This design comes from an exercise in tuning for small area on the open sky130 flow, not from production work.
Where RTL was checked, it was by simulation tests only, not by an equivalence proof against the original.
The series may have gaps, and a smaller design here may also do less where the tests do not look.
No functional check of the RTL was part of runs 2 to 4, 7 and 9.
No activity file was given, so power comes from the tool's default toggle rates.

[design/flow/run.sh]
#!/bin/bash
# synth_recipe.tcl (not shown) runs the flow's synth.tcl, then flattens the netlist and writes it again
# the make line also repeats each setting of config.mk as NAME=value (left out here)
make -C /OpenROAD-flow-scripts/flow DESIGN_CONFIG=/design/flow/config.mk WORK_HOME=/design/flow/orfs CLKGATE_MAP_FILE= SYNTH_SCRIPT=/design/flow/synth_recipe.tcl finish
[design/flow/config.mk]
export PLATFORM = sky130hd
export DESIGN_NAME = main
export DESIGN_NICKNAME = main
export VERILOG_FILES = /design/flow/design.v
export SDC_FILE = /design/flow/constraint.sdc
export NUM_CORES = 4
export LEC_CHECK = 0
export CAP_MARGIN = 20
export CORE_MARGIN = 2
export CORE_UTILIZATION = 40
export SLEW_MARGIN = 20
[design/flow/constraint.sdc]
create_clock -name core_clock -period 10.0 [get_ports {CLK100MHZ}]
set_input_delay 2.0000 -clock core_clock [delete_from_list [all_inputs] [get_ports {CLK100MHZ}]]
set_output_delay 2.0000 -clock core_clock [all_outputs]
set_load 0.01 [all_outputs]
[design/flow/design.v]
module button (input clk, input rst, input pin, output q);
    localparam [13:0] SEED      = 14'b10111010000111;
    localparam [13:0] LAST      = 14'b11111001101111;
    localparam [13:0] LAST_MASK = 14'b01110101111111;
    reg        s0, s1;
    reg        r_q;
    reg [13:0] timer;
    wire rising = s0 & ~s1;
    wire last   = ((timer & LAST_MASK) == (LAST & LAST_MASK));
    always @(posedge clk) begin
        if (rst) begin
            s0    <= 1'b0;
            s1    <= 1'b0;
            r_q   <= 1'b0;
            timer <= 14'd0;
        end else begin
            s0  <= pin;
            s1  <= s0;
            r_q <= last & s0;
            if (rising)
                timer <= SEED;
            else if (last)
                timer <= 14'd0;
            else
                timer <= {timer[12:0], timer[13] ^ timer[0]};
        end
    end
    assign q = r_q;
endmodule
module clock_div (input clk, input rst, output clk_out, output tick);
    reg [2:0] j;
    always @(posedge clk) begin
        if (rst) j <= 3'b000;
        else     j <= {j[1:0], ~j[2]};
    end
    assign clk_out = j[2];
    assign tick    = j[1] & ~j[2];
endmodule
module pwm (
    input        i_clk,
    input        i_rst,
    input        i_en,
    input  [4:0] i_r,
    input  [4:0] i_g,
    input  [4:0] i_b,
    output       o_r,
    output       o_g,
    output       o_b
);
    reg [4:0] ph_q;
    reg [3:0] ph_r;
    reg       r_r, r_g, r_b;
    wire r_at_9  = ph_r[3] & ph_r[0];               
    wire at_255  = ph_q[4] & ph_q[3] & ph_q[0]      
                 & ph_r[2] & ph_r[0];               
    always @(posedge i_clk) begin
        if (i_rst) begin
            ph_q <= 5'd0;
            ph_r <= 4'd0;
            r_r  <= 1'b0;
            r_g  <= 1'b0;
            r_b  <= 1'b0;
        end else if (i_en) begin
            r_r <= ph_q < i_r;
            r_g <= ph_q < i_g;
            r_b <= ph_q < i_b;
            if (at_255) begin
                ph_q <= 5'd0;
                ph_r <= 4'd0;
            end else if (r_at_9) begin
                ph_q <= ph_q + 5'd1;
                ph_r <= 4'd0;
            end else
                ph_r <= ph_r + 4'd1;
        end
    end
    assign o_r = r_r;
    assign o_g = r_g;
    assign o_b = r_b;
endmodule
module binary_to_bcd (
    input  [4:0] i_lvl,
    output [3:0] o_tens,
    output [1:0] o_hundreds
);
    assign o_hundreds = (i_lvl >= 5'd20) ? 2'd2 : (i_lvl >= 5'd10) ? 2'd1 : 2'd0;
    assign o_tens     = (i_lvl >= 5'd20) ? i_lvl - 5'd20 :
                        (i_lvl >= 5'd10) ? i_lvl - 5'd10 : i_lvl;
endmodule
module four_digit_display (
    input        i_clk,
    input        i_rst,
    input  [4:0] i_lvl,
    output [7:0] o_cathode,
    output [3:0] o_anode
);
    localparam [10:0] RST_STATE  = 11'b10001010110;
    localparam [10:0] WRAP_STATE = 11'b01000110100;
    localparam [10:0] LAST       = 11'b11110011111;
    localparam [10:0] LAST_MASK  = 11'b11110101111;
    reg [10:0] timer;
    reg [3:0]  r_anode;
    reg [3:0]  r_digit;
    reg [6:0]  r_cathode;
    wire step = ((timer & LAST_MASK) == (LAST & LAST_MASK));
    wire [3:0] tens;
    wire [1:0] hundreds;
    binary_to_bcd u_bcd (.i_lvl(i_lvl), .o_tens(tens), .o_hundreds(hundreds));
    wire idle = ~r_anode[0] & ~r_anode[1];
    always @(posedge i_clk) begin
        if (i_rst) begin
            timer   <= RST_STATE;
            r_anode <= 4'b0000;
            r_digit <= 4'd0;
        end else begin
            if (step) begin
                timer   <= WRAP_STATE;
                r_anode <= {r_anode[2:0] | {3{idle}}, r_anode[3]};
                if (~r_anode[0] & r_anode[1])
                    r_digit <= tens;
                else if (r_anode[0] & ~r_anode[1])
                    r_digit <= {2'b00, hundreds};
                else
                    r_digit <= 4'd0;
            end else
                timer <= {timer[9:0], timer[10] ^ timer[8]};
        end
    end
    always @(*) begin
        case (r_digit)
            4'd0    : r_cathode = 7'b0111111;
            4'd1    : r_cathode = 7'b0000110;
            4'd2    : r_cathode = 7'b1011011;
            4'd3    : r_cathode = 7'b1001111;
            4'd4    : r_cathode = 7'b1100110;
            4'd5    : r_cathode = 7'b1101101;
            4'd6    : r_cathode = 7'b1111101;
            4'd7    : r_cathode = 7'b0000111;
            4'd8    : r_cathode = 7'b1111111;
            4'd9    : r_cathode = 7'b1100111;
            default : r_cathode = 7'bxxxxxxx;
        endcase
    end
    assign o_cathode = {1'b1, ~r_cathode};
    assign o_anode   = r_anode;
endmodule
module main
(
    input   CLK100MHZ,
    input   RESET,
    input   [2:0] SW,
    input BTNU, BTND, BTNC,
    output  CLK_LED,
    output  LED16_R,
    output  LED16_G,
    output  LED16_B,
    output [7:0] AN,
    output [7:0] SEG
);
    wire pwm_tick;
    reg [4:0] red, green, blue;
    wire is_up, is_down, is_ctr;
    clock_div u1 (CLK100MHZ, RESET, CLK_LED, pwm_tick);
    four_digit_display u_fdd
    (
        .i_clk(CLK100MHZ),
        .i_rst(RESET),
        .i_lvl(red),
        .o_cathode(SEG),
        .o_anode(AN[3:0])
    );
    pwm u_pwm (CLK100MHZ, RESET, pwm_tick, red, green, blue, LED16_R, LED16_G, LED16_B);
    button u_up  (CLK100MHZ, RESET, BTNU, is_up  );
    button u_ctr (CLK100MHZ, RESET, BTNC, is_ctr );
    button u_down(CLK100MHZ, RESET, BTND, is_down);
    function automatic [4:0] next_level(input [4:0] lvl, input sel);
        if (is_down && sel && lvl != 5'd0)
            next_level = lvl - 5'd1;
        else if (is_up && sel && lvl != 5'd25)
            next_level = lvl + 5'd1;
        else if (is_ctr)
            next_level = 5'd0;
        else
            next_level = lvl;
    endfunction
    always @(posedge CLK100MHZ) begin
        if (RESET) begin
            red   <= 5'd20;
            green <= 5'd10;
            blue  <= 5'd10;
        end else begin
            red   <= next_level(red,   SW[0]);
            green <= next_level(green, SW[1]);
            blue  <= next_level(blue,  SW[2]);
        end
    end
    assign AN[7:4] = 4'b1111;
endmodule
==> run notes, run 1 <==
status timing/DRC/antenna clean; final worst path period share between 40 and 50%; Fillers 1090; global route hottest layer met2; post-cts sizing count 0; Async SR Flop Fraction 0%; sequential cell area fraction in the yosys report 44.9%; Power Combinational ~0.032 mW; WL per Instance between 10 and 15 um; RSZ-0062 raised after global routing no; CTS tree yes; fin crit period about 4000 ps; nets@finish 574; crit-path cells buf_2 -> buf_4 -> inv_1 -> and3_1 -> a31oi_1 -> inv_1 -> or4_1; slowest CP cell inv_1; num ports 28; CTS hold repair buffers 0; Netlist cell types 52; DRT antenna net count 0; relative slew slack approximately half; sequential cell area share approximately 40%; Clock group 0.356 mW; clock latency (worst-skew pair) 340 ps; pre-CTS WS about 5600 ps; CLK BUF 10; compound-gate portion of the synthesized area between 10% and 20%; GP Congestion ~0.81; initial DRC count roughly 170; Clk pwr share 42.5%; initial antenna violation count 0; multi-input logic area approximately 0.0024 mm^2; fmax 249 MHz; Avg Vias per Cell 5.21; Post-Synthesis Cell Area around 0.0048 mm^2; global-route wire length before repair 15900 um; Crit Path Category in2reg; Synth Area in Adders ~9.2%
-- run 1: sequential cells by signal (all words and copies together), names as in the netlist, 3 cells and up --
signal,flops
u_pwm.ph_q,5
u_up.timer,14
u_fdd.timer,11
u1.j,3
green,5
u_fdd.r_anode,4
u_ctr.timer,14
u_pwm.ph_r,4
u_fdd.r_cathode,7
u_fdd.r_digit,4
red,5
u_down.timer,14
blue,5
-- run 1: placed cells by master (no fill, tap or decap), types with 3 or more instances in the layout --
cell type,Yosys,routed
dfxtp_1,107,107
nand2_1,38,38
ha_1,35,35
a21o_1,33,33
inv_1,30,30
nor2_1,29,29
and2_1,26,26
clkdlybuf4s50_1,0,21
nor2b_1,20,20
nor3_1,18,18
o21ai_0,16,16
a21oi_1,14,14
nand2b_1,11,11
a211oi_1,11,11
and3_1,9,9
clkbuf_16,0,9
nand3_1,8,8
xnor2_1,8,8
nand4_1,7,7
xor2_1,7,7
a31oi_1,6,6
nand4b_1,5,5
conb_1,1,5
a41oi_1,4,4
and2_0,4,4
o31ai_1,3,3
or4_1,3,3
o311ai_0,3,3
a211o_1,3,3
or2_2,3,3
Run 1, hierarchy map of the flops:
Bar = 20 um. Other sequential cells in the stronger gray, the rest of the logic in the fainter gray.
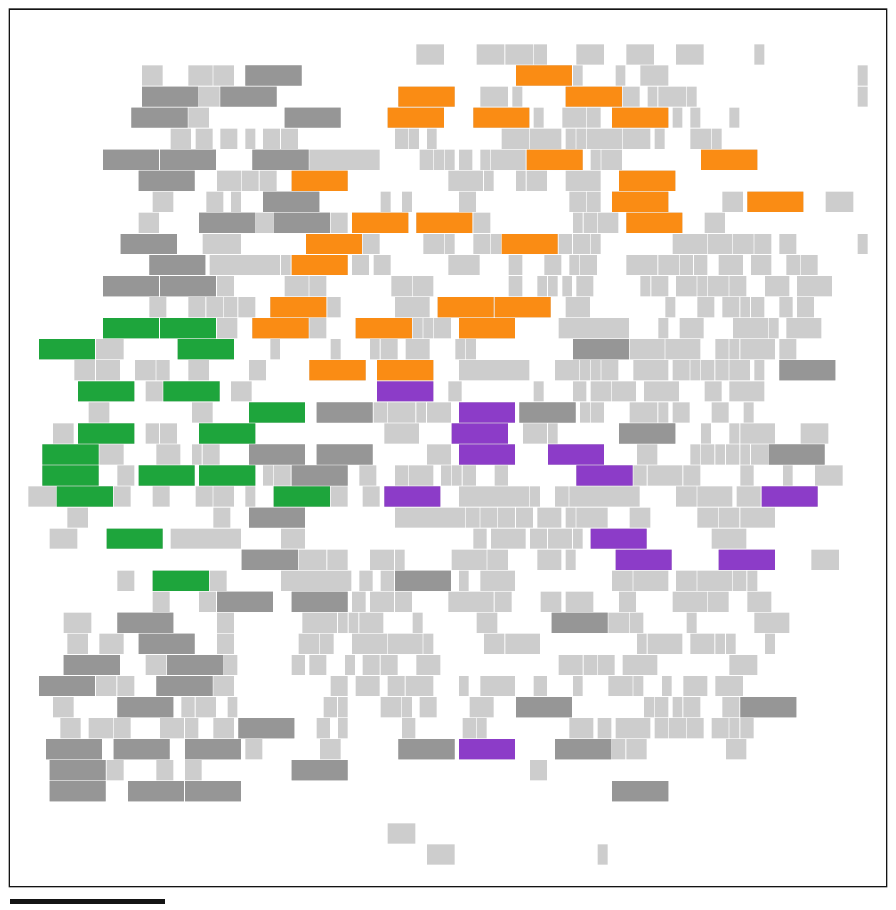
green -> u_ctr  # sequential cells 17, where west
orange -> u_fdd  # sequential cells 26, where north
purple -> u_pwm  # sequential cells 12
not colored = 52
Final Util: 46.8%
die area: 0.0128 mm^2

Run 1, metal 1:
Supply wires on this layer in gray.
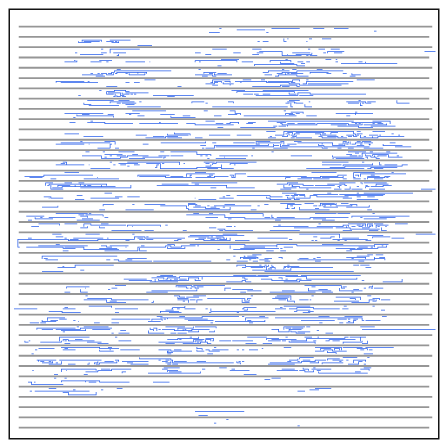
longest straight run = 23.5 um
main direction = horizontal
nets with wire on the layer = 529
share of all routed wire = 50%
wire length on this layer = 4550 um
via count: 3537
drt total wl: 9110 um

Run 1, sequential cells grouped by signal name:
Bar = 20 um. Other sequential cells in the stronger gray, the rest of the logic in the fainter gray.
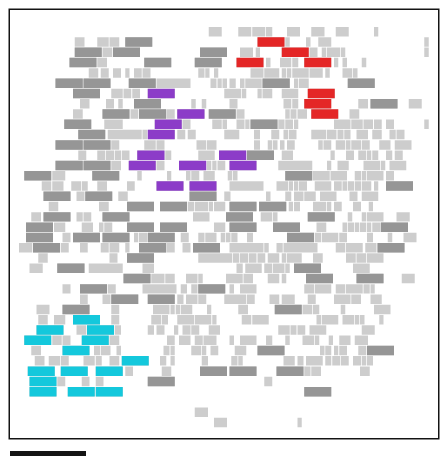
cyan -> u_up.timer  # sequential cells 14, where south-west
purple -> u_fdd.timer  # sequential cells 11
red -> u_fdd.r_cathode  # sequential cells 7, where north-east
not colored = 75

Run 1, the clock tree on the layout:
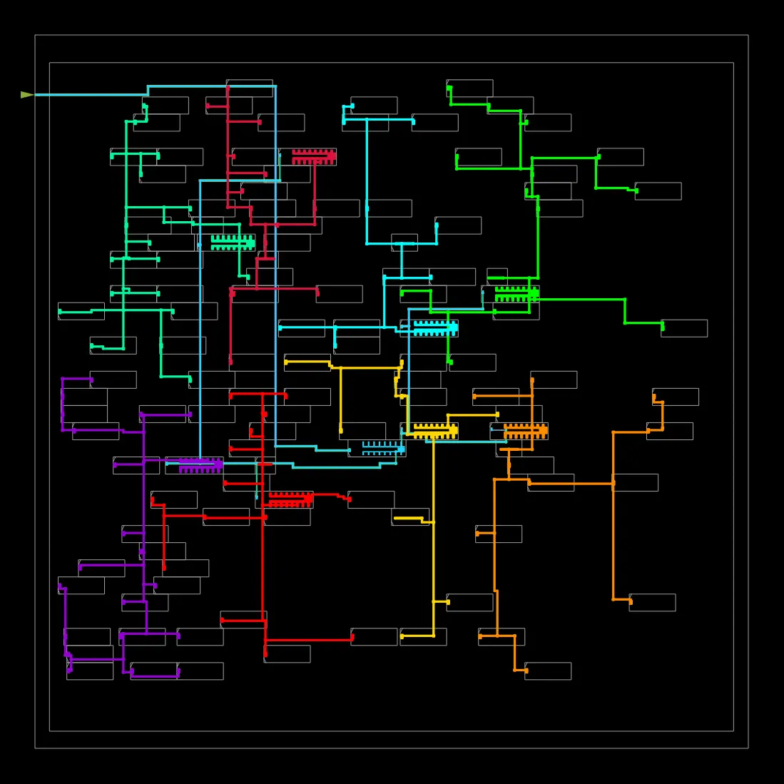
H-tree depth: 3
# clock sinks: 107
CTS Root Cell: clkbuf_16
CTS Buf Count: 9
Seq cells: 107

Run 1, signal wires on met3:
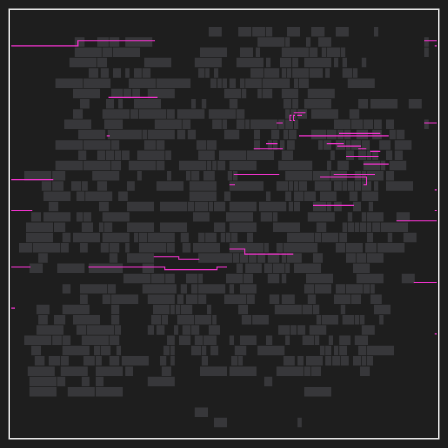

## Run 2: files that changed since run 1, shown whole
==> design/flow/design.v <==
module button (input clk, input rst, input pin, output q);
    localparam [13:0] SEED      = 14'b10111010000111;
    localparam [13:0] LAST      = 14'b11111001101111;
    localparam [13:0] LAST_MASK = 14'b01110101111111;
    reg        s0, s1;
    reg        r_q;
    reg [13:0] timer;
    wire rising = s0 & ~s1;
    wire last   = ((timer & LAST_MASK) == (LAST & LAST_MASK));
    always @(posedge clk) begin
        if (rst) begin
            s0    <= 1'b0;
            s1    <= 1'b0;
            r_q   <= 1'b0;
            timer <= 14'd0;
        end else begin
            s0  <= pin;
            s1  <= s0;
            r_q <= last & s0;
            if (rising)
                timer <= SEED;
            else if (last)
                timer <= 14'd0;
            else
                timer <= {timer[12:0], timer[13] ^ timer[0]};
        end
    end
    assign q = r_q;
endmodule
module clock_div (input clk, input rst, output clk_out, output tick);
    reg [2:0] j;
    always @(posedge clk) begin
        if (rst) j <= 3'b000;
        else     j <= {j[1:0], ~j[2]};
    end
    assign clk_out = j[2];
    assign tick    = j[1] & ~j[2];
endmodule
module pwm (
    input        i_clk,
    input        i_rst,
    input        i_en,
    input  [4:0] i_r,
    input  [4:0] i_g,
    input  [4:0] i_b,
    output       o_r,
    output       o_g,
    output       o_b
);
    reg [4:0] ph_q;
    reg [3:0] ph_r;
    reg       r_r, r_g, r_b;
    function automatic lt5(input [4:0] a, input [4:0] b);
        reg     l;
        integer k;
        begin
            l = 1'b0;
            for (k = 0; k < 5; k = k + 1)
                l = (~a[k] & b[k]) | (~a[k] & l) | (b[k] & l);
            lt5 = l;
        end
    endfunction
    wire r_at_9 = ph_r[3] & ph_r[0];                        
    wire at_255 = ph_q[4] & ph_q[3] & ph_q[0] & ph_r[2] & ph_r[0];   
    wire step_q = i_en & r_at_9;
    wire wrap   = i_rst | (i_en & at_255);
    reg [4:0] q_ones;
    reg [3:0] r_ones;
    integer k;
    always @(*) begin
        q_ones[0] = step_q;
        for (k = 1; k < 5; k = k + 1) q_ones[k] = q_ones[k-1] & ph_q[k-1];
        r_ones[0] = i_en;
        for (k = 1; k < 4; k = k + 1) r_ones[k] = r_ones[k-1] & ph_r[k-1];
    end
    always @(posedge i_clk) begin
        ph_q <= (ph_q ^ q_ones) & ~{5{wrap}};
        ph_r <= (ph_r ^ r_ones) & ~{4{wrap | step_q}};
        if (i_rst) begin
            r_r  <= 1'b0;
            r_g  <= 1'b0;
            r_b  <= 1'b0;
        end else if (i_en) begin
            r_r <= lt5(ph_q, i_r);
            r_g <= lt5(ph_q, i_g);
            r_b <= lt5(ph_q, i_b);
        end
    end
    assign o_r = r_r;
    assign o_g = r_g;
    assign o_b = r_b;
endmodule
module binary_to_bcd (
    input  [4:0] i_lvl,
    output [3:0] o_tens,
    output [1:0] o_hundreds
);
    localparam [127:0] TENS = {4'd11, 4'd10, 4'd9, 4'd8, 4'd7, 4'd6, 4'd5, 4'd4, 4'd3, 4'd2, 4'd1, 4'd0, 4'd9, 4'd8, 4'd7, 4'd6, 4'd5, 4'd4, 4'd3, 4'd2, 4'd1, 4'd0, 4'd9, 4'd8, 4'd7, 4'd6, 4'd5, 4'd4, 4'd3, 4'd2, 4'd1, 4'd0};
    localparam [63:0]  HUND = {2'd2, 2'd2, 2'd2, 2'd2, 2'd2, 2'd2, 2'd2, 2'd2, 2'd2, 2'd2, 2'd2, 2'd2, 2'd1, 2'd1, 2'd1, 2'd1, 2'd1, 2'd1, 2'd1, 2'd1, 2'd1, 2'd1, 2'd0, 2'd0, 2'd0, 2'd0, 2'd0, 2'd0, 2'd0, 2'd0, 2'd0, 2'd0};
    assign o_tens     = TENS[i_lvl * 4 +: 4];
    assign o_hundreds = HUND[i_lvl * 2 +: 2];
endmodule
module four_digit_display (
    input        i_clk,
    input        i_rst,
    input  [4:0] i_lvl,
    output [7:0] o_cathode,
    output [3:0] o_anode
);
    localparam [10:0] RST_STATE  = 11'b10001010110;
    localparam [10:0] WRAP_STATE = 11'b01000110100;
    localparam [10:0] LAST       = 11'b11110011111;
    localparam [10:0] LAST_MASK  = 11'b11110101111;
    reg [10:0] timer;
    reg [3:0]  r_anode;
    reg [3:0]  r_digit;
    reg [6:0]  r_cathode;
    wire step = ((timer & LAST_MASK) == (LAST & LAST_MASK));
    wire [3:0] tens;
    wire [1:0] hundreds;
    binary_to_bcd u_bcd (.i_lvl(i_lvl), .o_tens(tens), .o_hundreds(hundreds));
    wire idle = ~r_anode[0] & ~r_anode[1];
    always @(posedge i_clk) begin
        if (i_rst) begin
            timer   <= RST_STATE;
            r_anode <= 4'b0000;
            r_digit <= 4'd0;
        end else begin
            if (step) begin
                timer   <= WRAP_STATE;
                r_anode <= {r_anode[2:0] | {3{idle}}, r_anode[3]};
                if (~r_anode[0] & r_anode[1])
                    r_digit <= tens;
                else if (r_anode[0] & ~r_anode[1])
                    r_digit <= {2'b00, hundreds};
                else
                    r_digit <= 4'd0;
            end else
                timer <= {timer[9:0], timer[10] ^ timer[8]};
        end
    end
    wire A = r_digit[3], B = r_digit[2], C = r_digit[1], D = r_digit[0];
    always @(*) begin
        r_cathode[0] = A | C | (B & D) | (~B & ~D);
        r_cathode[1] = ~B | (~C & ~D) | (C & D);
        r_cathode[2] = B | ~C | D;
        r_cathode[3] = (~B & ~D) | (~B & C) | (C & ~D) | (B & ~C & D);
        r_cathode[4] = (~B & ~D) | (C & ~D);
        r_cathode[5] = A | (~C & ~D) | (B & ~C) | (B & ~D);
        r_cathode[6] = A | (B & ~C) | (~B & C) | (C & ~D);
    end
    assign o_cathode = {1'b1, ~r_cathode};
    assign o_anode   = r_anode;
endmodule
module main
(
    input   CLK100MHZ,
    input   RESET,
    input   [2:0] SW,
    input BTNU, BTND, BTNC,
    output  CLK_LED,
    output  LED16_R,
    output  LED16_G,
    output  LED16_B,
    output [7:0] AN,
    output [7:0] SEG
);
    wire pwm_tick;
    reg [4:0] red, green, blue;
    wire is_up, is_down, is_ctr;
    clock_div u1 (CLK100MHZ, RESET, CLK_LED, pwm_tick);
    four_digit_display u_fdd
    (
        .i_clk(CLK100MHZ),
        .i_rst(RESET),
        .i_lvl(red),
        .o_cathode(SEG),
        .o_anode(AN[3:0])
    );
    pwm u_pwm (CLK100MHZ, RESET, pwm_tick, red, green, blue, LED16_R, LED16_G, LED16_B);
    button u_up  (CLK100MHZ, RESET, BTNU, is_up  );
    button u_ctr (CLK100MHZ, RESET, BTNC, is_ctr );
    button u_down(CLK100MHZ, RESET, BTND, is_down);
    function automatic [4:0] next_level(input [4:0] lvl, input sel);
        reg       dn, up, clr;
        reg [4:0] ones, zeros;
        integer   k;
        begin
            dn  = is_down & sel & (lvl != 5'd0);
            up  = is_up & sel & ~(lvl[4] & lvl[3] & lvl[0]) & ~dn;
            clr = is_ctr & ~dn & ~up;
            ones[0]  = 1'b1;
            zeros[0] = 1'b1;
            for (k = 1; k < 5; k = k + 1) begin
                ones[k]  = ones[k-1] & lvl[k-1];
                zeros[k] = zeros[k-1] & ~lvl[k-1];
            end
            next_level = (lvl ^ ((ones & {5{up}}) | (zeros & {5{dn}}))) & ~{5{clr}};
        end
    endfunction
    always @(posedge CLK100MHZ) begin
        if (RESET) begin
            red   <= 5'd20;
            green <= 5'd10;
            blue  <= 5'd10;
        end else begin
            red   <= next_level(red,   SW[0]);
            green <= next_level(green, SW[1]);
            blue  <= next_level(blue,  SW[2]);
        end
    end
    assign AN[7:4] = 4'b1111;
endmodule
==> design/flow/config.mk <==
export PLATFORM = sky130hd
export DESIGN_NAME = main
export DESIGN_NICKNAME = main
export VERILOG_FILES = /design/flow/design.v
export SDC_FILE = /design/flow/constraint.sdc
export NUM_CORES = 4
export LEC_CHECK = 0
export CAP_MARGIN = 20
export CORE_MARGIN = 2
export CORE_UTILIZATION = 40
export CTS_BUF_LIST = sky130_fd_sc_hd__clkbuf_8
export CTS_CLUSTER_SIZE = 50
export SLEW_MARGIN = 20
Run 2, signal wires on met3:
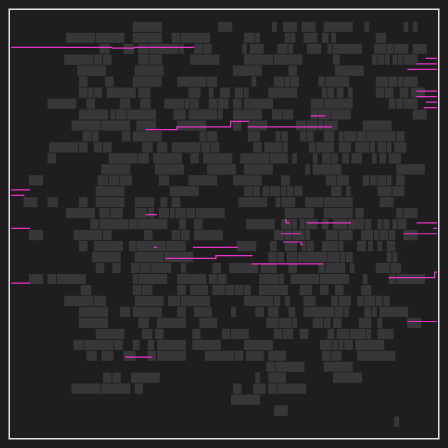
nets with wire on the layer = 24
longest straight run = 24.8 um
wire length on this layer = 257 um
main direction = horizontal

Run 2, sequential cells grouped by signal name:
Bar = 20 um. Other sequential cells in the stronger gray, the rest of the logic in the fainter gray.
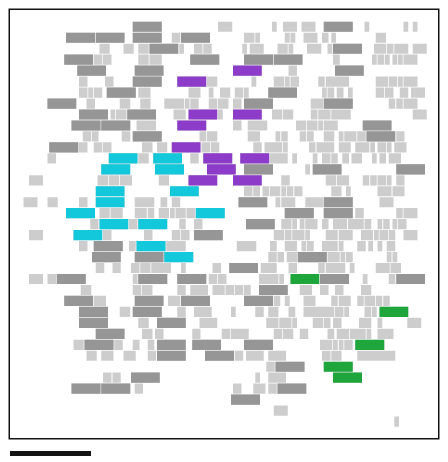
cyan -> u_up.timer  # sequential cells 14
green -> green  # sequential cells 5, where south-east
purple -> u_fdd.timer  # sequential cells 11
not colored = 70
FF/Latch Area: 0.00200 mm^2
Seq power: 0.422 mW
Final Util: 45.7%
sequential cell area share: 42.8%

==> run 2 against run 1 <==
Effect of this change:
- clock-buffer cell count is the same
- fmax grew 8.5%
- largest power group unchanged
- wire length decreased by 15%
- die area down 12%
- non-clock buffer count unchanged
- combinational power decreased by 2%
- sequential power down 6.0%
- synthesized cell count shrank 15%
- still clean
- total power down 15%
- synthesized area shrank 12%
- largest cell class unchanged
- setup slack improved by 310 ps
- first-iteration DRC count fell by 41%
==> run notes, run 2 <==
# clock sinks 100 (was 107); DRT antenna net count 0 (unchanged); H-tree depth 3 (unchanged); M1 WL 3790 um (was 4550 um); most frequent cells in the layout 100 x dfxtp_1, 39 x and2_1, 28 x nand2_1 (was 107 x dfxtp_1, 38 x nand2_1, 35 x ha_1); sequential cell area fraction in the yosys report 47.9% (was 44.9%); Internal 0.535 mW (was 0.641 mW); Fillers 969 (was 1090); Global Route met2 Usage 24.2% (was 24.4%); Crit Path Category reg2out (was in2reg); crit-path cells nand2b_1 -> nand3_1 -> o21ai_0 -> clkdlybuf4s50_1 (was buf_2 -> buf_4 -> inv_1 -> and3_1 -> a31oi_1 -> inv_1 -> or4_1); nets@finish 476 (was 574); hold crit path type reg2reg (unchanged); status timing/DRC/antenna clean (unchanged); P&R area growth vs syn 12.0% (was 12.9%); slowest CP cell clkdlybuf4s50_1 (was inv_1); fmax 270 MHz (was 249 MHz); CTS tree yes (unchanged); CTS Root Cell clkbuf_8 (was clkbuf_16); RSZ-0062 raised after global routing no (unchanged); num ports 28 (unchanged); GP Congestion 0.819 (was 0.807); relative slew slack 55.2% (was 51.4%); Clock group 0.256 mW (was 0.356 mW); Max FO, Critical Path 7 (was 47); Placement Cell Area 0.00447 mm^2 (was 0.00508 mm^2); global route hottest layer met2 (unchanged); Avg Vias per Cell 5.04 (was 5.21); Slew Limit Fails 0 (unchanged); compound-gate portion of the synthesized area 16.2% (was 16.3%); Largest regs u_ctr.timer x14, u_down.timer x14, u_up.timer x14 (unchanged); WL per Instance 12.9 um (was 13.4 um); Power Combinational 0.0316 mW (was 0.0324 mW); clock latency (worst-skew pair) 360 ps (was 340 ps); max layer used met4 (unchanged); global-route wire length before repair 13400 um (was 15900 um); drt total wl 7700 um (was 9110 um); CTS Buf Count 9 (unchanged); Post-Synthesis Cell Area 0.00418 mm^2 (was 0.00477 mm^2); CTS hold repair buffers 0 (unchanged); via count 3014 (was 3537); initial DRC count 102 (was 173)
Run 2, hierarchy map of the flops:
Bar = 20 um. Other sequential cells in the stronger gray, the rest of the logic in the fainter gray.
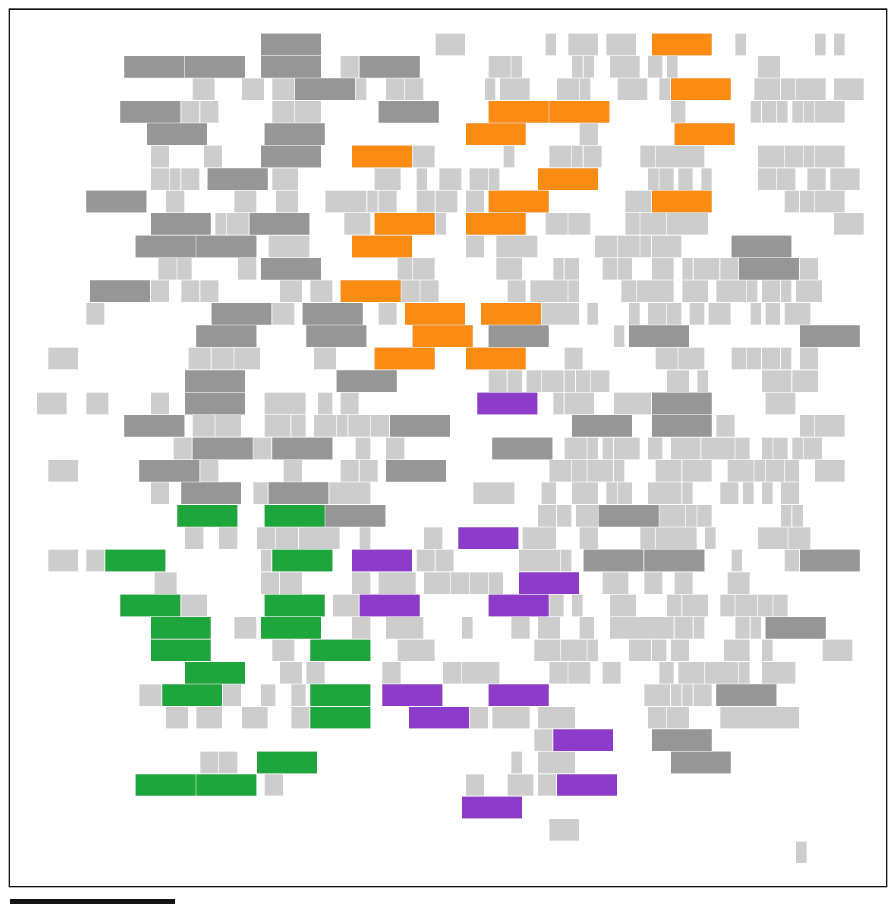
orange -> u_fdd  # sequential cells 19, where north
green -> u_ctr  # sequential cells 17, where south-west
purple -> u_pwm  # sequential cells 12
die area: 0.0113 mm^2
non-filler cells, final: 598

==> run 2: worst register-to-register path: stages, from the launching register on <==
cell	delay [ps]
dfxtp_1	330
nor2b_1	550
and3_1	260
ha_1	150
ha_1	150
ha_1	150
ha_1	160
xor2_1	140
and2_1	130
==> run 2: metrics by stage <==
step                      power [mW]  hold WS [ps]  setup WS (ps)
after floorplan                0.452           403           6970
after global placement         0.462           414           6240
after detailed placement       0.463           413           6160
after CTS                      0.723           432           6260
after global routing           0.745           454           6140
final                          0.709           429           6290
==> run 2: worst paths after layout <==
path	from	endpoint
setup / recovery	u_fdd.r_digit[1]	SEG[3]
hold / removal	u_ctr.timer[9]	u_ctr.timer[10]
setup reg to reg	u1.j[1]	u_pwm.ph_q[4]
hold reg to reg	u_ctr.timer[9]	u_ctr.timer[10]
==> run 2: area by class of cell <==
cell class                 instances  area, um^2  share of cell area (%)
clock buffer                      10         138                    2.94
clock inverter                     6        65.1                    1.39
inverter                          13        48.8                    1.04
multi-input combinational        309        2020                    43.2
sequential                       100        2000                    42.8
tap                              136         170                    3.64
timing repair buffer              24         235                    5.03
Run 2, the clock tree on the layout:
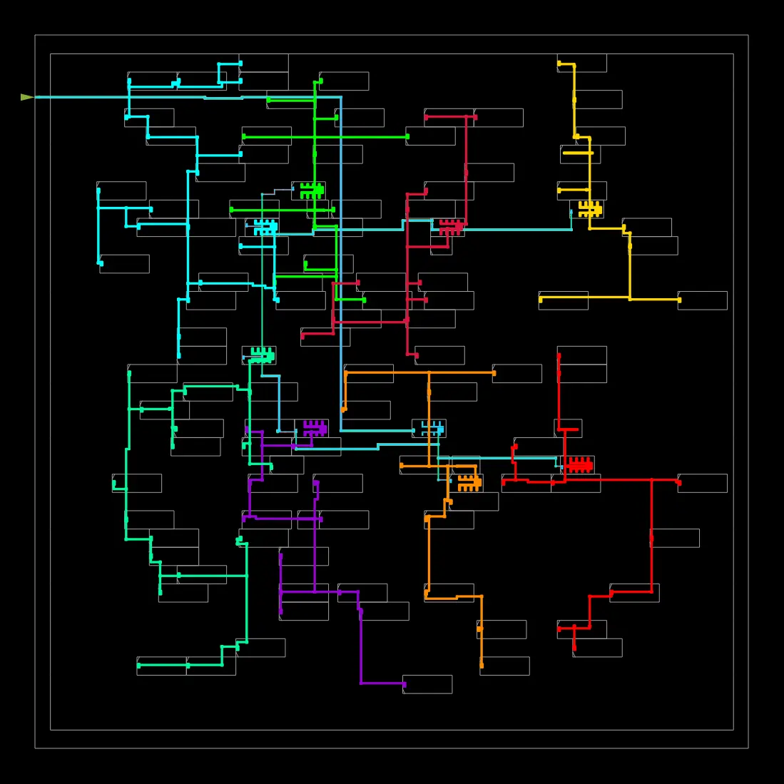

==> inputs of run 3 (changes only) <==
--- a/design/flow/config.mk
+++ b/design/flow/config.mk
@@ -10,4 +10,5 @@
 export CORE_UTILIZATION = 40
-export CTS_BUF_LIST = sky130_fd_sc_hd__clkbuf_8
-export CTS_CLUSTER_SIZE = 50
+export CTS_BUF_LIST = sky130_fd_sc_hd__clkbuf_16
+export CTS_CLUSTER_DIAMETER = 500
+export CTS_CLUSTER_SIZE = 100
 export SLEW_MARGIN = 20
Run 3, the clock tree on the layout:
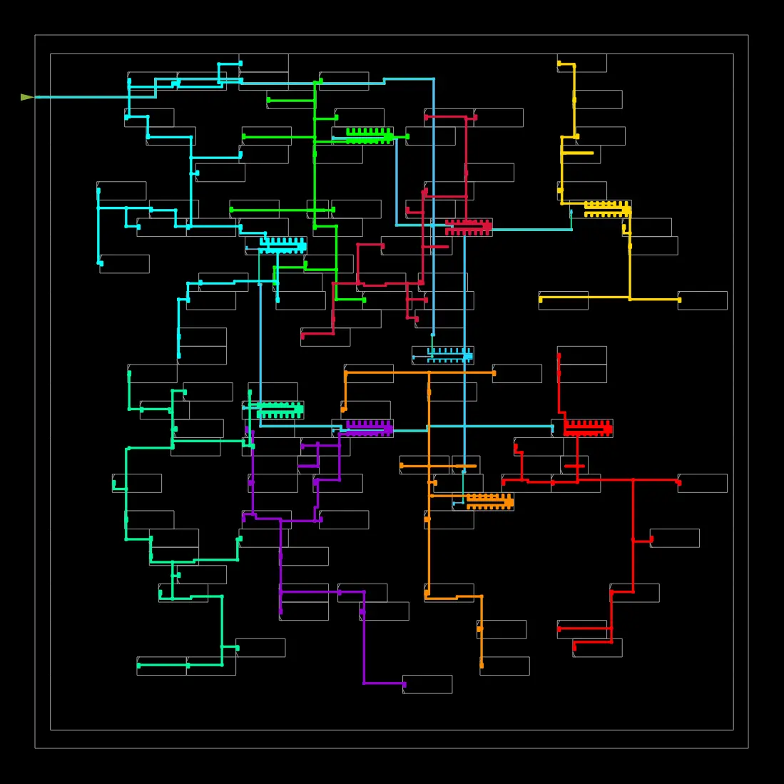
# clock sinks: 100
Seq cells: 100

Run 3, signal wires on met3:
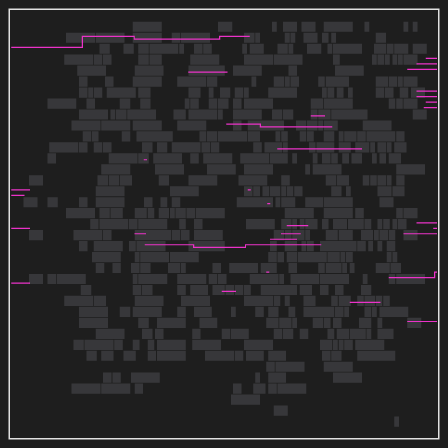
wire length on this layer = 277 um
longest straight run = 21.2 um
share of all routed wire = 3.6%
main direction = horizontal
nets with wire on the layer = 25
via count: 3027
met3 usage: 3.74%
drt total wl: 7730 um

Run 3, sequential cells grouped by signal name:
Bar = 20 um. Other sequential cells in the stronger gray, the rest of the logic in the fainter gray.
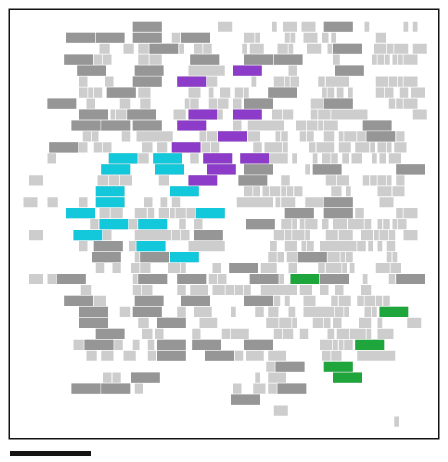
green -> green  # sequential cells 5, where south-east
cyan -> u_up.timer  # sequential cells 14
purple -> u_fdd.timer  # sequential cells 11

==> run 3 against run 2 <==
Effect of this change:
- non-clock buffer count is the same
- combinational power is essentially flat
- synthesized cell count is the same
- sequential share of layout area shrank 0.82 points
- critical path depth is the same
- first-iteration DRC count grew 14%
- core utilization grew 0.89 points
==> run notes, run 3 <==
Clk pwr share 42.7% (was 36.0%); crit path from u_fdd.r_digit[1] (unchanged); slowest CP cell clkdlybuf4s50_1 (unchanged); CTS hold repair buffers 0 (unchanged); Fillers 956 (was 969); Reg2Reg Capture Point u_pwm.ph_q[4] (unchanged); Async SR Flop Fraction 0% (unchanged); status timing/DRC/antenna clean (unchanged); P&R area growth vs syn 14.2% (was 12.0%); Placement Cell Area 0.00447 mm^2 (unchanged); WL per Instance 12.9 um (about the same); CTS tree yes (unchanged); global-route wire length before repair 13400 um (about the same); Avg Vias per Cell 5.06 (was 5.04); GP Congestion 0.819 (unchanged); Final WS setup 6320 ps (was 6290 ps); most common cell after layout, fill and taps aside dfxtp_1 (unchanged); final worst path period share 36.8% (was 37.1%); initial DRC count 116 (was 102); WHS 431 ps (was 429 ps); post-cts sizing count 0 (unchanged); initial antenna violation count 0 (unchanged); Max FO, Critical Path 7 (unchanged); global route hottest layer met2 (unchanged); Largest regs u_ctr.timer x14, u_down.timer x14, u_up.timer x14 (unchanged); non-filler cells, final 598 (unchanged); crit-path cells nand2b_1 -> nand3_1 -> o21ai_0 -> clkdlybuf4s50_1 (unchanged); Clk pin slew, worst setup/hold paths 70 ps (was 110 ps); die area 0.0113 mm^2 (unchanged); fmax 271 MHz (was 270 MHz); Endpoint, Worst Hold u_ctr.timer[10] (unchanged); CTS Root Cell clkbuf_16 (was clkbuf_8); Slew Limit Fails 0 (unchanged); CTS Buf Count 9 (unchanged); Global Route met2 Usage 24.2% (about the same); max layer used met4 (unchanged); DRT antenna net count 0 (unchanged); Final Util 46.6% (was 45.7%); Post-Synthesis Cell Area 0.00418 mm^2 (unchanged); count of final setup violators 0 (unchanged); M1 WL 3810 um (was 3790 um); worst reg2reg path startpoint u1.j[1] (unchanged); Worst setup endpoint SEG[3] (unchanged); H-tree depth 3 (unchanged); Internal 0.606 mW (was 0.535 mW); routed wl met2 3540 um (was 3600 um); pre-CTS WS 6160 ps (unchanged); Crit Path Category reg2out (unchanged); clock latency (worst-skew pair) 340 ps (was 360 ps); Netlist cell types 54 (unchanged); beginning of the worst hold path u_ctr.timer[9] (unchanged); relative slew slack 54.1% (was 55.2%); num ports 28 (unchanged); RSZ-0062 raised after global routing no (unchanged); fin crit period 3680 ps (was 3710 ps); most frequent cells in the layout 100 x dfxtp_1, 39 x and2_1, 28 x nand2_1 (unchanged)
==> run 3: area by class of cell <==
type,count,area [um^2],area share (%)
Multi-Input combinational cell,309,2020,42.3
Inverter,13,48.8,1.02
Clock buffer,9,225,4.72
Timing Repair Buffer,24,235,4.93
Clock inverter,7,68.8,1.44
Tap cell,136,170,3.57
Sequential cell,100,2000,42.0
==> run 3: power groups by stage <==
stage	clock network, mW	registers [mW]	logic (mW)
floorplan	0	0.429	0.0232
global placement	0	0.431	0.0310
detailed placement	0	0.431	0.0319
CTS	0.350	0.422	0.0323
global route	0.364	0.424	0.0362
finish	0.338	0.422	0.0316
==> run 3: worst max-delay path, delay by kind of cell (launching register included) <==
kind,cells,cell delay [ps]
buf+inv,1,550
flops,1,450
simple gates,2,250
compound gates,1,90
==> run 3: cells by family after synthesis <==
family | after synthesis | share of synthesized area, %
buffers and inverters | 37 | 4.08
adder cells (fa/ha/maj) | 12 | 3.54
AO/OA/AOI/OAI | 94 | 16.2
flip-flops | 100 | 47.9
XOR/XNOR | 18 | 3.78
other | 1 | 0.0898
AND/OR/NAND/NOR | 174 | 23.0
multiplexers | 6 | 1.47
Run 3, hierarchy map of the flops:
Bar = 20 um. Other sequential cells in the stronger gray, the rest of the logic in the fainter gray.
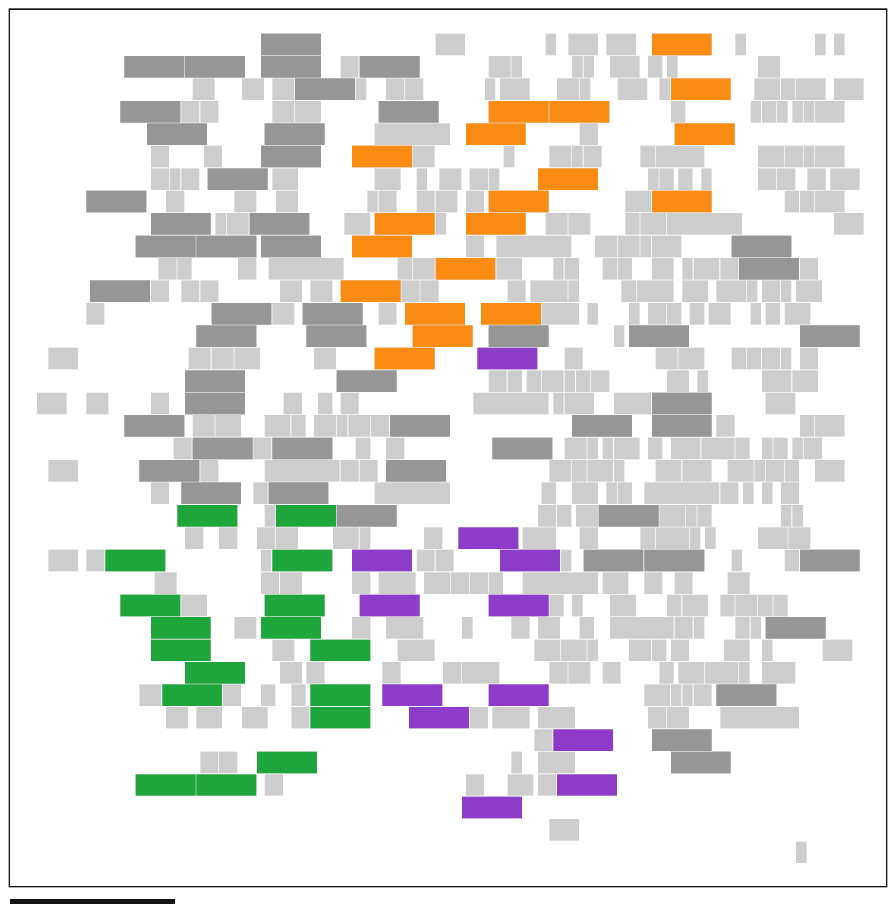

==> inputs of run 4 (changes only) <==
==> design/flow/flow/run.sh (new file) <==
#!/bin/bash
# Layout flow: the standard synthesis, then its combinational logic
# re-mapped for area by ABC (registers and tie cells kept: same instances,
# names and cells), proven equivalent to the standard netlist by yosys, then
# the standard layout from the floorplan on.  If the re-mapping or the
# proof fails, the standard netlist is laid out unchanged.
set -uo pipefail
R=orfs/results/$FLOW_PLATFORM/main/base
bash standard.sh synth > 1_standard_synth.log 2>&1 || exit 1
cp $R/1_2_yosys.v synth_standard.v
if REABC_SCRIPT=flow/area.abc yosys -c flow/reabc.tcl > 2_reabc.log 2>&1 &&
   yosys -c flow/eq.tcl > 3_equiv.log 2>&1; then
    cp synth_reabc.v $R/1_2_yosys.v
    rm -f $R/1_synth.odb
    echo "re-mapped netlist used" > netlist_choice.log
else
    echo "standard netlist used" > netlist_choice.log
fi
bash standard.sh > 4_standard_layout.log 2>&1
==> design/flow/flow/area.abc (new file) <==
strash
&get -n
&deepsyn -T 5
&put
dch -f
map -a
==> design/flow/flow/eq.tcl (new file) <==
yosys -import
set lib $::env(FLOW_HOME)/platforms/sky130hd/lib/sky130_fd_sc_hd__tt_025C_1v80.lib
read_liberty -ignore_miss_func $lib
read_verilog synth_standard.v
yosys rename main gold
read_verilog synth_reabc.v
yosys rename main gate
flatten gold gate
opt_clean gold gate
equiv_make gold gate equiv
hierarchy -top equiv
equiv_simple -seq 2 equiv
equiv_induct equiv
tee -o eq_status.txt equiv_status equiv
equiv_status -assert equiv
==> design/flow/flow/reabc.tcl (new file) <==
# Re-map the combinational logic of the standard synthesis for area.
# Registers and tie cells are kept as they are (same instances, names, cells).
yosys -import
set lib $::env(FLOW_HOME)/platforms/sky130hd/lib/sky130_fd_sc_hd__tt_025C_1v80.lib
set dont_use {sky130_fd_sc_hd__probe_p_8 sky130_fd_sc_hd__probec_p_8 sky130_fd_sc_hd__lpflow_bleeder_1 sky130_fd_sc_hd__lpflow_clkbufkapwr_1 sky130_fd_sc_hd__lpflow_clkbufkapwr_16 sky130_fd_sc_hd__lpflow_clkbufkapwr_2 sky130_fd_sc_hd__lpflow_clkbufkapwr_4 sky130_fd_sc_hd__lpflow_clkbufkapwr_8 sky130_fd_sc_hd__lpflow_clkinvkapwr_1 sky130_fd_sc_hd__lpflow_clkinvkapwr_16 sky130_fd_sc_hd__lpflow_clkinvkapwr_2 sky130_fd_sc_hd__lpflow_clkinvkapwr_4 sky130_fd_sc_hd__lpflow_clkinvkapwr_8 sky130_fd_sc_hd__lpflow_decapkapwr_12 sky130_fd_sc_hd__lpflow_decapkapwr_3 sky130_fd_sc_hd__lpflow_decapkapwr_4 sky130_fd_sc_hd__lpflow_decapkapwr_6 sky130_fd_sc_hd__lpflow_decapkapwr_8 sky130_fd_sc_hd__lpflow_inputiso0n_1 sky130_fd_sc_hd__lpflow_inputiso0p_1 sky130_fd_sc_hd__lpflow_inputiso1n_1 sky130_fd_sc_hd__lpflow_inputiso1p_1 sky130_fd_sc_hd__lpflow_inputisolatch_1 sky130_fd_sc_hd__lpflow_isobufsrc_1 sky130_fd_sc_hd__lpflow_isobufsrc_16 sky130_fd_sc_hd__lpflow_isobufsrc_2 sky130_fd_sc_hd__lpflow_isobufsrc_4 sky130_fd_sc_hd__lpflow_isobufsrc_8 sky130_fd_sc_hd__lpflow_isobufsrckapwr_16 sky130_fd_sc_hd__lpflow_lsbuf_lh_hl_isowell_tap_1 sky130_fd_sc_hd__lpflow_lsbuf_lh_hl_isowell_tap_2 sky130_fd_sc_hd__lpflow_lsbuf_lh_hl_isowell_tap_4 sky130_fd_sc_hd__lpflow_lsbuf_lh_isowell_4 sky130_fd_sc_hd__lpflow_lsbuf_lh_isowell_tap_1 sky130_fd_sc_hd__lpflow_lsbuf_lh_isowell_tap_2 sky130_fd_sc_hd__lpflow_lsbuf_lh_isowell_tap_4 }
read_liberty -ignore_miss_func $lib
read_verilog synth_standard.v
hierarchy -top main
setattr -mod -set keep_hierarchy 1 sky130_fd_sc_hd__dfxtp_1 sky130_fd_sc_hd__conb_1
flatten main
yosys rename -hide main/w:_*_.*
opt_clean main
tee -o stat_before.txt stat -liberty $lib main
set du_args {}
foreach c $dont_use { lappend du_args -dont_use $c }
abc -liberty $lib -script $::env(REABC_SCRIPT) {*}$du_args main
opt_clean -purge main
tee -o stat_after.txt stat -liberty $lib main
select main
write_verilog -noattr -nohex -nodec -selected synth_reabc.v
==> design/flow/standard.sh (new file) <==
#!/bin/bash
# synth_recipe.tcl (not shown) runs the flow's synth.tcl, then flattens the netlist and writes it again
# the make line also repeats each setting of config.mk as NAME=value (left out here)
make -C /OpenROAD-flow-scripts/flow DESIGN_CONFIG=/design/flow/config.mk WORK_HOME=/design/flow/orfs CLKGATE_MAP_FILE= SYNTH_SCRIPT=/design/flow/synth_recipe.tcl "${@:-finish}"
--- a/design/flow/config.mk
+++ b/design/flow/config.mk
@@ -10,5 +10,4 @@
 export CORE_UTILIZATION = 40
-export CTS_BUF_LIST = sky130_fd_sc_hd__clkbuf_16
-export CTS_CLUSTER_DIAMETER = 500
-export CTS_CLUSTER_SIZE = 100
+export CTS_BUF_LIST = sky130_fd_sc_hd__clkbuf_8
+export CTS_CLUSTER_SIZE = 50
 export SLEW_MARGIN = 20
removed: design/flow/run.sh
Run 4, hierarchy map of the flops:
Bar = 20 um. Other sequential cells in the stronger gray, the rest of the logic in the fainter gray.
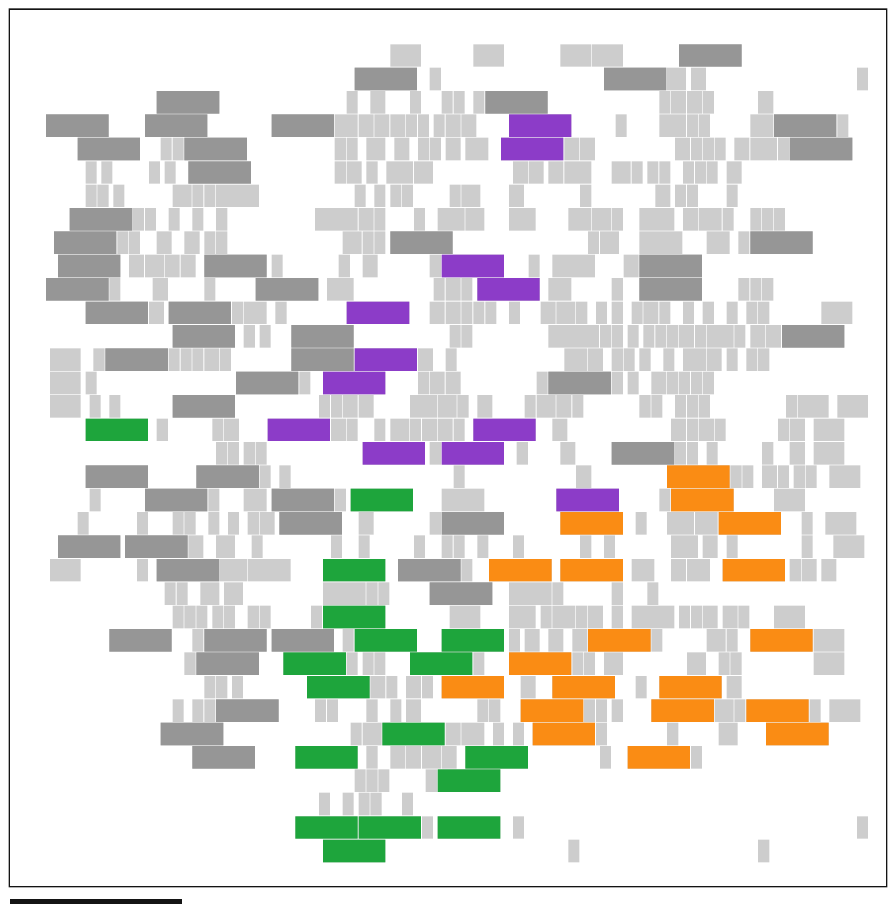
orange -> u_fdd  # sequential cells 19, where south-east
green -> u_ctr  # sequential cells 17, where south
purple -> u_pwm  # sequential cells 12
not colored = 52

Run 4, sequential cells grouped by signal name:
Bar = 20 um. Other sequential cells in the stronger gray, the rest of the logic in the fainter gray.
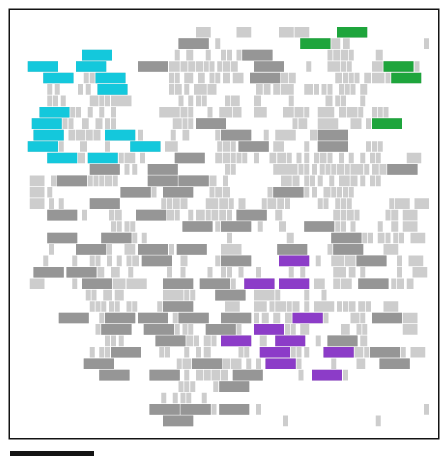
purple -> u_fdd.timer  # sequential cells 11
green -> green  # sequential cells 5, where north-east
cyan -> u_up.timer  # sequential cells 14, where north-west
not colored = 70

Run 4, the clock tree on the layout:
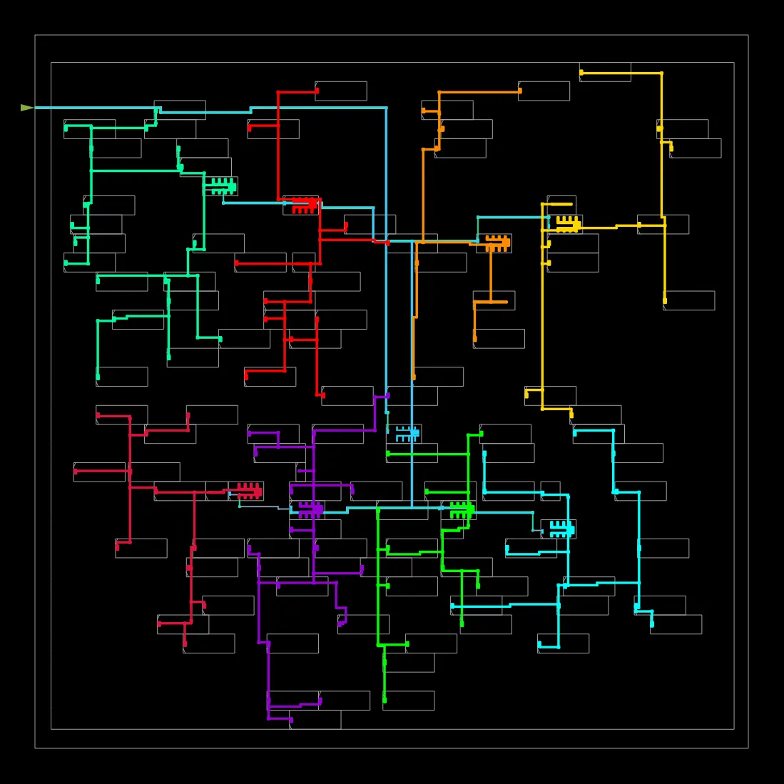
CTS Root Cell: clkbuf_8

==> run 4 against run 3 <==
Effect of this change:
- largest cell class is now registers
- global-route usage grew 0.60 points
- setup slack lost 700 ps
- via count grew 7.1%
- sequential cell count is the same
- cell count grew 14%
- worst hold slack lost 23 ps
- critical path type is now in2reg
- combinational power grew 16%
- clock-buffer cell count is the same
- cell area shrank 7.4%
- register-to-register slack is essentially flat
- wire length shrank 5.9%
- total power shrank 12%
==> run notes, run 4 <==
pre-CTS WS 5150 ps (was 6160 ps); Largest regs u_ctr.timer x14, u_down.timer x14, u_up.timer x14 (unchanged); Final WS setup 5620 ps (was 6320 ps); Tot Pwr 0.699 mW (was 0.792 mW); Clk pin slew, worst setup/hold paths 100 ps (was 70 ps); hold crit path type reg2reg (unchanged); fin crit period 4380 ps (was 3680 ps); CP delay by family, top buffers and inverters (unchanged); non-filler cells, final 684 (was 598); routed wl met2 3320 um (was 3540 um); # clock sinks 100 (unchanged); Logic inverters 105 (was 13); Endpoint, Worst Hold u_fdd.timer[7] (was u_ctr.timer[10]); fmax 228 MHz (was 271 MHz); CLK BUF 9 (unchanged); initial DRC count 174 (was 116); num ports 28 (unchanged); buffer share of cell area 4.99% (was 4.93%); global-route wire length before repair 12700 um (was 13400 um); multi-input gate share of total cell area 32.8% (was 42.3%); CTS hold repair buffers 0 (unchanged); clock latency (worst-skew pair) 360 ps (was 340 ps); final worst path period share 43.8% (was 36.8%); multi-input logic area 0.00145 mm^2 (was 0.00202 mm^2); Placement Cell Area 0.00423 mm^2 (was 0.00447 mm^2); P&R area growth vs syn 15.3% (was 14.2%); beginning of the worst hold path u_fdd.timer[6] (was u_ctr.timer[9]); H-tree depth 3 (unchanged); relative slew slack 50.4% (was 54.1%); Taps Inserted 129 (was 136); status timing/DRC/antenna clean (unchanged); Final Util 47.6% (was 46.6%); crit-path cells clkdlybuf4s50_1 -> clkinv_1 -> nand2_1 -> clkinv_1 -> nand2_1 -> o221ai_1 (was nand2b_1 -> nand3_1 -> o21ai_0 -> clkdlybuf4s50_1)
## run 4: cell count changes in the layout (fill, tap and decap cells not counted), moves of 19 or more
cell / before / now
a21o_1: 27 / 0
nand2_1: 28 / 73
nor2b_1: 19 / 0
clkinv_1: 1 / 105
nor2_1: 25 / 97
and2_1: 39 / 0
## run 4: report_power, final
group	total [mW]	internal, mW	switching [mW]
logic	0.0365	0.0133	0.0232
clock network	0.241	0.0948	0.146
registers	0.422	0.414	0.00749
total	0.699	0.522	0.176
## run 4: how the worst max path moves through the flow
| stage | slack, ps | startpoint | depth (start not counted) | endpoint |
|---|---|---|---|---|
| 6_report | 5620 | RESET | 6 | u_fdd.r_digit[0] |
| 5_1_grt | 5320 | RESET | 6 | u_down.timer[12] |
| 4_1_cts | 5590 | RESET | 6 | u_fdd.r_digit[0] |
| 3_5_place_dp | 5150 | RESET | 6 | u_up.timer[3] |
| 3_3_place_gp | 5290 | RESET | 6 | u_down.timer[8] |
| 2_1_floorplan | 6500 | u_fdd.r_digit[1] | 9 | SEG[5] |
Run 4, signal wires on met3:
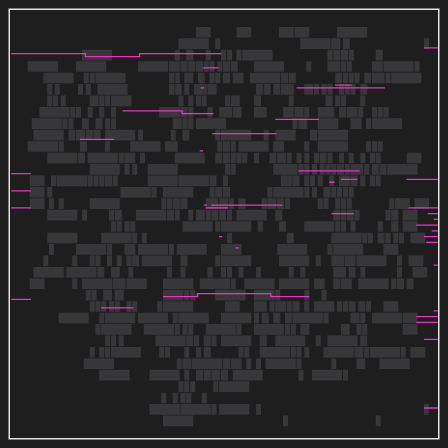

==> inputs of run 5 (changes only) <==
--- a/design/flow/design.v
+++ b/design/flow/design.v
@@ -9,2 +9,3 @@
     wire last   = ((timer & LAST_MASK) == (LAST & LAST_MASK));
+    always @(posedge clk) s1 <= s0;
     always @(posedge clk) begin
@@ -12,3 +13,2 @@
             s0    <= 1'b0;
-            s1    <= 1'b0;
             r_q   <= 1'b0;
@@ -17,3 +17,2 @@
             s0  <= pin;
-            s1  <= s0;
             r_q <= last & s0;
@@ -92,12 +91,2 @@
 endmodule
-module binary_to_bcd (
-    input  [4:0] i_lvl,
-    output [3:0] o_tens,
-    output [1:0] o_hundreds
-);
-    localparam [127:0] TENS = {4'd11, 4'd10, 4'd9, 4'd8, 4'd7, 4'd6, 4'd5, 4'd4, 4'd3, 4'd2, 4'd1, 4'd0, 4'd9, 4'd8, 4'd7, 4'd6, 4'd5, 4'd4, 4'd3, 4'd2, 4'd1, 4'd0, 4'd9, 4'd8, 4'd7, 4'd6, 4'd5, 4'd4, 4'd3, 4'd2, 4'd1, 4'd0};
-    localparam [63:0]  HUND = {2'd2, 2'd2, 2'd2, 2'd2, 2'd2, 2'd2, 2'd2, 2'd2, 2'd2, 2'd2, 2'd2, 2'd2, 2'd1, 2'd1, 2'd1, 2'd1, 2'd1, 2'd1, 2'd1, 2'd1, 2'd1, 2'd1, 2'd0, 2'd0, 2'd0, 2'd0, 2'd0, 2'd0, 2'd0, 2'd0, 2'd0, 2'd0};
-    assign o_tens     = TENS[i_lvl * 4 +: 4];
-    assign o_hundreds = HUND[i_lvl * 2 +: 2];
-endmodule
 module four_digit_display (
@@ -113,26 +102,25 @@
     localparam [10:0] LAST_MASK  = 11'b11110101111;
+    localparam [3:0] S_RESET = 4'd10, S_ONES = 4'd14, S_THOUSANDS = 4'd11;
+    localparam [63:0]  ANODES   = {4'b1011, 4'b1110, 4'b1011, 4'b1011, 4'b0111, 4'b0000, 4'b1101, 4'b1101, 4'b1101, 4'b1101, 4'b1101, 4'b1101, 4'b1101, 4'b1101, 4'b1101, 4'b1101};
+    localparam [111:0] CATHODES = {7'b0100100, 7'b1000000, 7'b1111001, 7'b1000000, 7'b1000000, 7'b1000000, 7'b0011000, 7'b0000000, 7'b1111000, 7'b0000010, 7'b0010010, 7'b0011001, 7'b0110000, 7'b0100100, 7'b1111001, 7'b1000000};
+    localparam [31:0]  NEXT     = {2'd1, 2'd2, 2'd1, 2'd1, 2'd3, 2'd3, 2'd0, 2'd0, 2'd0, 2'd0, 2'd0, 2'd0, 2'd0, 2'd0, 2'd0, 2'd0};
+    localparam [127:0] TENS     = {4'd9, 4'd9, 4'd9, 4'd9, 4'd9, 4'd9, 4'd5, 4'd4, 4'd3, 4'd2, 4'd1, 4'd0, 4'd9, 4'd8, 4'd7, 4'd6, 4'd5, 4'd4, 4'd3, 4'd2, 4'd1, 4'd0, 4'd9, 4'd8, 4'd7, 4'd6, 4'd5, 4'd4, 4'd3, 4'd2, 4'd1, 4'd0};
+    localparam [127:0] HUNDREDS = {4'd15, 4'd15, 4'd15, 4'd15, 4'd15, 4'd15, 4'd15, 4'd15, 4'd15, 4'd15, 4'd15, 4'd15, 4'd13, 4'd13, 4'd13, 4'd13, 4'd13, 4'd13, 4'd13, 4'd13, 4'd13, 4'd13, 4'd12, 4'd12, 4'd12, 4'd12, 4'd12, 4'd12, 4'd12, 4'd12, 4'd12, 4'd12};
     reg [10:0] timer;
-    reg [3:0]  r_anode;
-    reg [3:0]  r_digit;
-    reg [6:0]  r_cathode;
+    reg [3:0]  state;
     wire step = ((timer & LAST_MASK) == (LAST & LAST_MASK));
-    wire [3:0] tens;
-    wire [1:0] hundreds;
-    binary_to_bcd u_bcd (.i_lvl(i_lvl), .o_tens(tens), .o_hundreds(hundreds));
-    wire idle = ~r_anode[0] & ~r_anode[1];
+    wire [1:0] next = NEXT[state * 2 +: 2];
     always @(posedge i_clk) begin
         if (i_rst) begin
-            timer   <= RST_STATE;
-            r_anode <= 4'b0000;
-            r_digit <= 4'd0;
+            timer <= RST_STATE;
+            state <= S_RESET;
         end else begin
             if (step) begin
-                timer   <= WRAP_STATE;
-                r_anode <= {r_anode[2:0] | {3{idle}}, r_anode[3]};
-                if (~r_anode[0] & r_anode[1])
-                    r_digit <= tens;
-                else if (r_anode[0] & ~r_anode[1])
-                    r_digit <= {2'b00, hundreds};
-                else
-                    r_digit <= 4'd0;
+                timer <= WRAP_STATE;
+                case (next)
+                    2'd0: state <= HUNDREDS[i_lvl * 4 +: 4];
+                    2'd1: state <= S_THOUSANDS;
+                    2'd2: state <= TENS[i_lvl * 4 +: 4];
+                    2'd3: state <= S_ONES;
+                endcase
             end else
@@ -141,14 +129,4 @@
     end
-    wire A = r_digit[3], B = r_digit[2], C = r_digit[1], D = r_digit[0];
-    always @(*) begin
-        r_cathode[0] = A | C | (B & D) | (~B & ~D);
-        r_cathode[1] = ~B | (~C & ~D) | (C & D);
-        r_cathode[2] = B | ~C | D;
-        r_cathode[3] = (~B & ~D) | (~B & C) | (C & ~D) | (B & ~C & D);
-        r_cathode[4] = (~B & ~D) | (C & ~D);
-        r_cathode[5] = A | (~C & ~D) | (B & ~C) | (B & ~D);
-        r_cathode[6] = A | (B & ~C) | (~B & C) | (C & ~D);
-    end
-    assign o_cathode = {1'b1, ~r_cathode};
-    assign o_anode   = r_anode;
+    assign o_anode   = ANODES[state * 4 +: 4];
+    assign o_cathode = {1'b1, CATHODES[state * 7 +: 7]};
 endmodule
==> design/flow/flow/area.abc (replaced) <==
strash
balance -l
resub -K 6 -l
rewrite -l
resub -K 6 -N 2 -l
refactor -l
resub -K 8 -l
balance -l
resub -K 8 -N 2 -l
rewrite -l
resub -K 10 -l
rewrite -z -l
resub -K 10 -N 2 -l
balance -l
resub -K 12 -l
refactor -z -l
resub -K 12 -N 2 -l
rewrite -z -l
balance -l
&get -n
&dch -f
&nf -a -R 1000
&put
mfs2 -W 4 -M 5000
strash
&get -n
&dch -f
&nf -a -R 1000
&put
Run 5, signal wires on met3:
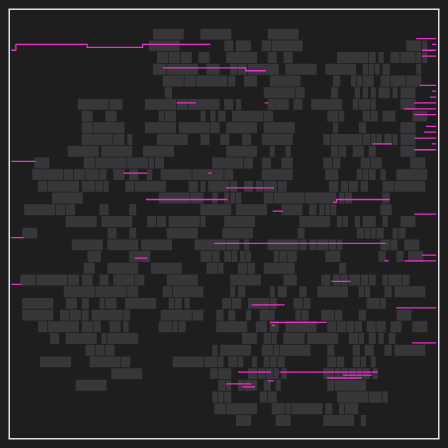
nets with wire on the layer = 38
longest straight run = 39.6 um
main direction = horizontal
share of all routed wire = 4.7%
via count: 2953
drt total wl: 7210 um
met3 usage: 3.58%

Run 5, metal 1:
Supply wires on this layer in gray.
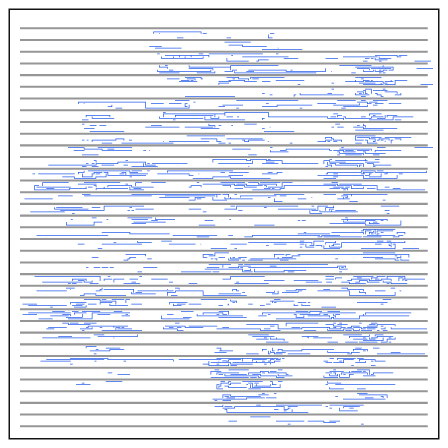
nets with wire on the layer = 418
main direction = horizontal
wire length on this layer = 3610 um
longest straight run = 25.8 um
GR Util met1: 21.5%

==> run 5 against run 4 <==
Effect of this change:
- largest power group unchanged
- clock-buffer cell count unchanged
- global-route usage up 0.39 points
- highest routed layer unchanged
- cell area down 5.2%
- core utilization up 0.18 points
- sequential power down 4%
- sequential share of layout area up 0.59 points
==> run notes, run 5 <==
Max FO, Critical Path 8 (was 24); Crit Path Category reg2out (was in2reg); die area 0.00989 mm^2 (was 0.0104 mm^2); H-tree depth 3 (unchanged); Clk pin slew, worst setup/hold paths 90 ps (was 100 ps); Switching Fraction 23.7% (was 25.3%); worst reg2reg path startpoint u1.j[2] (was red[4]); final worst path period share 41.6% (was 43.8%); sequential share of power 61.8% (was 60.3%); CTS Buf Count 9 (unchanged); CTS tree yes (unchanged); CP delay by family, top buffers and inverters (unchanged); num ports 28 (unchanged); count of final setup violators 0 (unchanged); Largest regs u_ctr.timer x14, u_down.timer x14, u_up.timer x14 (unchanged); slowest CP cell clkdlybuf4s50_1 (unchanged); most frequent cells in the layout 96 x dfxtp_1, 50 x nor2_1, 30 x nand2_1 (was 105 x clkinv_1, 100 x dfxtp_1, 97 x nor2_1); Seq power 0.407 mW (was 0.422 mW); fin crit period 4160 ps (was 4380 ps); nets@finish 453 (was 558); Worst setup endpoint SEG[2] (was u_fdd.r_digit[0]); P&R area growth vs syn 14.8% (was 15.3%); status timing/DRC/antenna clean (unchanged); post-cts sizing count 0 (unchanged); Clock group 0.218 mW (was 0.241 mW); Clk pwr share 33.2% (was 34.4%); fmax 240 MHz (was 228 MHz); initial antenna violation count 0 (unchanged); crit path from u_fdd.state[3] (was RESET); global-route wire length before repair 12600 um (was 12700 um); Avg Vias per Cell 5.30 (was 4.74); initial DRC count 132 (was 174); hold crit path type reg2reg (unchanged); Internal 0.502 mW (was 0.522 mW); RSZ-0062 raised after global routing no (unchanged); Placement Cell Area 0.00402 mm^2 (was 0.00423 mm^2); Logic pwr share 5.0% (was 5.2%); Post-Synthesis Cell Area 0.00364 mm^2 (was 0.00383 mm^2); DRT antenna net count 0 (unchanged)
Run 5, the clock tree on the layout:
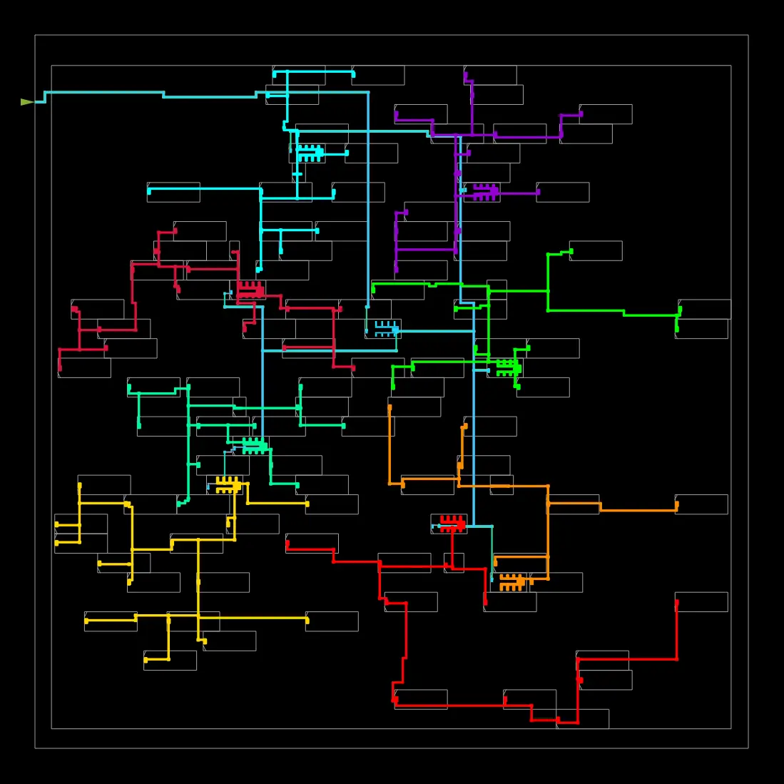
Seq cells: 96
# clock sinks: 96

## run 5: per-layer routing
layer	GRT usage (%)	vias up	wire [um]
li1	-	1514	-
met1	21.5	1362	3610
met2	23.9	63	3130
met3	3.58	14	340
met4	6.64	0	133
met5	0	-	0
## run 5: area by class of cell
cell class                      count  area (um^2)
Tap cell                          108          135
Clock buffer                        9          124
Sequential cell                    96         1920
Multi-Input combinational cell    304         1700
Inverter                           11         41.3
Timing Repair Buffer               23          228
Fill cell                         854         4580
Clock inverter                      6         37.5
## run 5: worst min-delay path by stage
stage,from,endpoint,cells after the start
3_3_place_gp,u_ctr.s0,u_ctr.s1,0
6_report,u_down.s0,u_down.s1,0
4_1_cts,u_down.s0,u_down.s1,0
5_1_grt,u_down.s0,u_down.s1,0
2_1_floorplan,u_down.s0,u_down.s1,0
3_5_place_dp,u_ctr.s0,u_ctr.s1,0
## run 5: per-stage QoR
step                      instances  util (%)  total power [mW]  worst slack [ps]
after floorplan                 411         -             0.434              6670
after global placement          542      45.9             0.448              5780
after detailed placement        542      45.9             0.449              5740
after CTS                       557      47.7             0.667              5810
after global routing            557      47.7             0.689              5600
final                           557      47.7             0.658              5840
Run 5, sequential cells grouped by signal name:
Bar = 20 um. Other sequential cells in the stronger gray, the rest of the logic in the fainter gray.
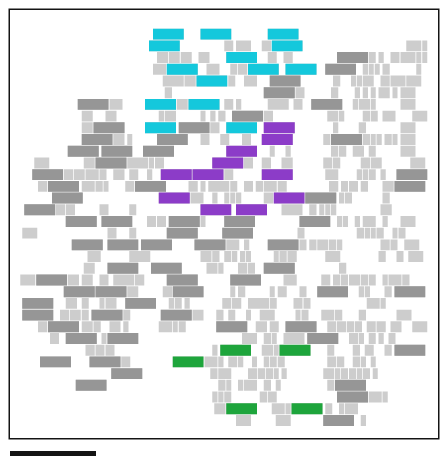

==> inputs of run 6 (changes only) <==
--- a/design/flow/flow/run.sh
+++ b/design/flow/flow/run.sh
@@ -4,3 +4,5 @@
 # names and cells), proven equivalent to the standard netlist by yosys, then
-# the standard layout from the floorplan on.  If the re-mapping or the
+# the standard layout from the floorplan on, with two settings passed to
+# its steps: ports buffered with buf_1 rather than clkdlybuf4s50_1, and clock
+# tree synthesis without dummy loads.  If the re-mapping or the
 # proof fails, the standard netlist is laid out unchanged.
@@ -18,2 +20,5 @@
 fi
-bash standard.sh > 4_standard_layout.log 2>&1
+bash standard.sh \
+    BUFFER_PORTS_ARGS="-inputs -outputs -buffer_cell sky130_fd_sc_hd__buf_1" \
+    CTS_ARGS="-sink_clustering_enable -repair_clock_nets -sink_clustering_size 50 -buf_list sky130_fd_sc_hd__clkbuf_8 -dont_use_dummy_load" \
+    finish > 4_standard_layout.log 2>&1
Run 6, sequential cells grouped by signal name:
Bar = 20 um. Other sequential cells in the stronger gray, the rest of the logic in the fainter gray.
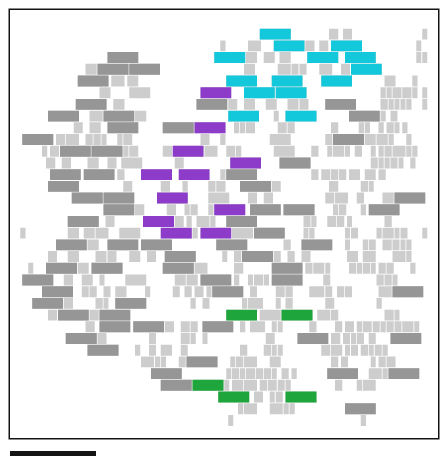
purple -> u_fdd.timer  # sequential cells 11
cyan -> u_up.timer  # sequential cells 14
green -> green  # sequential cells 5, where south

Run 6, metal 1:
Supply wires on this layer in gray.
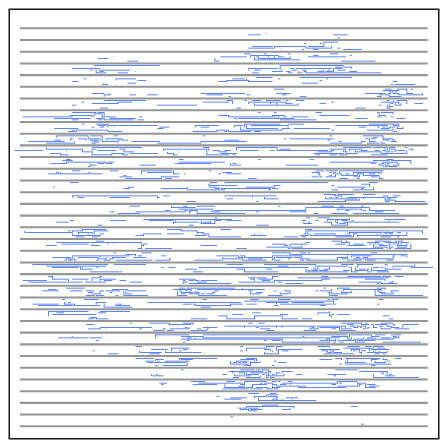
nets with wire on the layer = 415
main direction = horizontal
longest straight run = 33.6 um
share of all routed wire = 52%

Run 6, hierarchy map of the flops:
Bar = 20 um. Other sequential cells in the stronger gray, the rest of the logic in the fainter gray.
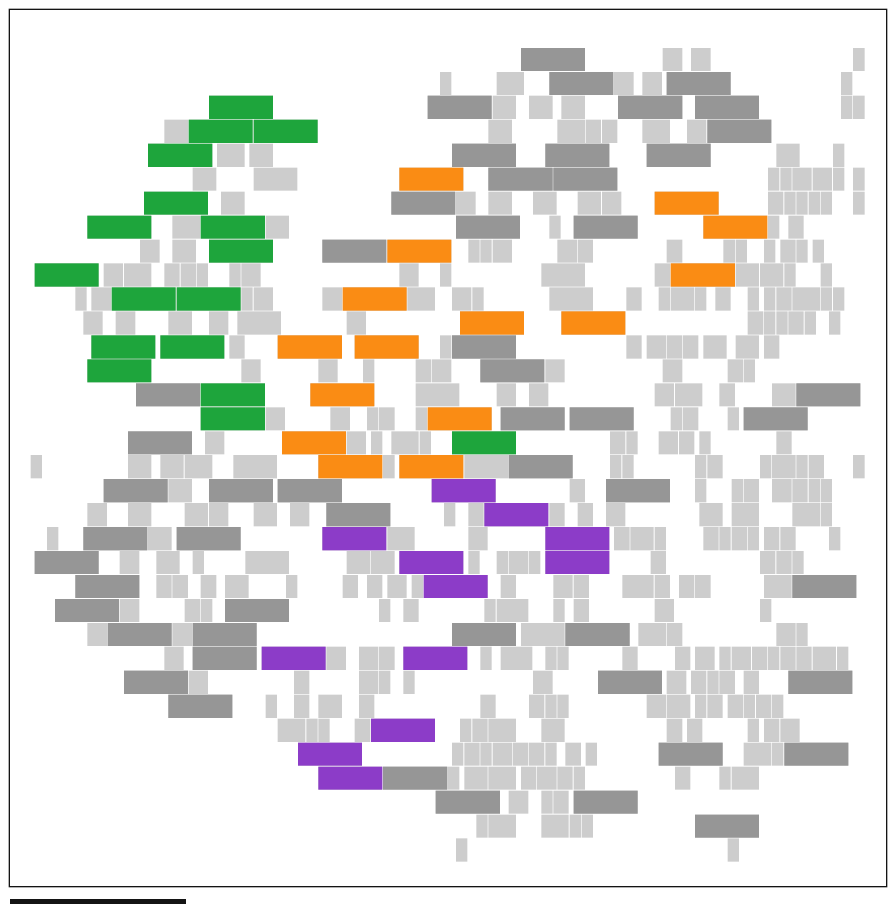
orange -> u_fdd  # sequential cells 15
purple -> u_pwm  # sequential cells 12
green -> u_ctr  # sequential cells 17
Final Util: 45.7%
die area: 0.00989 mm^2
non-filler cells, final: 551

==> run 6 against run 5 <==
Effect of this change:
- sequential share of layout area is 2.0 points higher
- synthesized area stayed put
- fmax is 11% higher
- via count is 2.5% lower
- core utilization is 2.0 points lower
- non-clock buffer count stayed put
- total power is 4.4% lower
- combinational power is 9.5% lower
- sequential cell count stayed put
- wire length is 1.4% lower
- clock skew is 25 ps higher
- largest power group unchanged
==> run notes, run 6 <==
status timing/DRC/antenna clean (unchanged); CTS Root Cell clkbuf_8 (unchanged); GP Congestion 0.859 (was 0.887); final worst path period share 37.6% (was 41.6%); Max FO, Critical Path 8 (unchanged); Clk pin slew, worst setup/hold paths 100 ps (was 90 ps); worst hold stages 0 (unchanged); worst reg2reg path startpoint u1.j[2] (unchanged); relative slew slack 35.6% (was 37.3%); initial DRC count 101 (was 132); RSZ-0062 raised after global routing no (unchanged); most common cell after layout, fill and taps aside dfxtp_1 (unchanged); Worst setup endpoint SEG[2] (unchanged); Tot Pwr 0.629 mW (was 0.658 mW); initial antenna violation count 0 (unchanged); DP Cell Count 542 (unchanged); hold crit path type reg2reg (unchanged); clock latency (worst-skew pair) 350 ps (was 360 ps); WHS 359 ps (was 350 ps); via count 2880 (was 2953); drt total wl 7100 um (was 7210 um); fmax 266 MHz (was 240 MHz); beginning of the worst hold path u_down.s0 (unchanged); Post-Synthesis Cell Area 0.00364 mm^2 (unchanged); global-route wire length before repair 12200 um (was 12600 um); CTS hold repair buffers 0 (unchanged); CTS Buf Count 9 (unchanged); crit path from u_fdd.state[3] (unchanged); pre-CTS WS 6200 ps (was 5740 ps); num ports 28 (unchanged); Placement Cell Area 0.00388 mm^2 (was 0.00402 mm^2); Fillers 868 (was 854); Crit Path Category reg2out (unchanged); WL per Instance 12.9 um (about the same); P&R area growth vs syn 9.99% (was 14.8%); DRT antenna net count 0 (unchanged); H-tree depth 3 (unchanged); Slew Limit Fails 0 (unchanged); count of final setup violators 0 (unchanged); post-cts sizing count 0 (unchanged)
-- run 6: where the power goes --
| group | switching [mW] | leakage (nW) | internal, mW | total, mW |
|---|---|---|---|---|
| Sequential | 0.00920 | 0.786 | 0.398 | 0.407 |
| Clock | 0.111 | 0.0647 | 0.0809 | 0.192 |
| Combinational | 0.0167 | 0.785 | 0.0129 | 0.0296 |
| Total | 0.137 | 1.64 | 0.492 | 0.629 |
-- run 6: critical path: stages (launching register included) --
cell and delay [ps]:
dfxtp_1 490, clkinv_1 180, a22oi_1 320, o22ai_1 150
nor2b_1 120, buf_1 150
-- run 6: cell type report --
type                    instances  area [um^2]  area share (%)
inverters                      11         41.3            1.03
flip-flops and latches         96         1920            47.9
well taps                     108          135            3.37
repair buffers                 23         90.1            2.25
multi-input cells             304         1700            42.3
clock buffers                   9          124            3.09
-- run 6: metal layers --
layer | GRT usage, % | vias to the layer above | part of all wire [%]
met2 | 22.9 | 62 | 43
met4 | 5.58 | 0 | 1.2
met1 | 21.6 | 1304 | 52
met5 | 0 | - | 0
met3 | 2.88 | 9 | 4.2
li1 | - | 1505 | -
Run 6, the clock tree on the layout:
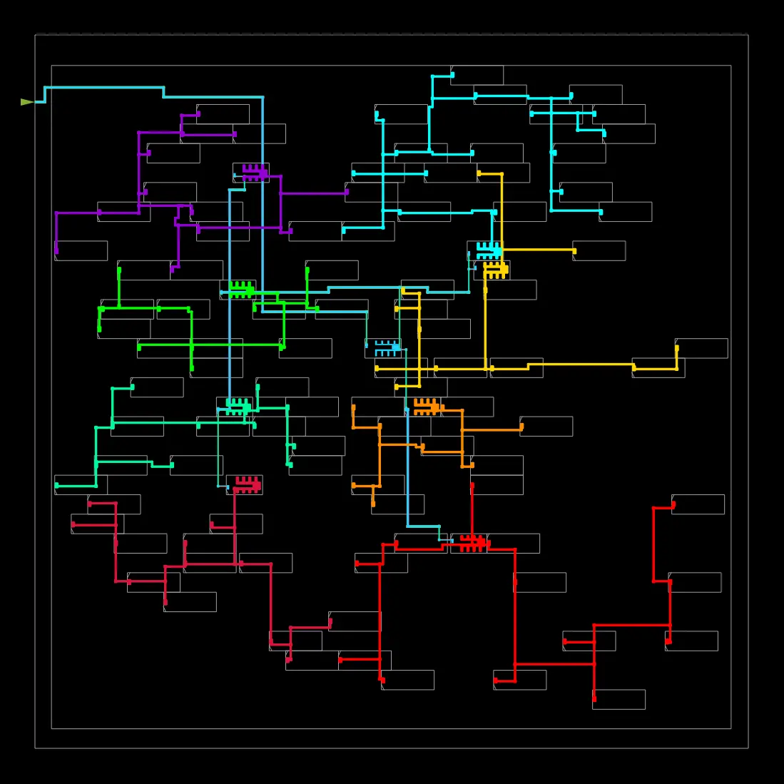

==> inputs of run 7 (changes only) <==
--- a/design/flow/design.v
+++ b/design/flow/design.v
@@ -98,6 +98,5 @@
 );
-    localparam [10:0] RST_STATE  = 11'b10001010110;
-    localparam [10:0] WRAP_STATE = 11'b01000110100;
-    localparam [10:0] LAST       = 11'b11110011111;
-    localparam [10:0] LAST_MASK  = 11'b11110101111;
+    localparam [9:0] START     = 10'b1110111110;
+    localparam [9:0] LAST      = 10'b0110111111;
+    localparam [9:0] LAST_MASK = 10'b0110111111;
     localparam [3:0] S_RESET = 4'd10, S_ONES = 4'd14, S_THOUSANDS = 4'd11;
@@ -106,7 +105,19 @@
     localparam [31:0]  NEXT     = {2'd1, 2'd2, 2'd1, 2'd1, 2'd3, 2'd3, 2'd0, 2'd0, 2'd0, 2'd0, 2'd0, 2'd0, 2'd0, 2'd0, 2'd0, 2'd0};
-    localparam [127:0] TENS     = {4'd9, 4'd9, 4'd9, 4'd9, 4'd9, 4'd9, 4'd5, 4'd4, 4'd3, 4'd2, 4'd1, 4'd0, 4'd9, 4'd8, 4'd7, 4'd6, 4'd5, 4'd4, 4'd3, 4'd2, 4'd1, 4'd0, 4'd9, 4'd8, 4'd7, 4'd6, 4'd5, 4'd4, 4'd3, 4'd2, 4'd1, 4'd0};
+    localparam [127:0] TENS     = {4'd11, 4'd10, 4'd9, 4'd8, 4'd7, 4'd6, 4'd5, 4'd4, 4'd3, 4'd2, 4'd1, 4'd0, 4'd9, 4'd8, 4'd7, 4'd6, 4'd5, 4'd4, 4'd3, 4'd2, 4'd1, 4'd0, 4'd9, 4'd8, 4'd7, 4'd6, 4'd5, 4'd4, 4'd3, 4'd2, 4'd1, 4'd0};
     localparam [127:0] HUNDREDS = {4'd15, 4'd15, 4'd15, 4'd15, 4'd15, 4'd15, 4'd15, 4'd15, 4'd15, 4'd15, 4'd15, 4'd15, 4'd13, 4'd13, 4'd13, 4'd13, 4'd13, 4'd13, 4'd13, 4'd13, 4'd13, 4'd13, 4'd12, 4'd12, 4'd12, 4'd12, 4'd12, 4'd12, 4'd12, 4'd12, 4'd12, 4'd12};
-    reg [10:0] timer;
-    reg [3:0]  state;
-    wire step = ((timer & LAST_MASK) == (LAST & LAST_MASK));
+    reg [9:0] timer;
+    reg       half;
+    reg [3:0] state;
+    wire last = ((timer & LAST_MASK) == (LAST & LAST_MASK));
+    wire step = last & ~half;
+    always @(posedge i_clk) begin
+        if (i_rst | last)
+            timer <= START;
+        else
+            timer <= {timer[8:0], ~(timer[9] ^ timer[6])};
+        if (i_rst)
+            half <= 1'b0;
+        else if (last)
+            half <= ~half;
+    end
     wire [1:0] next = NEXT[state * 2 +: 2];
@@ -114,3 +125,2 @@
         if (i_rst) begin
-            timer <= RST_STATE;
             state <= S_RESET;
@@ -118,3 +128,2 @@
             if (step) begin
-                timer <= WRAP_STATE;
                 case (next)
@@ -125,4 +134,3 @@
                 endcase
-            end else
-                timer <= {timer[9:0], timer[10] ^ timer[8]};
+            end
         end
--- a/design/flow/flow/run.sh
+++ b/design/flow/flow/run.sh
@@ -5,4 +5,5 @@
 # the standard layout from the floorplan on, with two settings passed to
-# its steps: ports buffered with buf_1 rather than clkdlybuf4s50_1, and clock
-# tree synthesis without dummy loads.  If the re-mapping or the
+# its steps: ports buffered with buf_1 rather than clkdlybuf4s50_1, clock
+# tree synthesis without dummy loads, and one tie cell shared by the constant
+# outputs.  If the re-mapping or the
 # proof fails, the standard netlist is laid out unchanged.
@@ -23,2 +24,3 @@
     CTS_ARGS="-sink_clustering_enable -repair_clock_nets -sink_clustering_size 50 -buf_list sky130_fd_sc_hd__clkbuf_8 -dont_use_dummy_load" \
+    SKIP_REPAIR_TIE_FANOUT=1 \
     finish > 4_standard_layout.log 2>&1
Run 7, the clock tree on the layout:
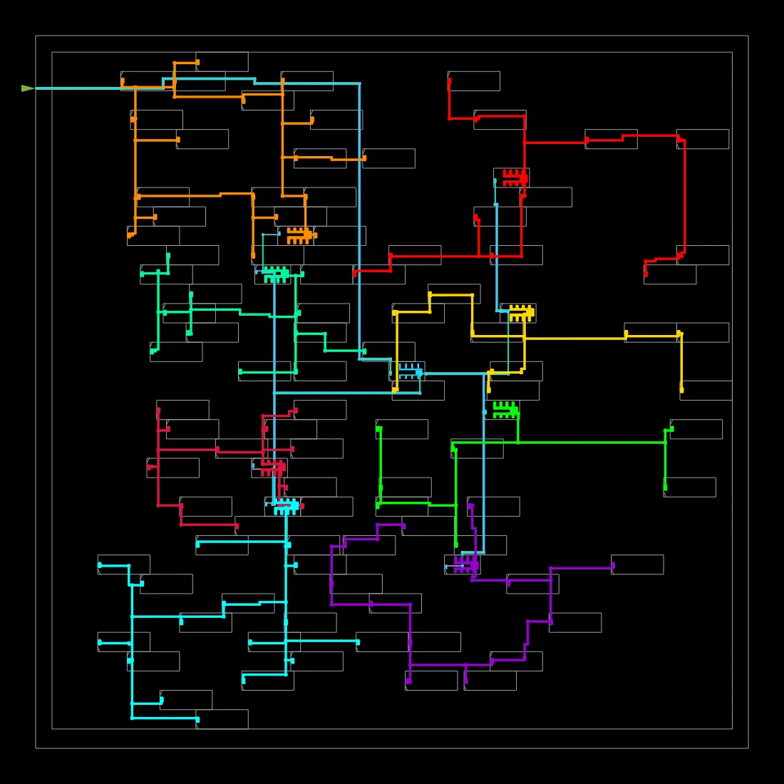

Run 7, sequential cells grouped by signal name:
Bar = 20 um. Other sequential cells in the stronger gray, the rest of the logic in the fainter gray.
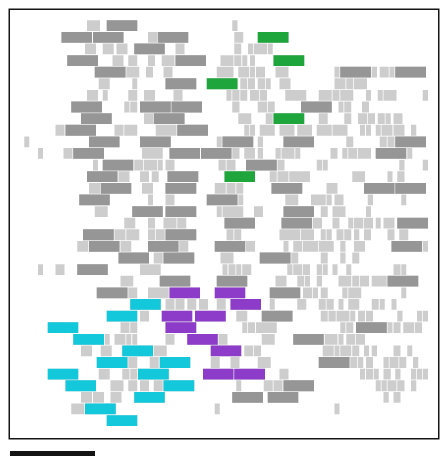
purple -> u_fdd.timer  # sequential cells 10, where south
cyan -> u_up.timer  # sequential cells 14, where south-west
green -> green  # sequential cells 5, where north
not colored = 67

Run 7, hierarchy map of the flops:
Bar = 20 um. Other sequential cells in the stronger gray, the rest of the logic in the fainter gray.
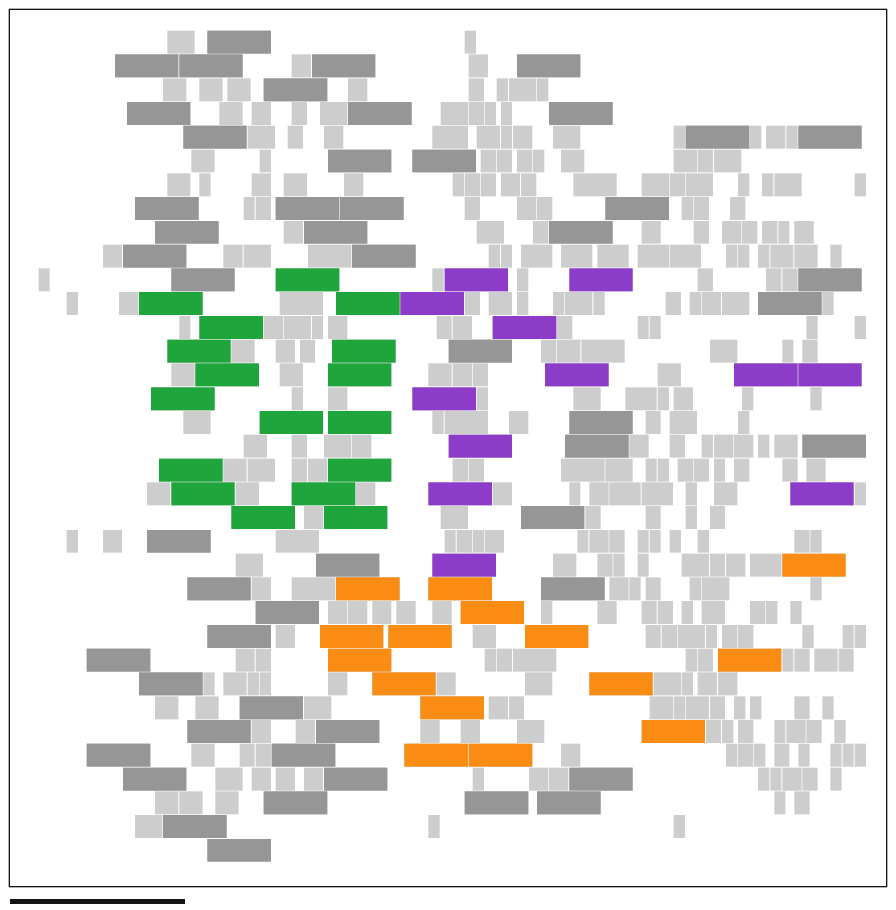
purple -> u_pwm  # sequential cells 12
green -> u_ctr  # sequential cells 17
orange -> u_fdd  # sequential cells 15, where south
not colored = 52

==> run 7 against run 6 <==
Effect of this change:
- sequential cell count did not move
- highest routed layer unchanged
- clock power about the same
- combinational power is 15% higher
- synthesized cell count fell by 0.98%
- synthesized area rose by 1.6%
- sequential share of layout area decreased by 0.59 points
- cell count fell by 0.91%
- die area is 1.6% higher
- wire length fell by 4.2%
- clock skew is 6.9 ps lower
==> run notes, run 7 <==
beginning of the worst hold path u_up.s0 (was u_down.s0); most common cell after layout, fill and taps aside dfxtp_1 (unchanged); Clk pin slew, worst setup/hold paths 70 ps (was 100 ps); WL per Instance 12.5 um (was 12.9 um); worst reg2reg path startpoint u1.j[1] (was u1.j[2]); DP Cell Count 537 (was 542); H-tree depth 3 (unchanged); post-cts sizing count 0 (unchanged); relative slew slack 52.9% (was 35.6%); P&R area growth vs syn 9.56% (was 9.99%); WHS 365 ps (was 359 ps); RSZ-0062 raised after global routing no (unchanged); most frequent cells in the layout 96 x dfxtp_1, 49 x nor2_1, 23 x a21o_1 (was 96 x dfxtp_1, 50 x nor2_1, 30 x nand2_1); Final Util 44.6% (was 45.7%); Max FO, Critical Path 9 (was 8); fmax 272 MHz (was 266 MHz); initial DRC count 88 (was 101); non-filler cells, final 546 (was 551); status timing/DRC/antenna clean (unchanged); CTS tree yes (unchanged); met3 usage 2.79% (was 2.88%); global-route wire length before repair 11700 um (was 12200 um); # clock sinks 96 (unchanged); count of final setup violators 0 (unchanged); drt total wl 6810 um (was 7100 um); Global Route met2 Usage 21.2% (was 22.9%)
[run 7: worst paths after layout]
path	endpoint	slack, ps	cells past startpoint
worst max-delay path	SEG[3]	6320	7
worst min-delay path	u_up.s1	370	0
worst max register to register	u_pwm.ph_q[4]	7770	7
worst min register to register	u_up.s1	370	0
[run 7: area by class of cell]
class | instances | area (um^2) | area share (%)
clock buffers | 9 | 124 | 3.05
inverters | 13 | 48.8 | 1.20
multi-input cells | 294 | 1730 | 42.7
flip-flops and latches | 96 | 1920 | 47.3
well taps | 111 | 139 | 3.42
repair buffers | 23 | 91.3 | 2.25
[run 7: power breakdown]
group,switching [mW],total [mW],internal (mW)
sequential,0.00842,0.406,0.398
combinational,0.0188,0.0340,0.0151
clock,0.113,0.194,0.0809
total,0.140,0.634,0.494
[run 7: critical path, cell delays in order, from the launching register on]
cell     delay, ps
dfxtp_1        480
nor2_1         120
nor2_1         170
nor2_1          60
a21oi_1        160
nor3_1          80
a21oi_1        130
buf_1          160
[run 7: routing by layer]
| metal | vias to the layer above | share of wire (%) |
|---|---|---|
| li1 | 1485 | - |
| met1 | 1322 | 52 |
| met2 | 47 | 42 |
| met3 | 12 | 3.2 |
| met4 | 0 | 2.2 |
| met5 | - | 0 |
Run 7, signal wires on met3:
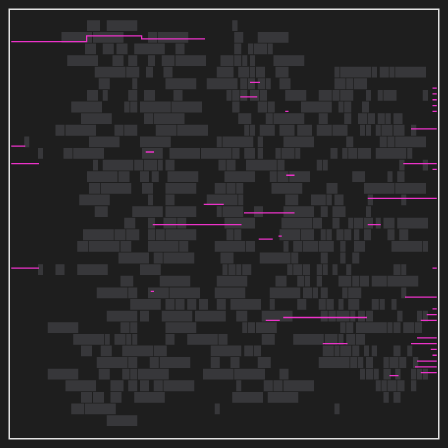

==> inputs of run 8 (changes only) <==
--- a/design/flow/design.v
+++ b/design/flow/design.v
@@ -98,5 +98,6 @@
 );
-    localparam [9:0] START     = 10'b1110111110;
-    localparam [9:0] LAST      = 10'b0110111111;
-    localparam [9:0] LAST_MASK = 10'b0110111111;
+    localparam [10:0] RST_STATE  = 11'b10001010110;
+    localparam [10:0] WRAP_STATE = 11'b01000110100;
+    localparam [10:0] LAST       = 11'b11110011111;
+    localparam [10:0] LAST_MASK  = 11'b11110101111;
     localparam [3:0] S_RESET = 4'd10, S_ONES = 4'd14, S_THOUSANDS = 4'd11;
@@ -105,19 +106,7 @@
     localparam [31:0]  NEXT     = {2'd1, 2'd2, 2'd1, 2'd1, 2'd3, 2'd3, 2'd0, 2'd0, 2'd0, 2'd0, 2'd0, 2'd0, 2'd0, 2'd0, 2'd0, 2'd0};
-    localparam [127:0] TENS     = {4'd11, 4'd10, 4'd9, 4'd8, 4'd7, 4'd6, 4'd5, 4'd4, 4'd3, 4'd2, 4'd1, 4'd0, 4'd9, 4'd8, 4'd7, 4'd6, 4'd5, 4'd4, 4'd3, 4'd2, 4'd1, 4'd0, 4'd9, 4'd8, 4'd7, 4'd6, 4'd5, 4'd4, 4'd3, 4'd2, 4'd1, 4'd0};
+    localparam [127:0] TENS     = {4'd9, 4'd9, 4'd9, 4'd9, 4'd9, 4'd9, 4'd5, 4'd4, 4'd3, 4'd2, 4'd1, 4'd0, 4'd9, 4'd8, 4'd7, 4'd6, 4'd5, 4'd4, 4'd3, 4'd2, 4'd1, 4'd0, 4'd9, 4'd8, 4'd7, 4'd6, 4'd5, 4'd4, 4'd3, 4'd2, 4'd1, 4'd0};
     localparam [127:0] HUNDREDS = {4'd15, 4'd15, 4'd15, 4'd15, 4'd15, 4'd15, 4'd15, 4'd15, 4'd15, 4'd15, 4'd15, 4'd15, 4'd13, 4'd13, 4'd13, 4'd13, 4'd13, 4'd13, 4'd13, 4'd13, 4'd13, 4'd13, 4'd12, 4'd12, 4'd12, 4'd12, 4'd12, 4'd12, 4'd12, 4'd12, 4'd12, 4'd12};
-    reg [9:0] timer;
-    reg       half;
-    reg [3:0] state;
-    wire last = ((timer & LAST_MASK) == (LAST & LAST_MASK));
-    wire step = last & ~half;
-    always @(posedge i_clk) begin
-        if (i_rst | last)
-            timer <= START;
-        else
-            timer <= {timer[8:0], ~(timer[9] ^ timer[6])};
-        if (i_rst)
-            half <= 1'b0;
-        else if (last)
-            half <= ~half;
-    end
+    reg [10:0] timer;
+    reg [3:0]  state;
+    wire step = ((timer & LAST_MASK) == (LAST & LAST_MASK));
     wire [1:0] next = NEXT[state * 2 +: 2];
@@ -125,2 +114,3 @@
         if (i_rst) begin
+            timer <= RST_STATE;
             state <= S_RESET;
@@ -128,2 +118,3 @@
             if (step) begin
+                timer <= WRAP_STATE;
                 case (next)
@@ -134,3 +125,4 @@
                 endcase
-            end
+            end else
+                timer <= {timer[9:0], timer[10] ^ timer[8]};
         end
==> design/flow/flow/run.sh (replaced) <==
#!/bin/bash
# Layout flow.
# 1. the standard synthesis (standard.sh synth).
# 2. Its combinational logic re-mapped for area by ABC with each script in
#    flow/abc/ (registers and tie cells kept: same instances, names and
#    cells); the smallest netlist that yosys proves equivalent to the
#    standard one is used (if none is, the standard netlist is kept).
# 3. the standard layout from the floorplan on (standard.sh finish), with
#    these settings passed to its steps: ports buffered with buf_1 rather than
#    clkdlybuf4s50_1; one tie cell shared by the constant outputs; and clock
#    tree synthesis with clkbuf_8 and without dummy loads.
# Each tool's output goes to a log file of its own in this folder.
set -uo pipefail
R=orfs/results/$FLOW_PLATFORM/main/base
bash standard.sh synth > 1_standard_synth.log 2>&1 || exit 1
cp $R/1_2_yosys.v synth_standard.v

for f in flow/abc/*.abc; do
    b=$(basename $f .abc)
    mkdir -p reabc_$b
    cp synth_standard.v reabc_$b/
    (cd reabc_$b && REABC_SCRIPT=$PWD/../$f yosys -c ../flow/reabc.tcl > ../2_reabc_$b.log 2>&1) &
    while (( $(jobs -rp | wc -l) >= ${NUM_CORES:-4} )); do sleep 1; done
done
wait
: > netlist_choice.log
for b in $(for d in reabc_*; do
               a=$(awk '/Chip area/ {print $NF}' $d/stat_after.txt 2>/dev/null)
               [ -n "$a" ] && [ -f $d/synth_reabc.v ] && echo "$a ${d#reabc_}"
           done | sort -g | awk '{print $2}'); do
    a=$(awk '/Chip area/ {print $NF}' reabc_$b/stat_after.txt)
    if (cd reabc_$b && yosys -c ../flow/eq.tcl > ../3_equiv_$b.log 2>&1); then
        cp reabc_$b/synth_reabc.v $R/1_2_yosys.v
        rm -f $R/1_synth.odb
        echo "re-mapped netlist from flow/abc/$b.abc used ($a um2)" >> netlist_choice.log
        break
    fi
    echo "flow/abc/$b.abc: not proven equivalent, skipped" >> netlist_choice.log
done
[ -s netlist_choice.log ] && grep -q used netlist_choice.log || echo "standard netlist used" >> netlist_choice.log

bash standard.sh \
    BUFFER_PORTS_ARGS="-inputs -outputs -buffer_cell sky130_fd_sc_hd__buf_1" \
    SKIP_REPAIR_TIE_FANOUT=1 \
    CTS_ARGS="-sink_clustering_enable -repair_clock_nets -sink_clustering_size 50 -buf_list sky130_fd_sc_hd__clkbuf_8 -dont_use_dummy_load" \
    finish > 4_standard_layout.log 2>&1
==> design/flow/flow/abc/a1.abc (new file) <==
strash
balance -l
resub -K 6 -l
rewrite -l
resub -K 6 -N 2 -l
refactor -l
resub -K 8 -l
balance -l
resub -K 8 -N 2 -l
rewrite -l
resub -K 10 -l
rewrite -z -l
resub -K 10 -N 2 -l
balance -l
resub -K 12 -l
refactor -z -l
resub -K 12 -N 2 -l
rewrite -z -l
balance -l
&get -n
&dch -f
&nf -a -R 1000
&put
==> design/flow/flow/abc/a2.abc (new file) <==
strash
balance -l
resub -K 6 -l
rewrite -l
resub -K 6 -N 2 -l
refactor -l
resub -K 8 -l
balance -l
resub -K 8 -N 2 -l
rewrite -l
resub -K 10 -l
rewrite -z -l
resub -K 10 -N 2 -l
balance -l
resub -K 12 -l
refactor -z -l
resub -K 12 -N 2 -l
rewrite -z -l
balance -l
balance -l
resub -K 6 -l
rewrite -l
resub -K 6 -N 2 -l
refactor -l
resub -K 8 -l
balance -l
resub -K 8 -N 2 -l
rewrite -l
resub -K 10 -l
rewrite -z -l
resub -K 10 -N 2 -l
balance -l
resub -K 12 -l
refactor -z -l
resub -K 12 -N 2 -l
rewrite -z -l
balance -l
&get -n
&dch -f
&nf -a -R 1000
&put
mfs2
strash
&get -n
&dch -f
&nf -a -R 1000
&put
==> design/flow/flow/abc/a3.abc (new file) <==
strash
balance -l
resub -K 6 -l
rewrite -l
resub -K 6 -N 2 -l
refactor -l
resub -K 8 -l
balance -l
resub -K 8 -N 2 -l
rewrite -l
resub -K 10 -l
rewrite -z -l
resub -K 10 -N 2 -l
balance -l
resub -K 12 -l
refactor -z -l
resub -K 12 -N 2 -l
rewrite -z -l
balance -l
&get -n
&dch -f
&nf -a -R 1000
&put
mfs2 -W 4 -M 5000
strash
&get -n
&dch -f
&nf -a -R 1000
&put
==> design/flow/flow/abc/a4.abc (new file) <==
strash
balance -l
resub -K 6 -l
rewrite -l
resub -K 6 -N 2 -l
refactor -l
resub -K 8 -l
balance -l
resub -K 8 -N 2 -l
rewrite -l
resub -K 10 -l
rewrite -z -l
resub -K 10 -N 2 -l
balance -l
resub -K 12 -l
refactor -z -l
resub -K 12 -N 2 -l
rewrite -z -l
balance -l
&get -n
&dch -f
&nf -a -R 1000
&put
mfs2 -W 4 -M 5000
strash
&get -n
&dch -f
&nf -a -R 1000
&put
mfs2 -W 4 -M 5000
strash
&get -n
&dch -f
&nf -a -R 1000
&put
==> design/flow/flow/abc/a5.abc (new file) <==
strash
balance -l
resub -K 6 -l
rewrite -l
resub -K 6 -N 2 -l
refactor -l
resub -K 8 -l
balance -l
resub -K 8 -N 2 -l
rewrite -l
resub -K 10 -l
rewrite -z -l
resub -K 10 -N 2 -l
balance -l
resub -K 12 -l
refactor -z -l
resub -K 12 -N 2 -l
rewrite -z -l
balance -l
&get -n
&dch -f
&nf -a -R 3000 -C 32
&put
mfs2 -W 4 -M 5000
strash
&get -n
&dch -f
&nf -a -R 3000 -C 32
&put
==> design/flow/flow/abc/a6.abc (new file) <==
strash
balance -l
resub -K 6 -l
rewrite -l
resub -K 6 -N 2 -l
refactor -l
resub -K 8 -l
balance -l
resub -K 8 -N 2 -l
rewrite -l
resub -K 10 -l
rewrite -z -l
resub -K 10 -N 2 -l
balance -l
resub -K 12 -l
refactor -z -l
resub -K 12 -N 2 -l
rewrite -z -l
balance -l
&get -n
&synch2
&nf -a -R 1000
&put
mfs2 -W 4 -M 5000
strash
&get -n
&dch -f
&nf -a -R 1000
&put
==> design/flow/flow/abc/a7.abc (new file) <==
strash
balance -l
resub -K 6 -l
rewrite -l
resub -K 6 -N 2 -l
refactor -l
resub -K 8 -l
balance -l
resub -K 8 -N 2 -l
rewrite -l
resub -K 10 -l
rewrite -z -l
resub -K 10 -N 2 -l
balance -l
resub -K 12 -l
refactor -z -l
resub -K 12 -N 2 -l
rewrite -z -l
balance -l
&get -n
&dch -f
&nf -R 1000
&put
removed: design/flow/flow/area.abc
Run 8, signal wires on met3:
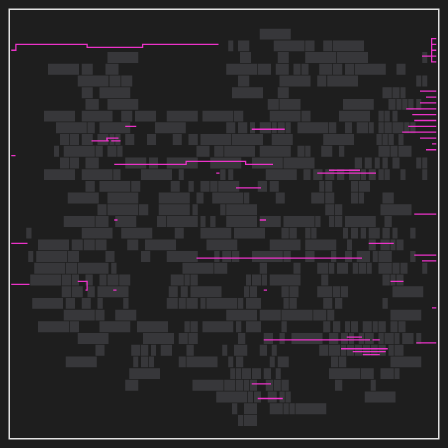
share of all routed wire = 4.6%
nets with wire on the layer = 36
main direction = horizontal
wire length on this layer = 329 um

Run 8, hierarchy map of the flops:
Bar = 20 um. Other sequential cells in the stronger gray, the rest of the logic in the fainter gray.
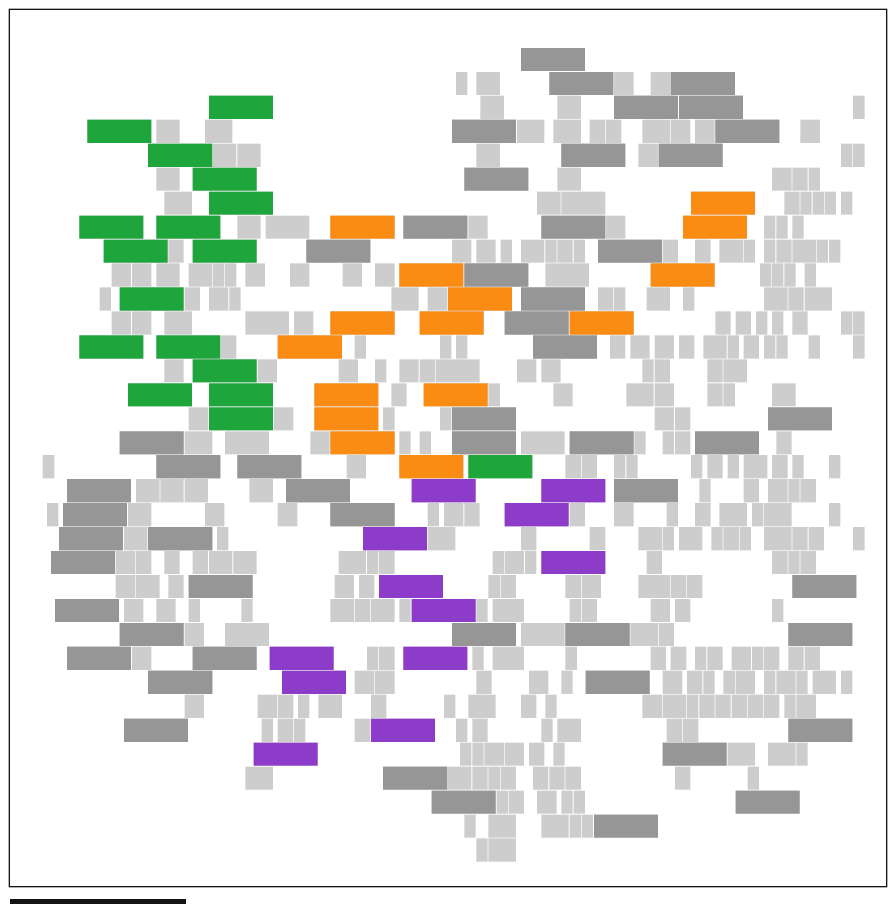
purple -> u_pwm  # sequential cells 12
green -> u_ctr  # sequential cells 17
orange -> u_fdd  # sequential cells 15

Run 8, sequential cells grouped by signal name:
Bar = 20 um. Other sequential cells in the stronger gray, the rest of the logic in the fainter gray.
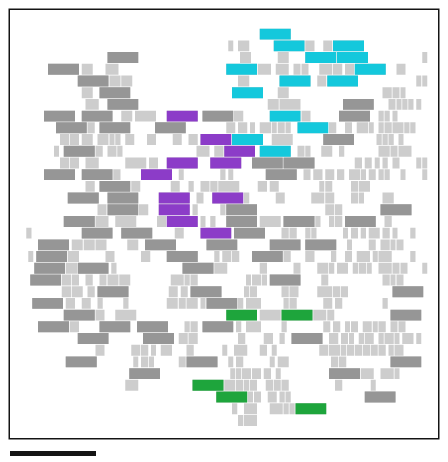
purple -> u_fdd.timer  # sequential cells 11, where center
cyan -> u_up.timer  # sequential cells 14
green -> green  # sequential cells 5, where south
not colored = 66

==> run 8 against run 7 <==
Effect of this change:
- die area shrank 1.6%
- non-clock buffer count unchanged
- core utilization up 1.0 points
- first-iteration DRC count is 1.1% lower
- via count rose by 2.0%
- cell count is 0.18% higher
- highest routed layer unchanged
==> run notes, run 8 <==
Die Span Y 99.5 um (was 100 um); initial antenna violation count 0 (unchanged); CTS Root Cell clkbuf_8 (unchanged); die area 0.00989 mm^2 (was 0.0100 mm^2); CTS max path bufs 2 (unchanged); post-cts sizing count 0 (unchanged); Fillers 859 (was 914); count of final setup violators 0 (unchanged); CTS Buf Count 9 (unchanged); Max FO, Critical Path 8 (was 9); Final WS setup 6180 ps (was 6320 ps); Worst setup endpoint SEG[2] (was SEG[3]); Slew Limit Fails 0 (unchanged); CTS hold repair buffers 0 (unchanged); global-route wire length before repair 12400 um (was 11700 um); final worst path period share 38.2% (was 36.8%); status timing/DRC/antenna clean (unchanged); WHS 362 ps (was 365 ps); clock latency (worst-skew pair) 350 ps (about the same); Largest regs u_ctr.timer x14, u_down.timer x14, u_up.timer x14 (unchanged); crit path from u_fdd.state[3] (was u_fdd.state[0]); worst reg2reg path startpoint u1.j[2] (was u1.j[1]); Clk pin slew, worst setup/hold paths 100 ps (was 70 ps); worst hold stages 0 (unchanged); DRT antenna net count 0 (unchanged); nets@finish 449 (was 445); number of global-route vias before repair 2704 (was 2542); fin crit period 3820 ps (was 3680 ps); drt total wl 7110 um (was 6810 um); Avg Vias per Cell 5.34 (was 5.25); hold crit path type reg2reg (unchanged); pre-CTS WS 6180 ps (was 6440 ps); Post-Synthesis Cell Area 0.00364 mm^2 (was 0.00370 mm^2); most common cell after layout, fill and taps aside dfxtp_1 (unchanged); fmax 262 MHz (was 272 MHz); worst reg2reg path depth 6 (was 7); beginning of the worst hold path u_down.s0 (was u_up.s0); most frequent cells in the layout 96 x dfxtp_1, 50 x nor2_1, 30 x nand2_1 (was 96 x dfxtp_1, 49 x nor2_1, 23 x a21o_1); relative slew slack 37.7% (was 52.9%); RSZ-0062 raised after global routing no (unchanged); Endpoint, Worst Hold u_down.s1 (was u_up.s1); P&R area growth vs syn 9.58% (was 9.56%); Leakage 1.62 nW (about the same); WL per Instance 13.0 um (was 12.5 um); CTS tree yes (unchanged); H-tree depth 3 (unchanged); initial DRC count 87 (was 88); Reg2Reg Setup Slack 7820 ps (was 7770 ps); GP Congestion 0.839 (was 0.850)
==> run 8: per-layer routing <==
metal | track usage (%) | share of wire [%]
met1 | 21.3 | 50
met2 | 23.4 | 44
met3 | 3.16 | 4.6
met4 | 6.01 | 1.1
met5 | 0 | 0
==> run 8: report_power, final <==
part,switching (mW),leakage (nW),internal (mW)
Combinational,0.0167,0.772,0.0129
Clock,0.111,0.0647,0.0809
Sequential,0.00919,0.786,0.398
==> run 8: per-stage QoR <==
step	power (mW)	std cells	instance area [um^2]	utilization (%)
after floorplan	0.434	407	3640	-
after detailed placement	0.446	538	3870	44.2
after global routing	0.658	547	3990	45.6
final	0.629	547	3990	45.6
after global placement	0.445	538	3870	44.2
after CTS	0.636	547	3990	45.6
==> run 8: final cells by class <==
type	count	area, um^2	area share (%)
repair buffers	23	90.1	2.26
clock buffers	9	124	3.10
multi-input cells	300	1680	42.1
well taps	108	135	3.38
flip-flops and latches	96	1920	48.1
inverters	11	41.3	1.03
==> run 8: worst max-delay path, cell delays in order, from the launching register on <==
cell and delay [ps]:
dfxtp_1 500, clkinv_1 190, a22oi_1 330, o22ai_1 170
nor2b_1 130, buf_1 150
Run 8, the clock tree on the layout:
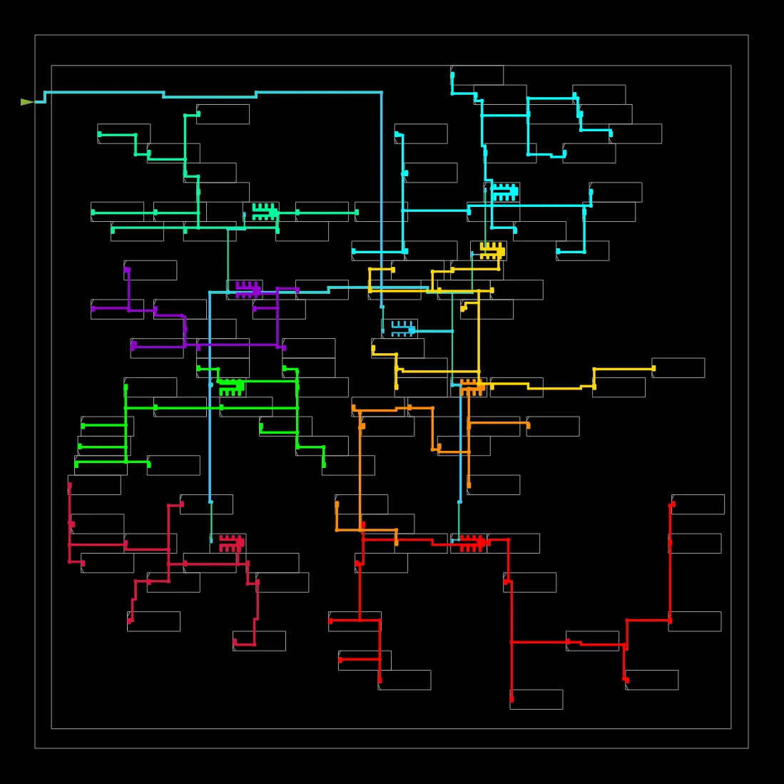

==> inputs of run 9 (changes only) <==
--- a/design/flow/design.v
+++ b/design/flow/design.v
@@ -4,5 +4,7 @@
     localparam [13:0] LAST_MASK = 14'b01110101111111;
+    localparam [13:0] INV       = 14'b10101010101010;
     reg        s0, s1;
     reg        r_q;
-    reg [13:0] timer;
+    reg [13:0] r;
+    wire [13:0] timer = r ^ INV;
     wire rising = s0 & ~s1;
@@ -14,3 +16,3 @@
             r_q   <= 1'b0;
-            timer <= 14'd0;
+            r     <= INV;
         end else begin
@@ -19,7 +21,7 @@
             if (rising)
-                timer <= SEED;
+                r <= SEED ^ INV;
             else if (last)
-                timer <= 14'd0;
+                r <= INV;
             else
-                timer <= {timer[12:0], timer[13] ^ timer[0]};
+                r <= {timer[12:0], timer[13] ^ timer[0]} ^ INV;
         end
Run 9, the clock tree on the layout:
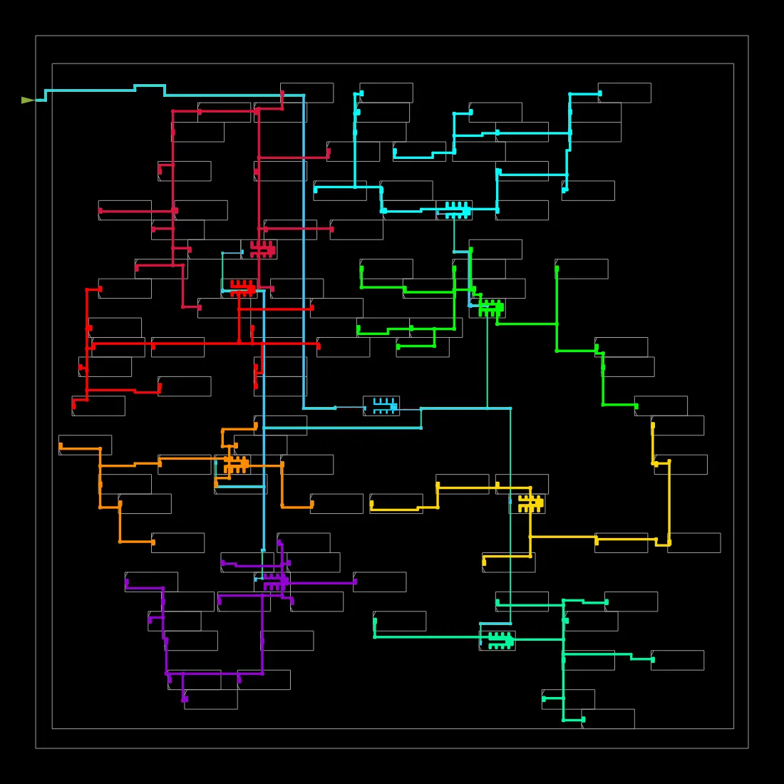

Run 9, hierarchy map of the flops:
Bar = 20 um. Other sequential cells in the stronger gray, the rest of the logic in the fainter gray.
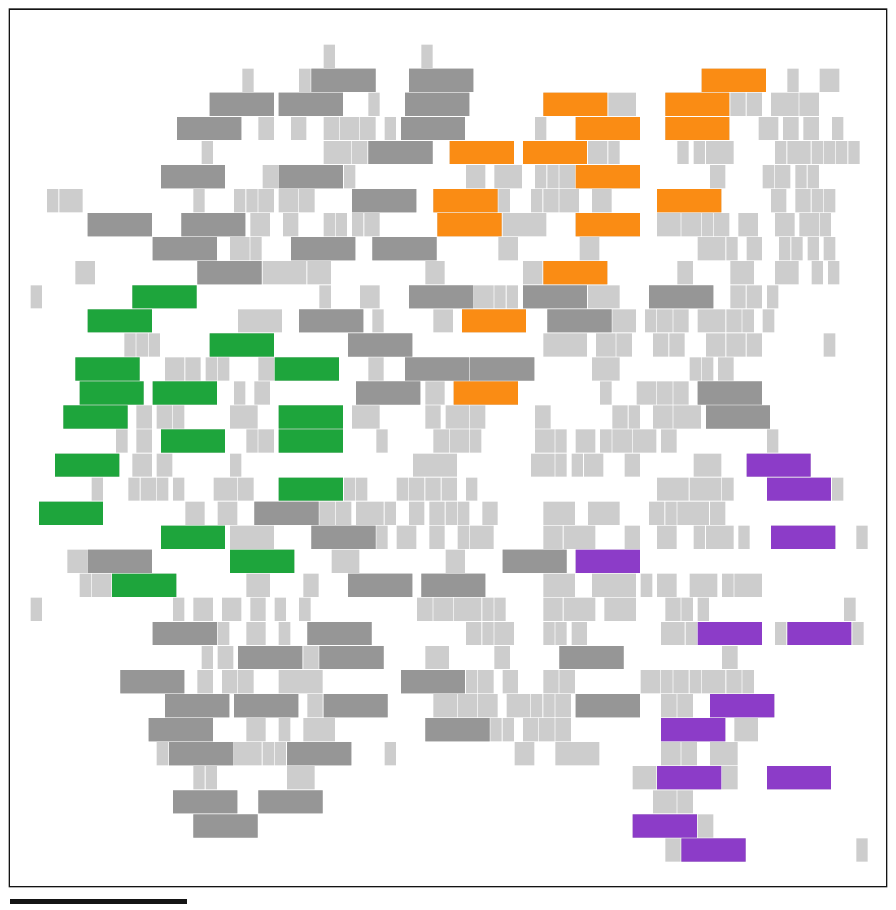
orange -> u_fdd  # sequential cells 15
purple -> u_pwm  # sequential cells 12
green -> u_ctr  # sequential cells 17, where west

==> run 9 against run 8 <==
Effect of this change:
- register-to-register slack lost 370 ps
- total power shrank 0.66%
- global-route usage grew 0.14 points
- synthesized area shrank 0.79%
- via count shrank 1.5%
- critical path depth is the same
- critical path type unchanged
- critical endpoint unchanged
==> run notes, run 9 <==
met3 wire len 286 um (was 329 um); hold crit path type reg2reg (unchanged); H-tree depth 3 (unchanged); slowest CP cell dfxtp_1 (unchanged); drt total wl 6990 um (was 7110 um); RSZ-0062 raised after global routing no (unchanged); Leakage 1.45 nW (was 1.62 nW); CTS hold repair buffers 0 (unchanged); sequential share of power 65.0% (was 64.8%); GR Util met1 20.9% (was 21.3%); Slew Limit Fails 0 (unchanged); Clk pin slew, worst setup/hold paths 90 ps (was 100 ps); Reg2Reg Setup Slack 7450 ps (was 7820 ps); Reg2Reg Capture Point u_pwm.ph_r[1] (was u_pwm.ph_r[2]); count of final setup violators 0 (unchanged); Clk pwr share 30.9% (was 30.5%); Switching Fraction 21.8% (about the same); via count 2878 (was 2923); CTS tree yes (unchanged); Final WS setup 6170 ps (was 6180 ps); Avg Vias per Cell 5.22 (was 5.34); largest power group registers (unchanged); Clock group 0.193 mW (was 0.192 mW); max layer used met4 (unchanged); WL per Instance 12.7 um (was 13.0 um); Power Combinational 0.0258 mW (was 0.0296 mW); worst reg2reg path depth 7 (was 6); status timing/DRC/antenna clean (unchanged); global-route wire length before repair 12300 um (was 12400 um); crit-path cells nand2b_1 -> nand3_1 -> a211oi_1 -> and2_0 -> buf_1 (was clkinv_1 -> a22oi_1 -> o22ai_1 -> nor2b_1 -> buf_1); num ports 28 (unchanged); fin crit period 3830 ps (was 3820 ps); Endpoint, Worst Hold u_ctr.r[5] (was u_down.s1); Largest regs u_ctr.r x14, u_down.r x14, u_up.r x14 (was u_ctr.timer x14, u_down.timer x14, u_up.timer x14); Logic pwr share 4.1% (was 4.7%); initial antenna violation count 0 (unchanged); worst reg2reg path startpoint u1.j[1] (was u1.j[2]); relative slew slack 53.1% (was 37.7%); post-cts sizing count 0 (unchanged); nets@finish 453 (was 449); largest stage delay on the critical path 470 ps (was 500 ps); most common cell after layout, fill and taps aside dfxtp_1 (unchanged)
Run 9, sequential cells grouped by signal name:
Bar = 20 um. Other sequential cells in the stronger gray, the rest of the logic in the fainter gray.
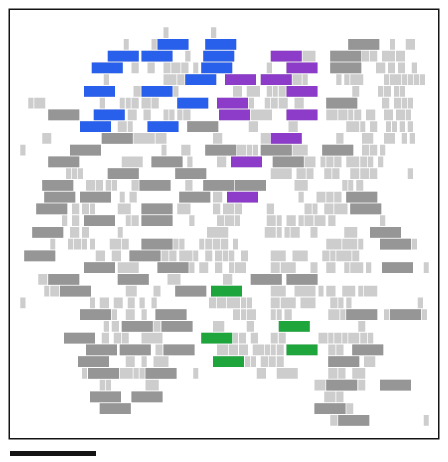
purple -> u_fdd.timer  # sequential cells 11
green -> green  # sequential cells 5, where south
blue -> u_up.r  # sequential cells 14
not colored = 66
Seq power: 0.406 mW
sequential cell area share: 48.5%
FF/Latch Area: 0.00192 mm^2
Final Util: 45.2%

-- run 9: cell type report --
type | instances | area (um^2)
fill | 878 | 4800
sequential | 96 | 1920
multi-input combinational | 308 | 1670
tap | 108 | 135
timing repair buffer | 23 | 90.1
clock buffer | 9 | 124
inverter | 7 | 26.3
-- run 9: per-stage QoR --
step | instance area, um^2 | cells | hold slack [ps]
final | 3970 | 551 | 376
after detailed placement | 3840 | 542 | 370
after floorplan | 3620 | 411 | 354
after global routing | 3970 | 551 | 383
after CTS | 3970 | 551 | 375
after global placement | 3840 | 542 | 367
-- run 9: worst max-delay path: cells and delay by family, from the launching register on --
kind / cells / cell delay [ps]
AO/OA/AOI/OAI: 1 / 330
buffers and inverters: 1 / 150
flip-flops: 1 / 470
AND/OR/NAND/NOR: 3 / 530
-- run 9: worst max path at each step --
stage                         startpoint            end  slack (ps)  depth (start not counted)
after floorplan           u_fdd.state[0]         SEG[2]        6610                          4
after global placement             RESET  u_pwm.ph_r[1]        6050                          7
after detailed placement           RESET  u_pwm.ph_r[1]        6010                          7
after CTS                 u_fdd.state[0]         SEG[2]        6130                          5
after global routing      u_fdd.state[0]         SEG[2]        5970                          5
final                     u_fdd.state[0]         SEG[2]        6170                          5
Run 9, signal wires on met3:
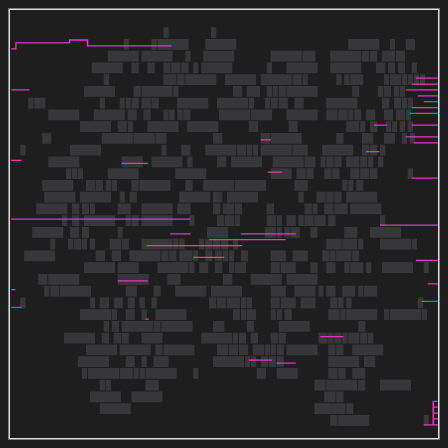

==> inputs of run 10 (changes only) <==
--- a/design/flow/design.v
+++ b/design/flow/design.v
@@ -5,3 +5,4 @@
     localparam [13:0] INV       = 14'b10101010101010;
-    reg        s0, s1;
+    reg        s0_n, s1_n;
+    wire       s0 = ~s0_n;
     reg        r_q;
@@ -9,8 +10,8 @@
     wire [13:0] timer = r ^ INV;
-    wire rising = s0 & ~s1;
+    wire rising = s0 & s1_n;
     wire last   = ((timer & LAST_MASK) == (LAST & LAST_MASK));
-    always @(posedge clk) s1 <= s0;
+    always @(posedge clk) s1_n <= s0_n;
     always @(posedge clk) begin
         if (rst) begin
-            s0    <= 1'b0;
+            s0_n  <= 1'b1;
             r_q   <= 1'b0;
@@ -18,3 +19,3 @@
         end else begin
-            s0  <= pin;
+            s0_n <= ~pin;
             r_q <= last & s0;
Run 10, signal wires on met3:
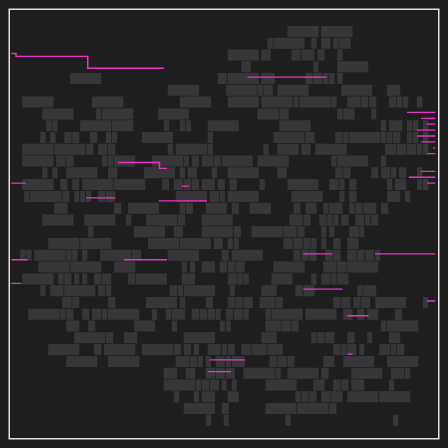
wire length on this layer = 188 um
main direction = horizontal
met3 usage: 3.97%
via count: 2899
drt total wl: 6910 um

Run 10, hierarchy map of the flops:
Bar = 20 um. Other sequential cells in the stronger gray, the rest of the logic in the fainter gray.
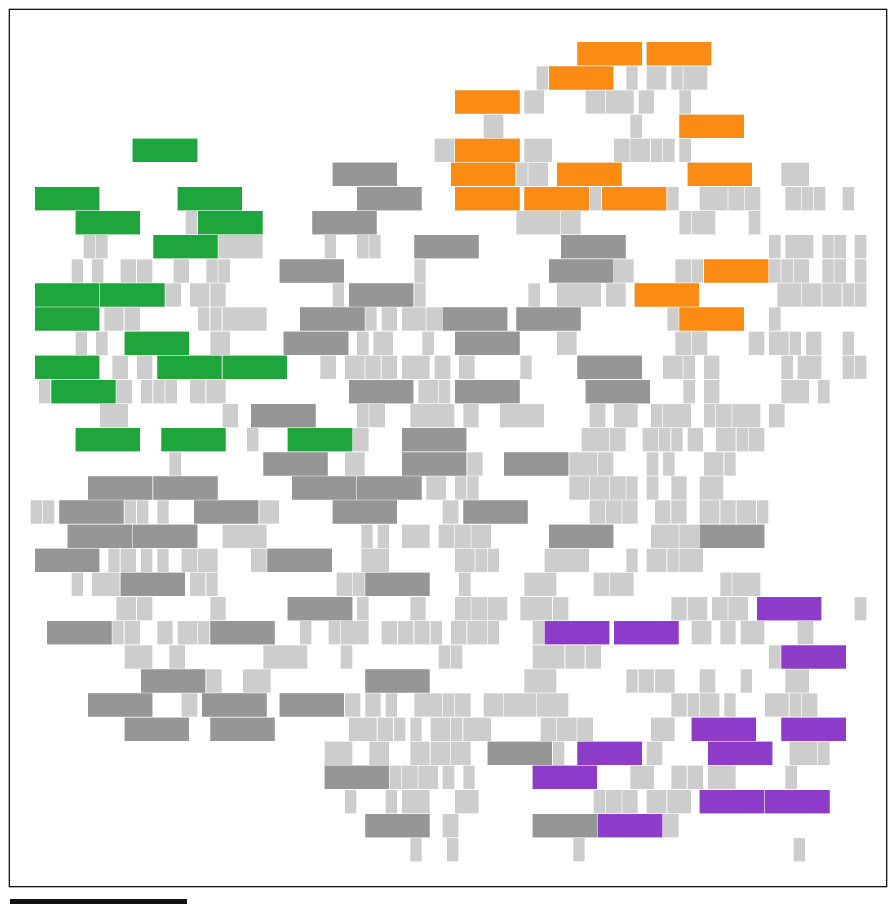
green -> u_ctr  # sequential cells 17
purple -> u_pwm  # sequential cells 12, where south-east
orange -> u_fdd  # sequential cells 15
Final Util: 45.2%
die area: 0.00976 mm^2

==> run 10 against run 9 <==
Effect of this change:
- cell count did not move
- clock-buffer cell count did not move
- clock power barely moved
- sequential power barely moved
- worst hold slack got worse by 7.2 ps
- setup slack got worse by 150 ps
- core utilization barely moved
- non-clock buffer count did not move
- largest cell class unchanged
- highest routed layer unchanged
==> run notes, run 10 <==
global route hottest layer met2 (unchanged); count of final setup violators 0 (unchanged); Max FO, Critical Path 7 (was 9); global-route wire length before repair 12100 um (was 12300 um); Placement Cell Area 0.00382 mm^2 (was 0.00384 mm^2); beginning of the worst hold path u_up.s0_n (was u_ctr.r[4]); worst reg2reg path startpoint u1.j[1] (unchanged); fmax 251 MHz (was 261 MHz); status timing/DRC/antenna clean (unchanged); max layer used met4 (unchanged); met3 wire len 188 um (was 286 um); CTS max path bufs 2 (unchanged); RSZ-0062 raised after global routing no (unchanged); Largest regs u_ctr.r x14, u_down.r x14, u_up.r x14 (unchanged); Internal 0.489 mW (was 0.488 mW); Switching Fraction 21.7% (was 21.8%); Tot Pwr 0.625 mW (was 0.624 mW); clock latency (worst-skew pair) 330 ps (was 350 ps); final worst path period share 39.8% (was 38.3%); post-cts sizing count 0 (unchanged); relative slew slack 50.6% (was 53.1%); most frequent cells in the layout 96 x dfxtp_1, 63 x nor2_1, 41 x nand2_1 (was 96 x dfxtp_1, 56 x nor2_1, 46 x nand2_1); pre-CTS WS 6080 ps (was 6010 ps); GR Util met1 19.8% (was 20.9%); initial DRC count 141 (unchanged); GP Congestion 0.838 (was 0.826); most common cell after layout, fill and taps aside dfxtp_1 (unchanged); Leakage 1.42 nW (was 1.45 nW)
Run 10, metal 1:
Supply wires on this layer in gray.
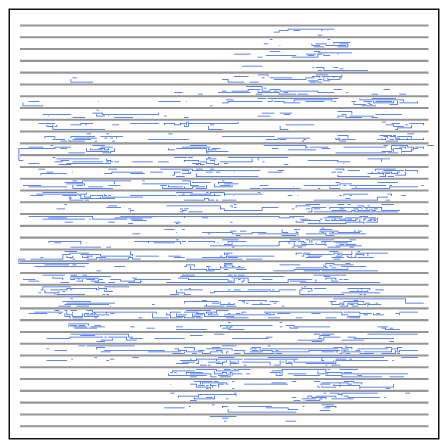
main direction = horizontal
nets with wire on the layer = 417
wire length on this layer = 3460 um
share of all routed wire = 50%

run 10: layout make-up:
type / instances / area, um^2
inverters: 9 / 33.8
clock buffers: 9 / 124
flip-flops and latches: 96 / 1920
fillers: 870 / 4780
multi-input cells: 306 / 1640
well taps: 108 / 135
repair buffers: 23 / 90.1
run 10: worst max-delay path: stages, from the launching register on:
cell and delay (ps):
dfxtp_1 430, clkinv_1 180, nand4_1 260, nand3_1 170, a211oi_1 310, nor2b_1 160
buf_1 150
run 10: path summary, 6_finish.rpt:
path | cells past startpoint | end | slack (ps)
hold / removal | 0 | u_up.s1_n | 370
setup / recovery | 6 | SEG[2] | 6020
hold reg to reg | 0 | u_up.s1_n | 370
setup reg to reg | 6 | u_pwm.ph_r[2] | 7580
run 10: power groups by stage:
stage	Sequential [mW]	Combinational [mW]	Clock, mW
5_1_grt	0.409	0.0328	0.214
3_5_place_dp	0.416	0.0283	0
3_3_place_gp	0.416	0.0278	0
2_1_floorplan	0.414	0.0192	0
4_1_cts	0.407	0.0285	0.201
6_report	0.407	0.0281	0.190

static timing again, ports no longer ideal:
How much do the figures lean on ideal ports? The routed layouts below were timed once more, with nothing changed but the port constraints.
Step 1 (the two cells are an assumption about what drives the block):
set clk [get_ports {CLK100MHZ}]
set_driving_cell -lib_cell sky130_fd_sc_hd__clkbuf_16 $clk
set_driving_cell -lib_cell sky130_fd_sc_hd__buf_2 [delete_from_list [all_inputs] $clk]
Step 2 moves the port delays by t, midway between the first and last clock arrival at a register: inputs arrive t later, outputs are due t later. That takes back most of the time a late clock gives input paths.
Three values: ideal ports, drivers, drivers and shift; two values: the first two.
| run | t, ns | slack for setup (ns) | clock arrival spread, ns | worst data-port slew with drivers (ns) |
|---|---|---|---|---|
| run 1 | 0.377 | 5.977 / 5.994 / 5.617 | 0.012 / 0.012 | 0.03 |
| run 2 | 0.391 | 6.291 / 6.255 / 6.205 | 0.014 / 0.014 | 0.03 |
| run 3 | 0.377 | 6.317 / 6.277 / 6.185 | 0.008 / 0.008 | 0.03 |
| run 4 | 0.384 | 5.616 / 5.625 / 5.241 | 0.011 / 0.012 | 0.03 |
| run 5 | 0.384 | 5.836 / 5.807 / 5.797 | 0.013 / 0.013 | 0.03 |
| run 6 | 0.362 | 6.237 / 6.207 / 6.225 | 0.038 / 0.038 | 0.03 |
| run 7 | 0.372 | 6.322 / 6.291 / 6.428 | 0.036 / 0.036 | 0.03 |
| run 8 | 0.365 | 6.178 / 6.149 / 6.234 | 0.032 / 0.032 | 0.04 |
| run 9 | 0.372 | 6.171 / 6.140 / 6.062 | 0.025 / 0.025 | 0.05 |
| run 10 | 0.355 | 6.022 / 5.992 / 6.099 | 0.019 / 0.019 | 0.03 |
After both steps setup and hold are still met in every run listed. The setup slack of run 4, which loses most, moves by +0.009 ns with the drivers and by -0.375 ns with both steps.
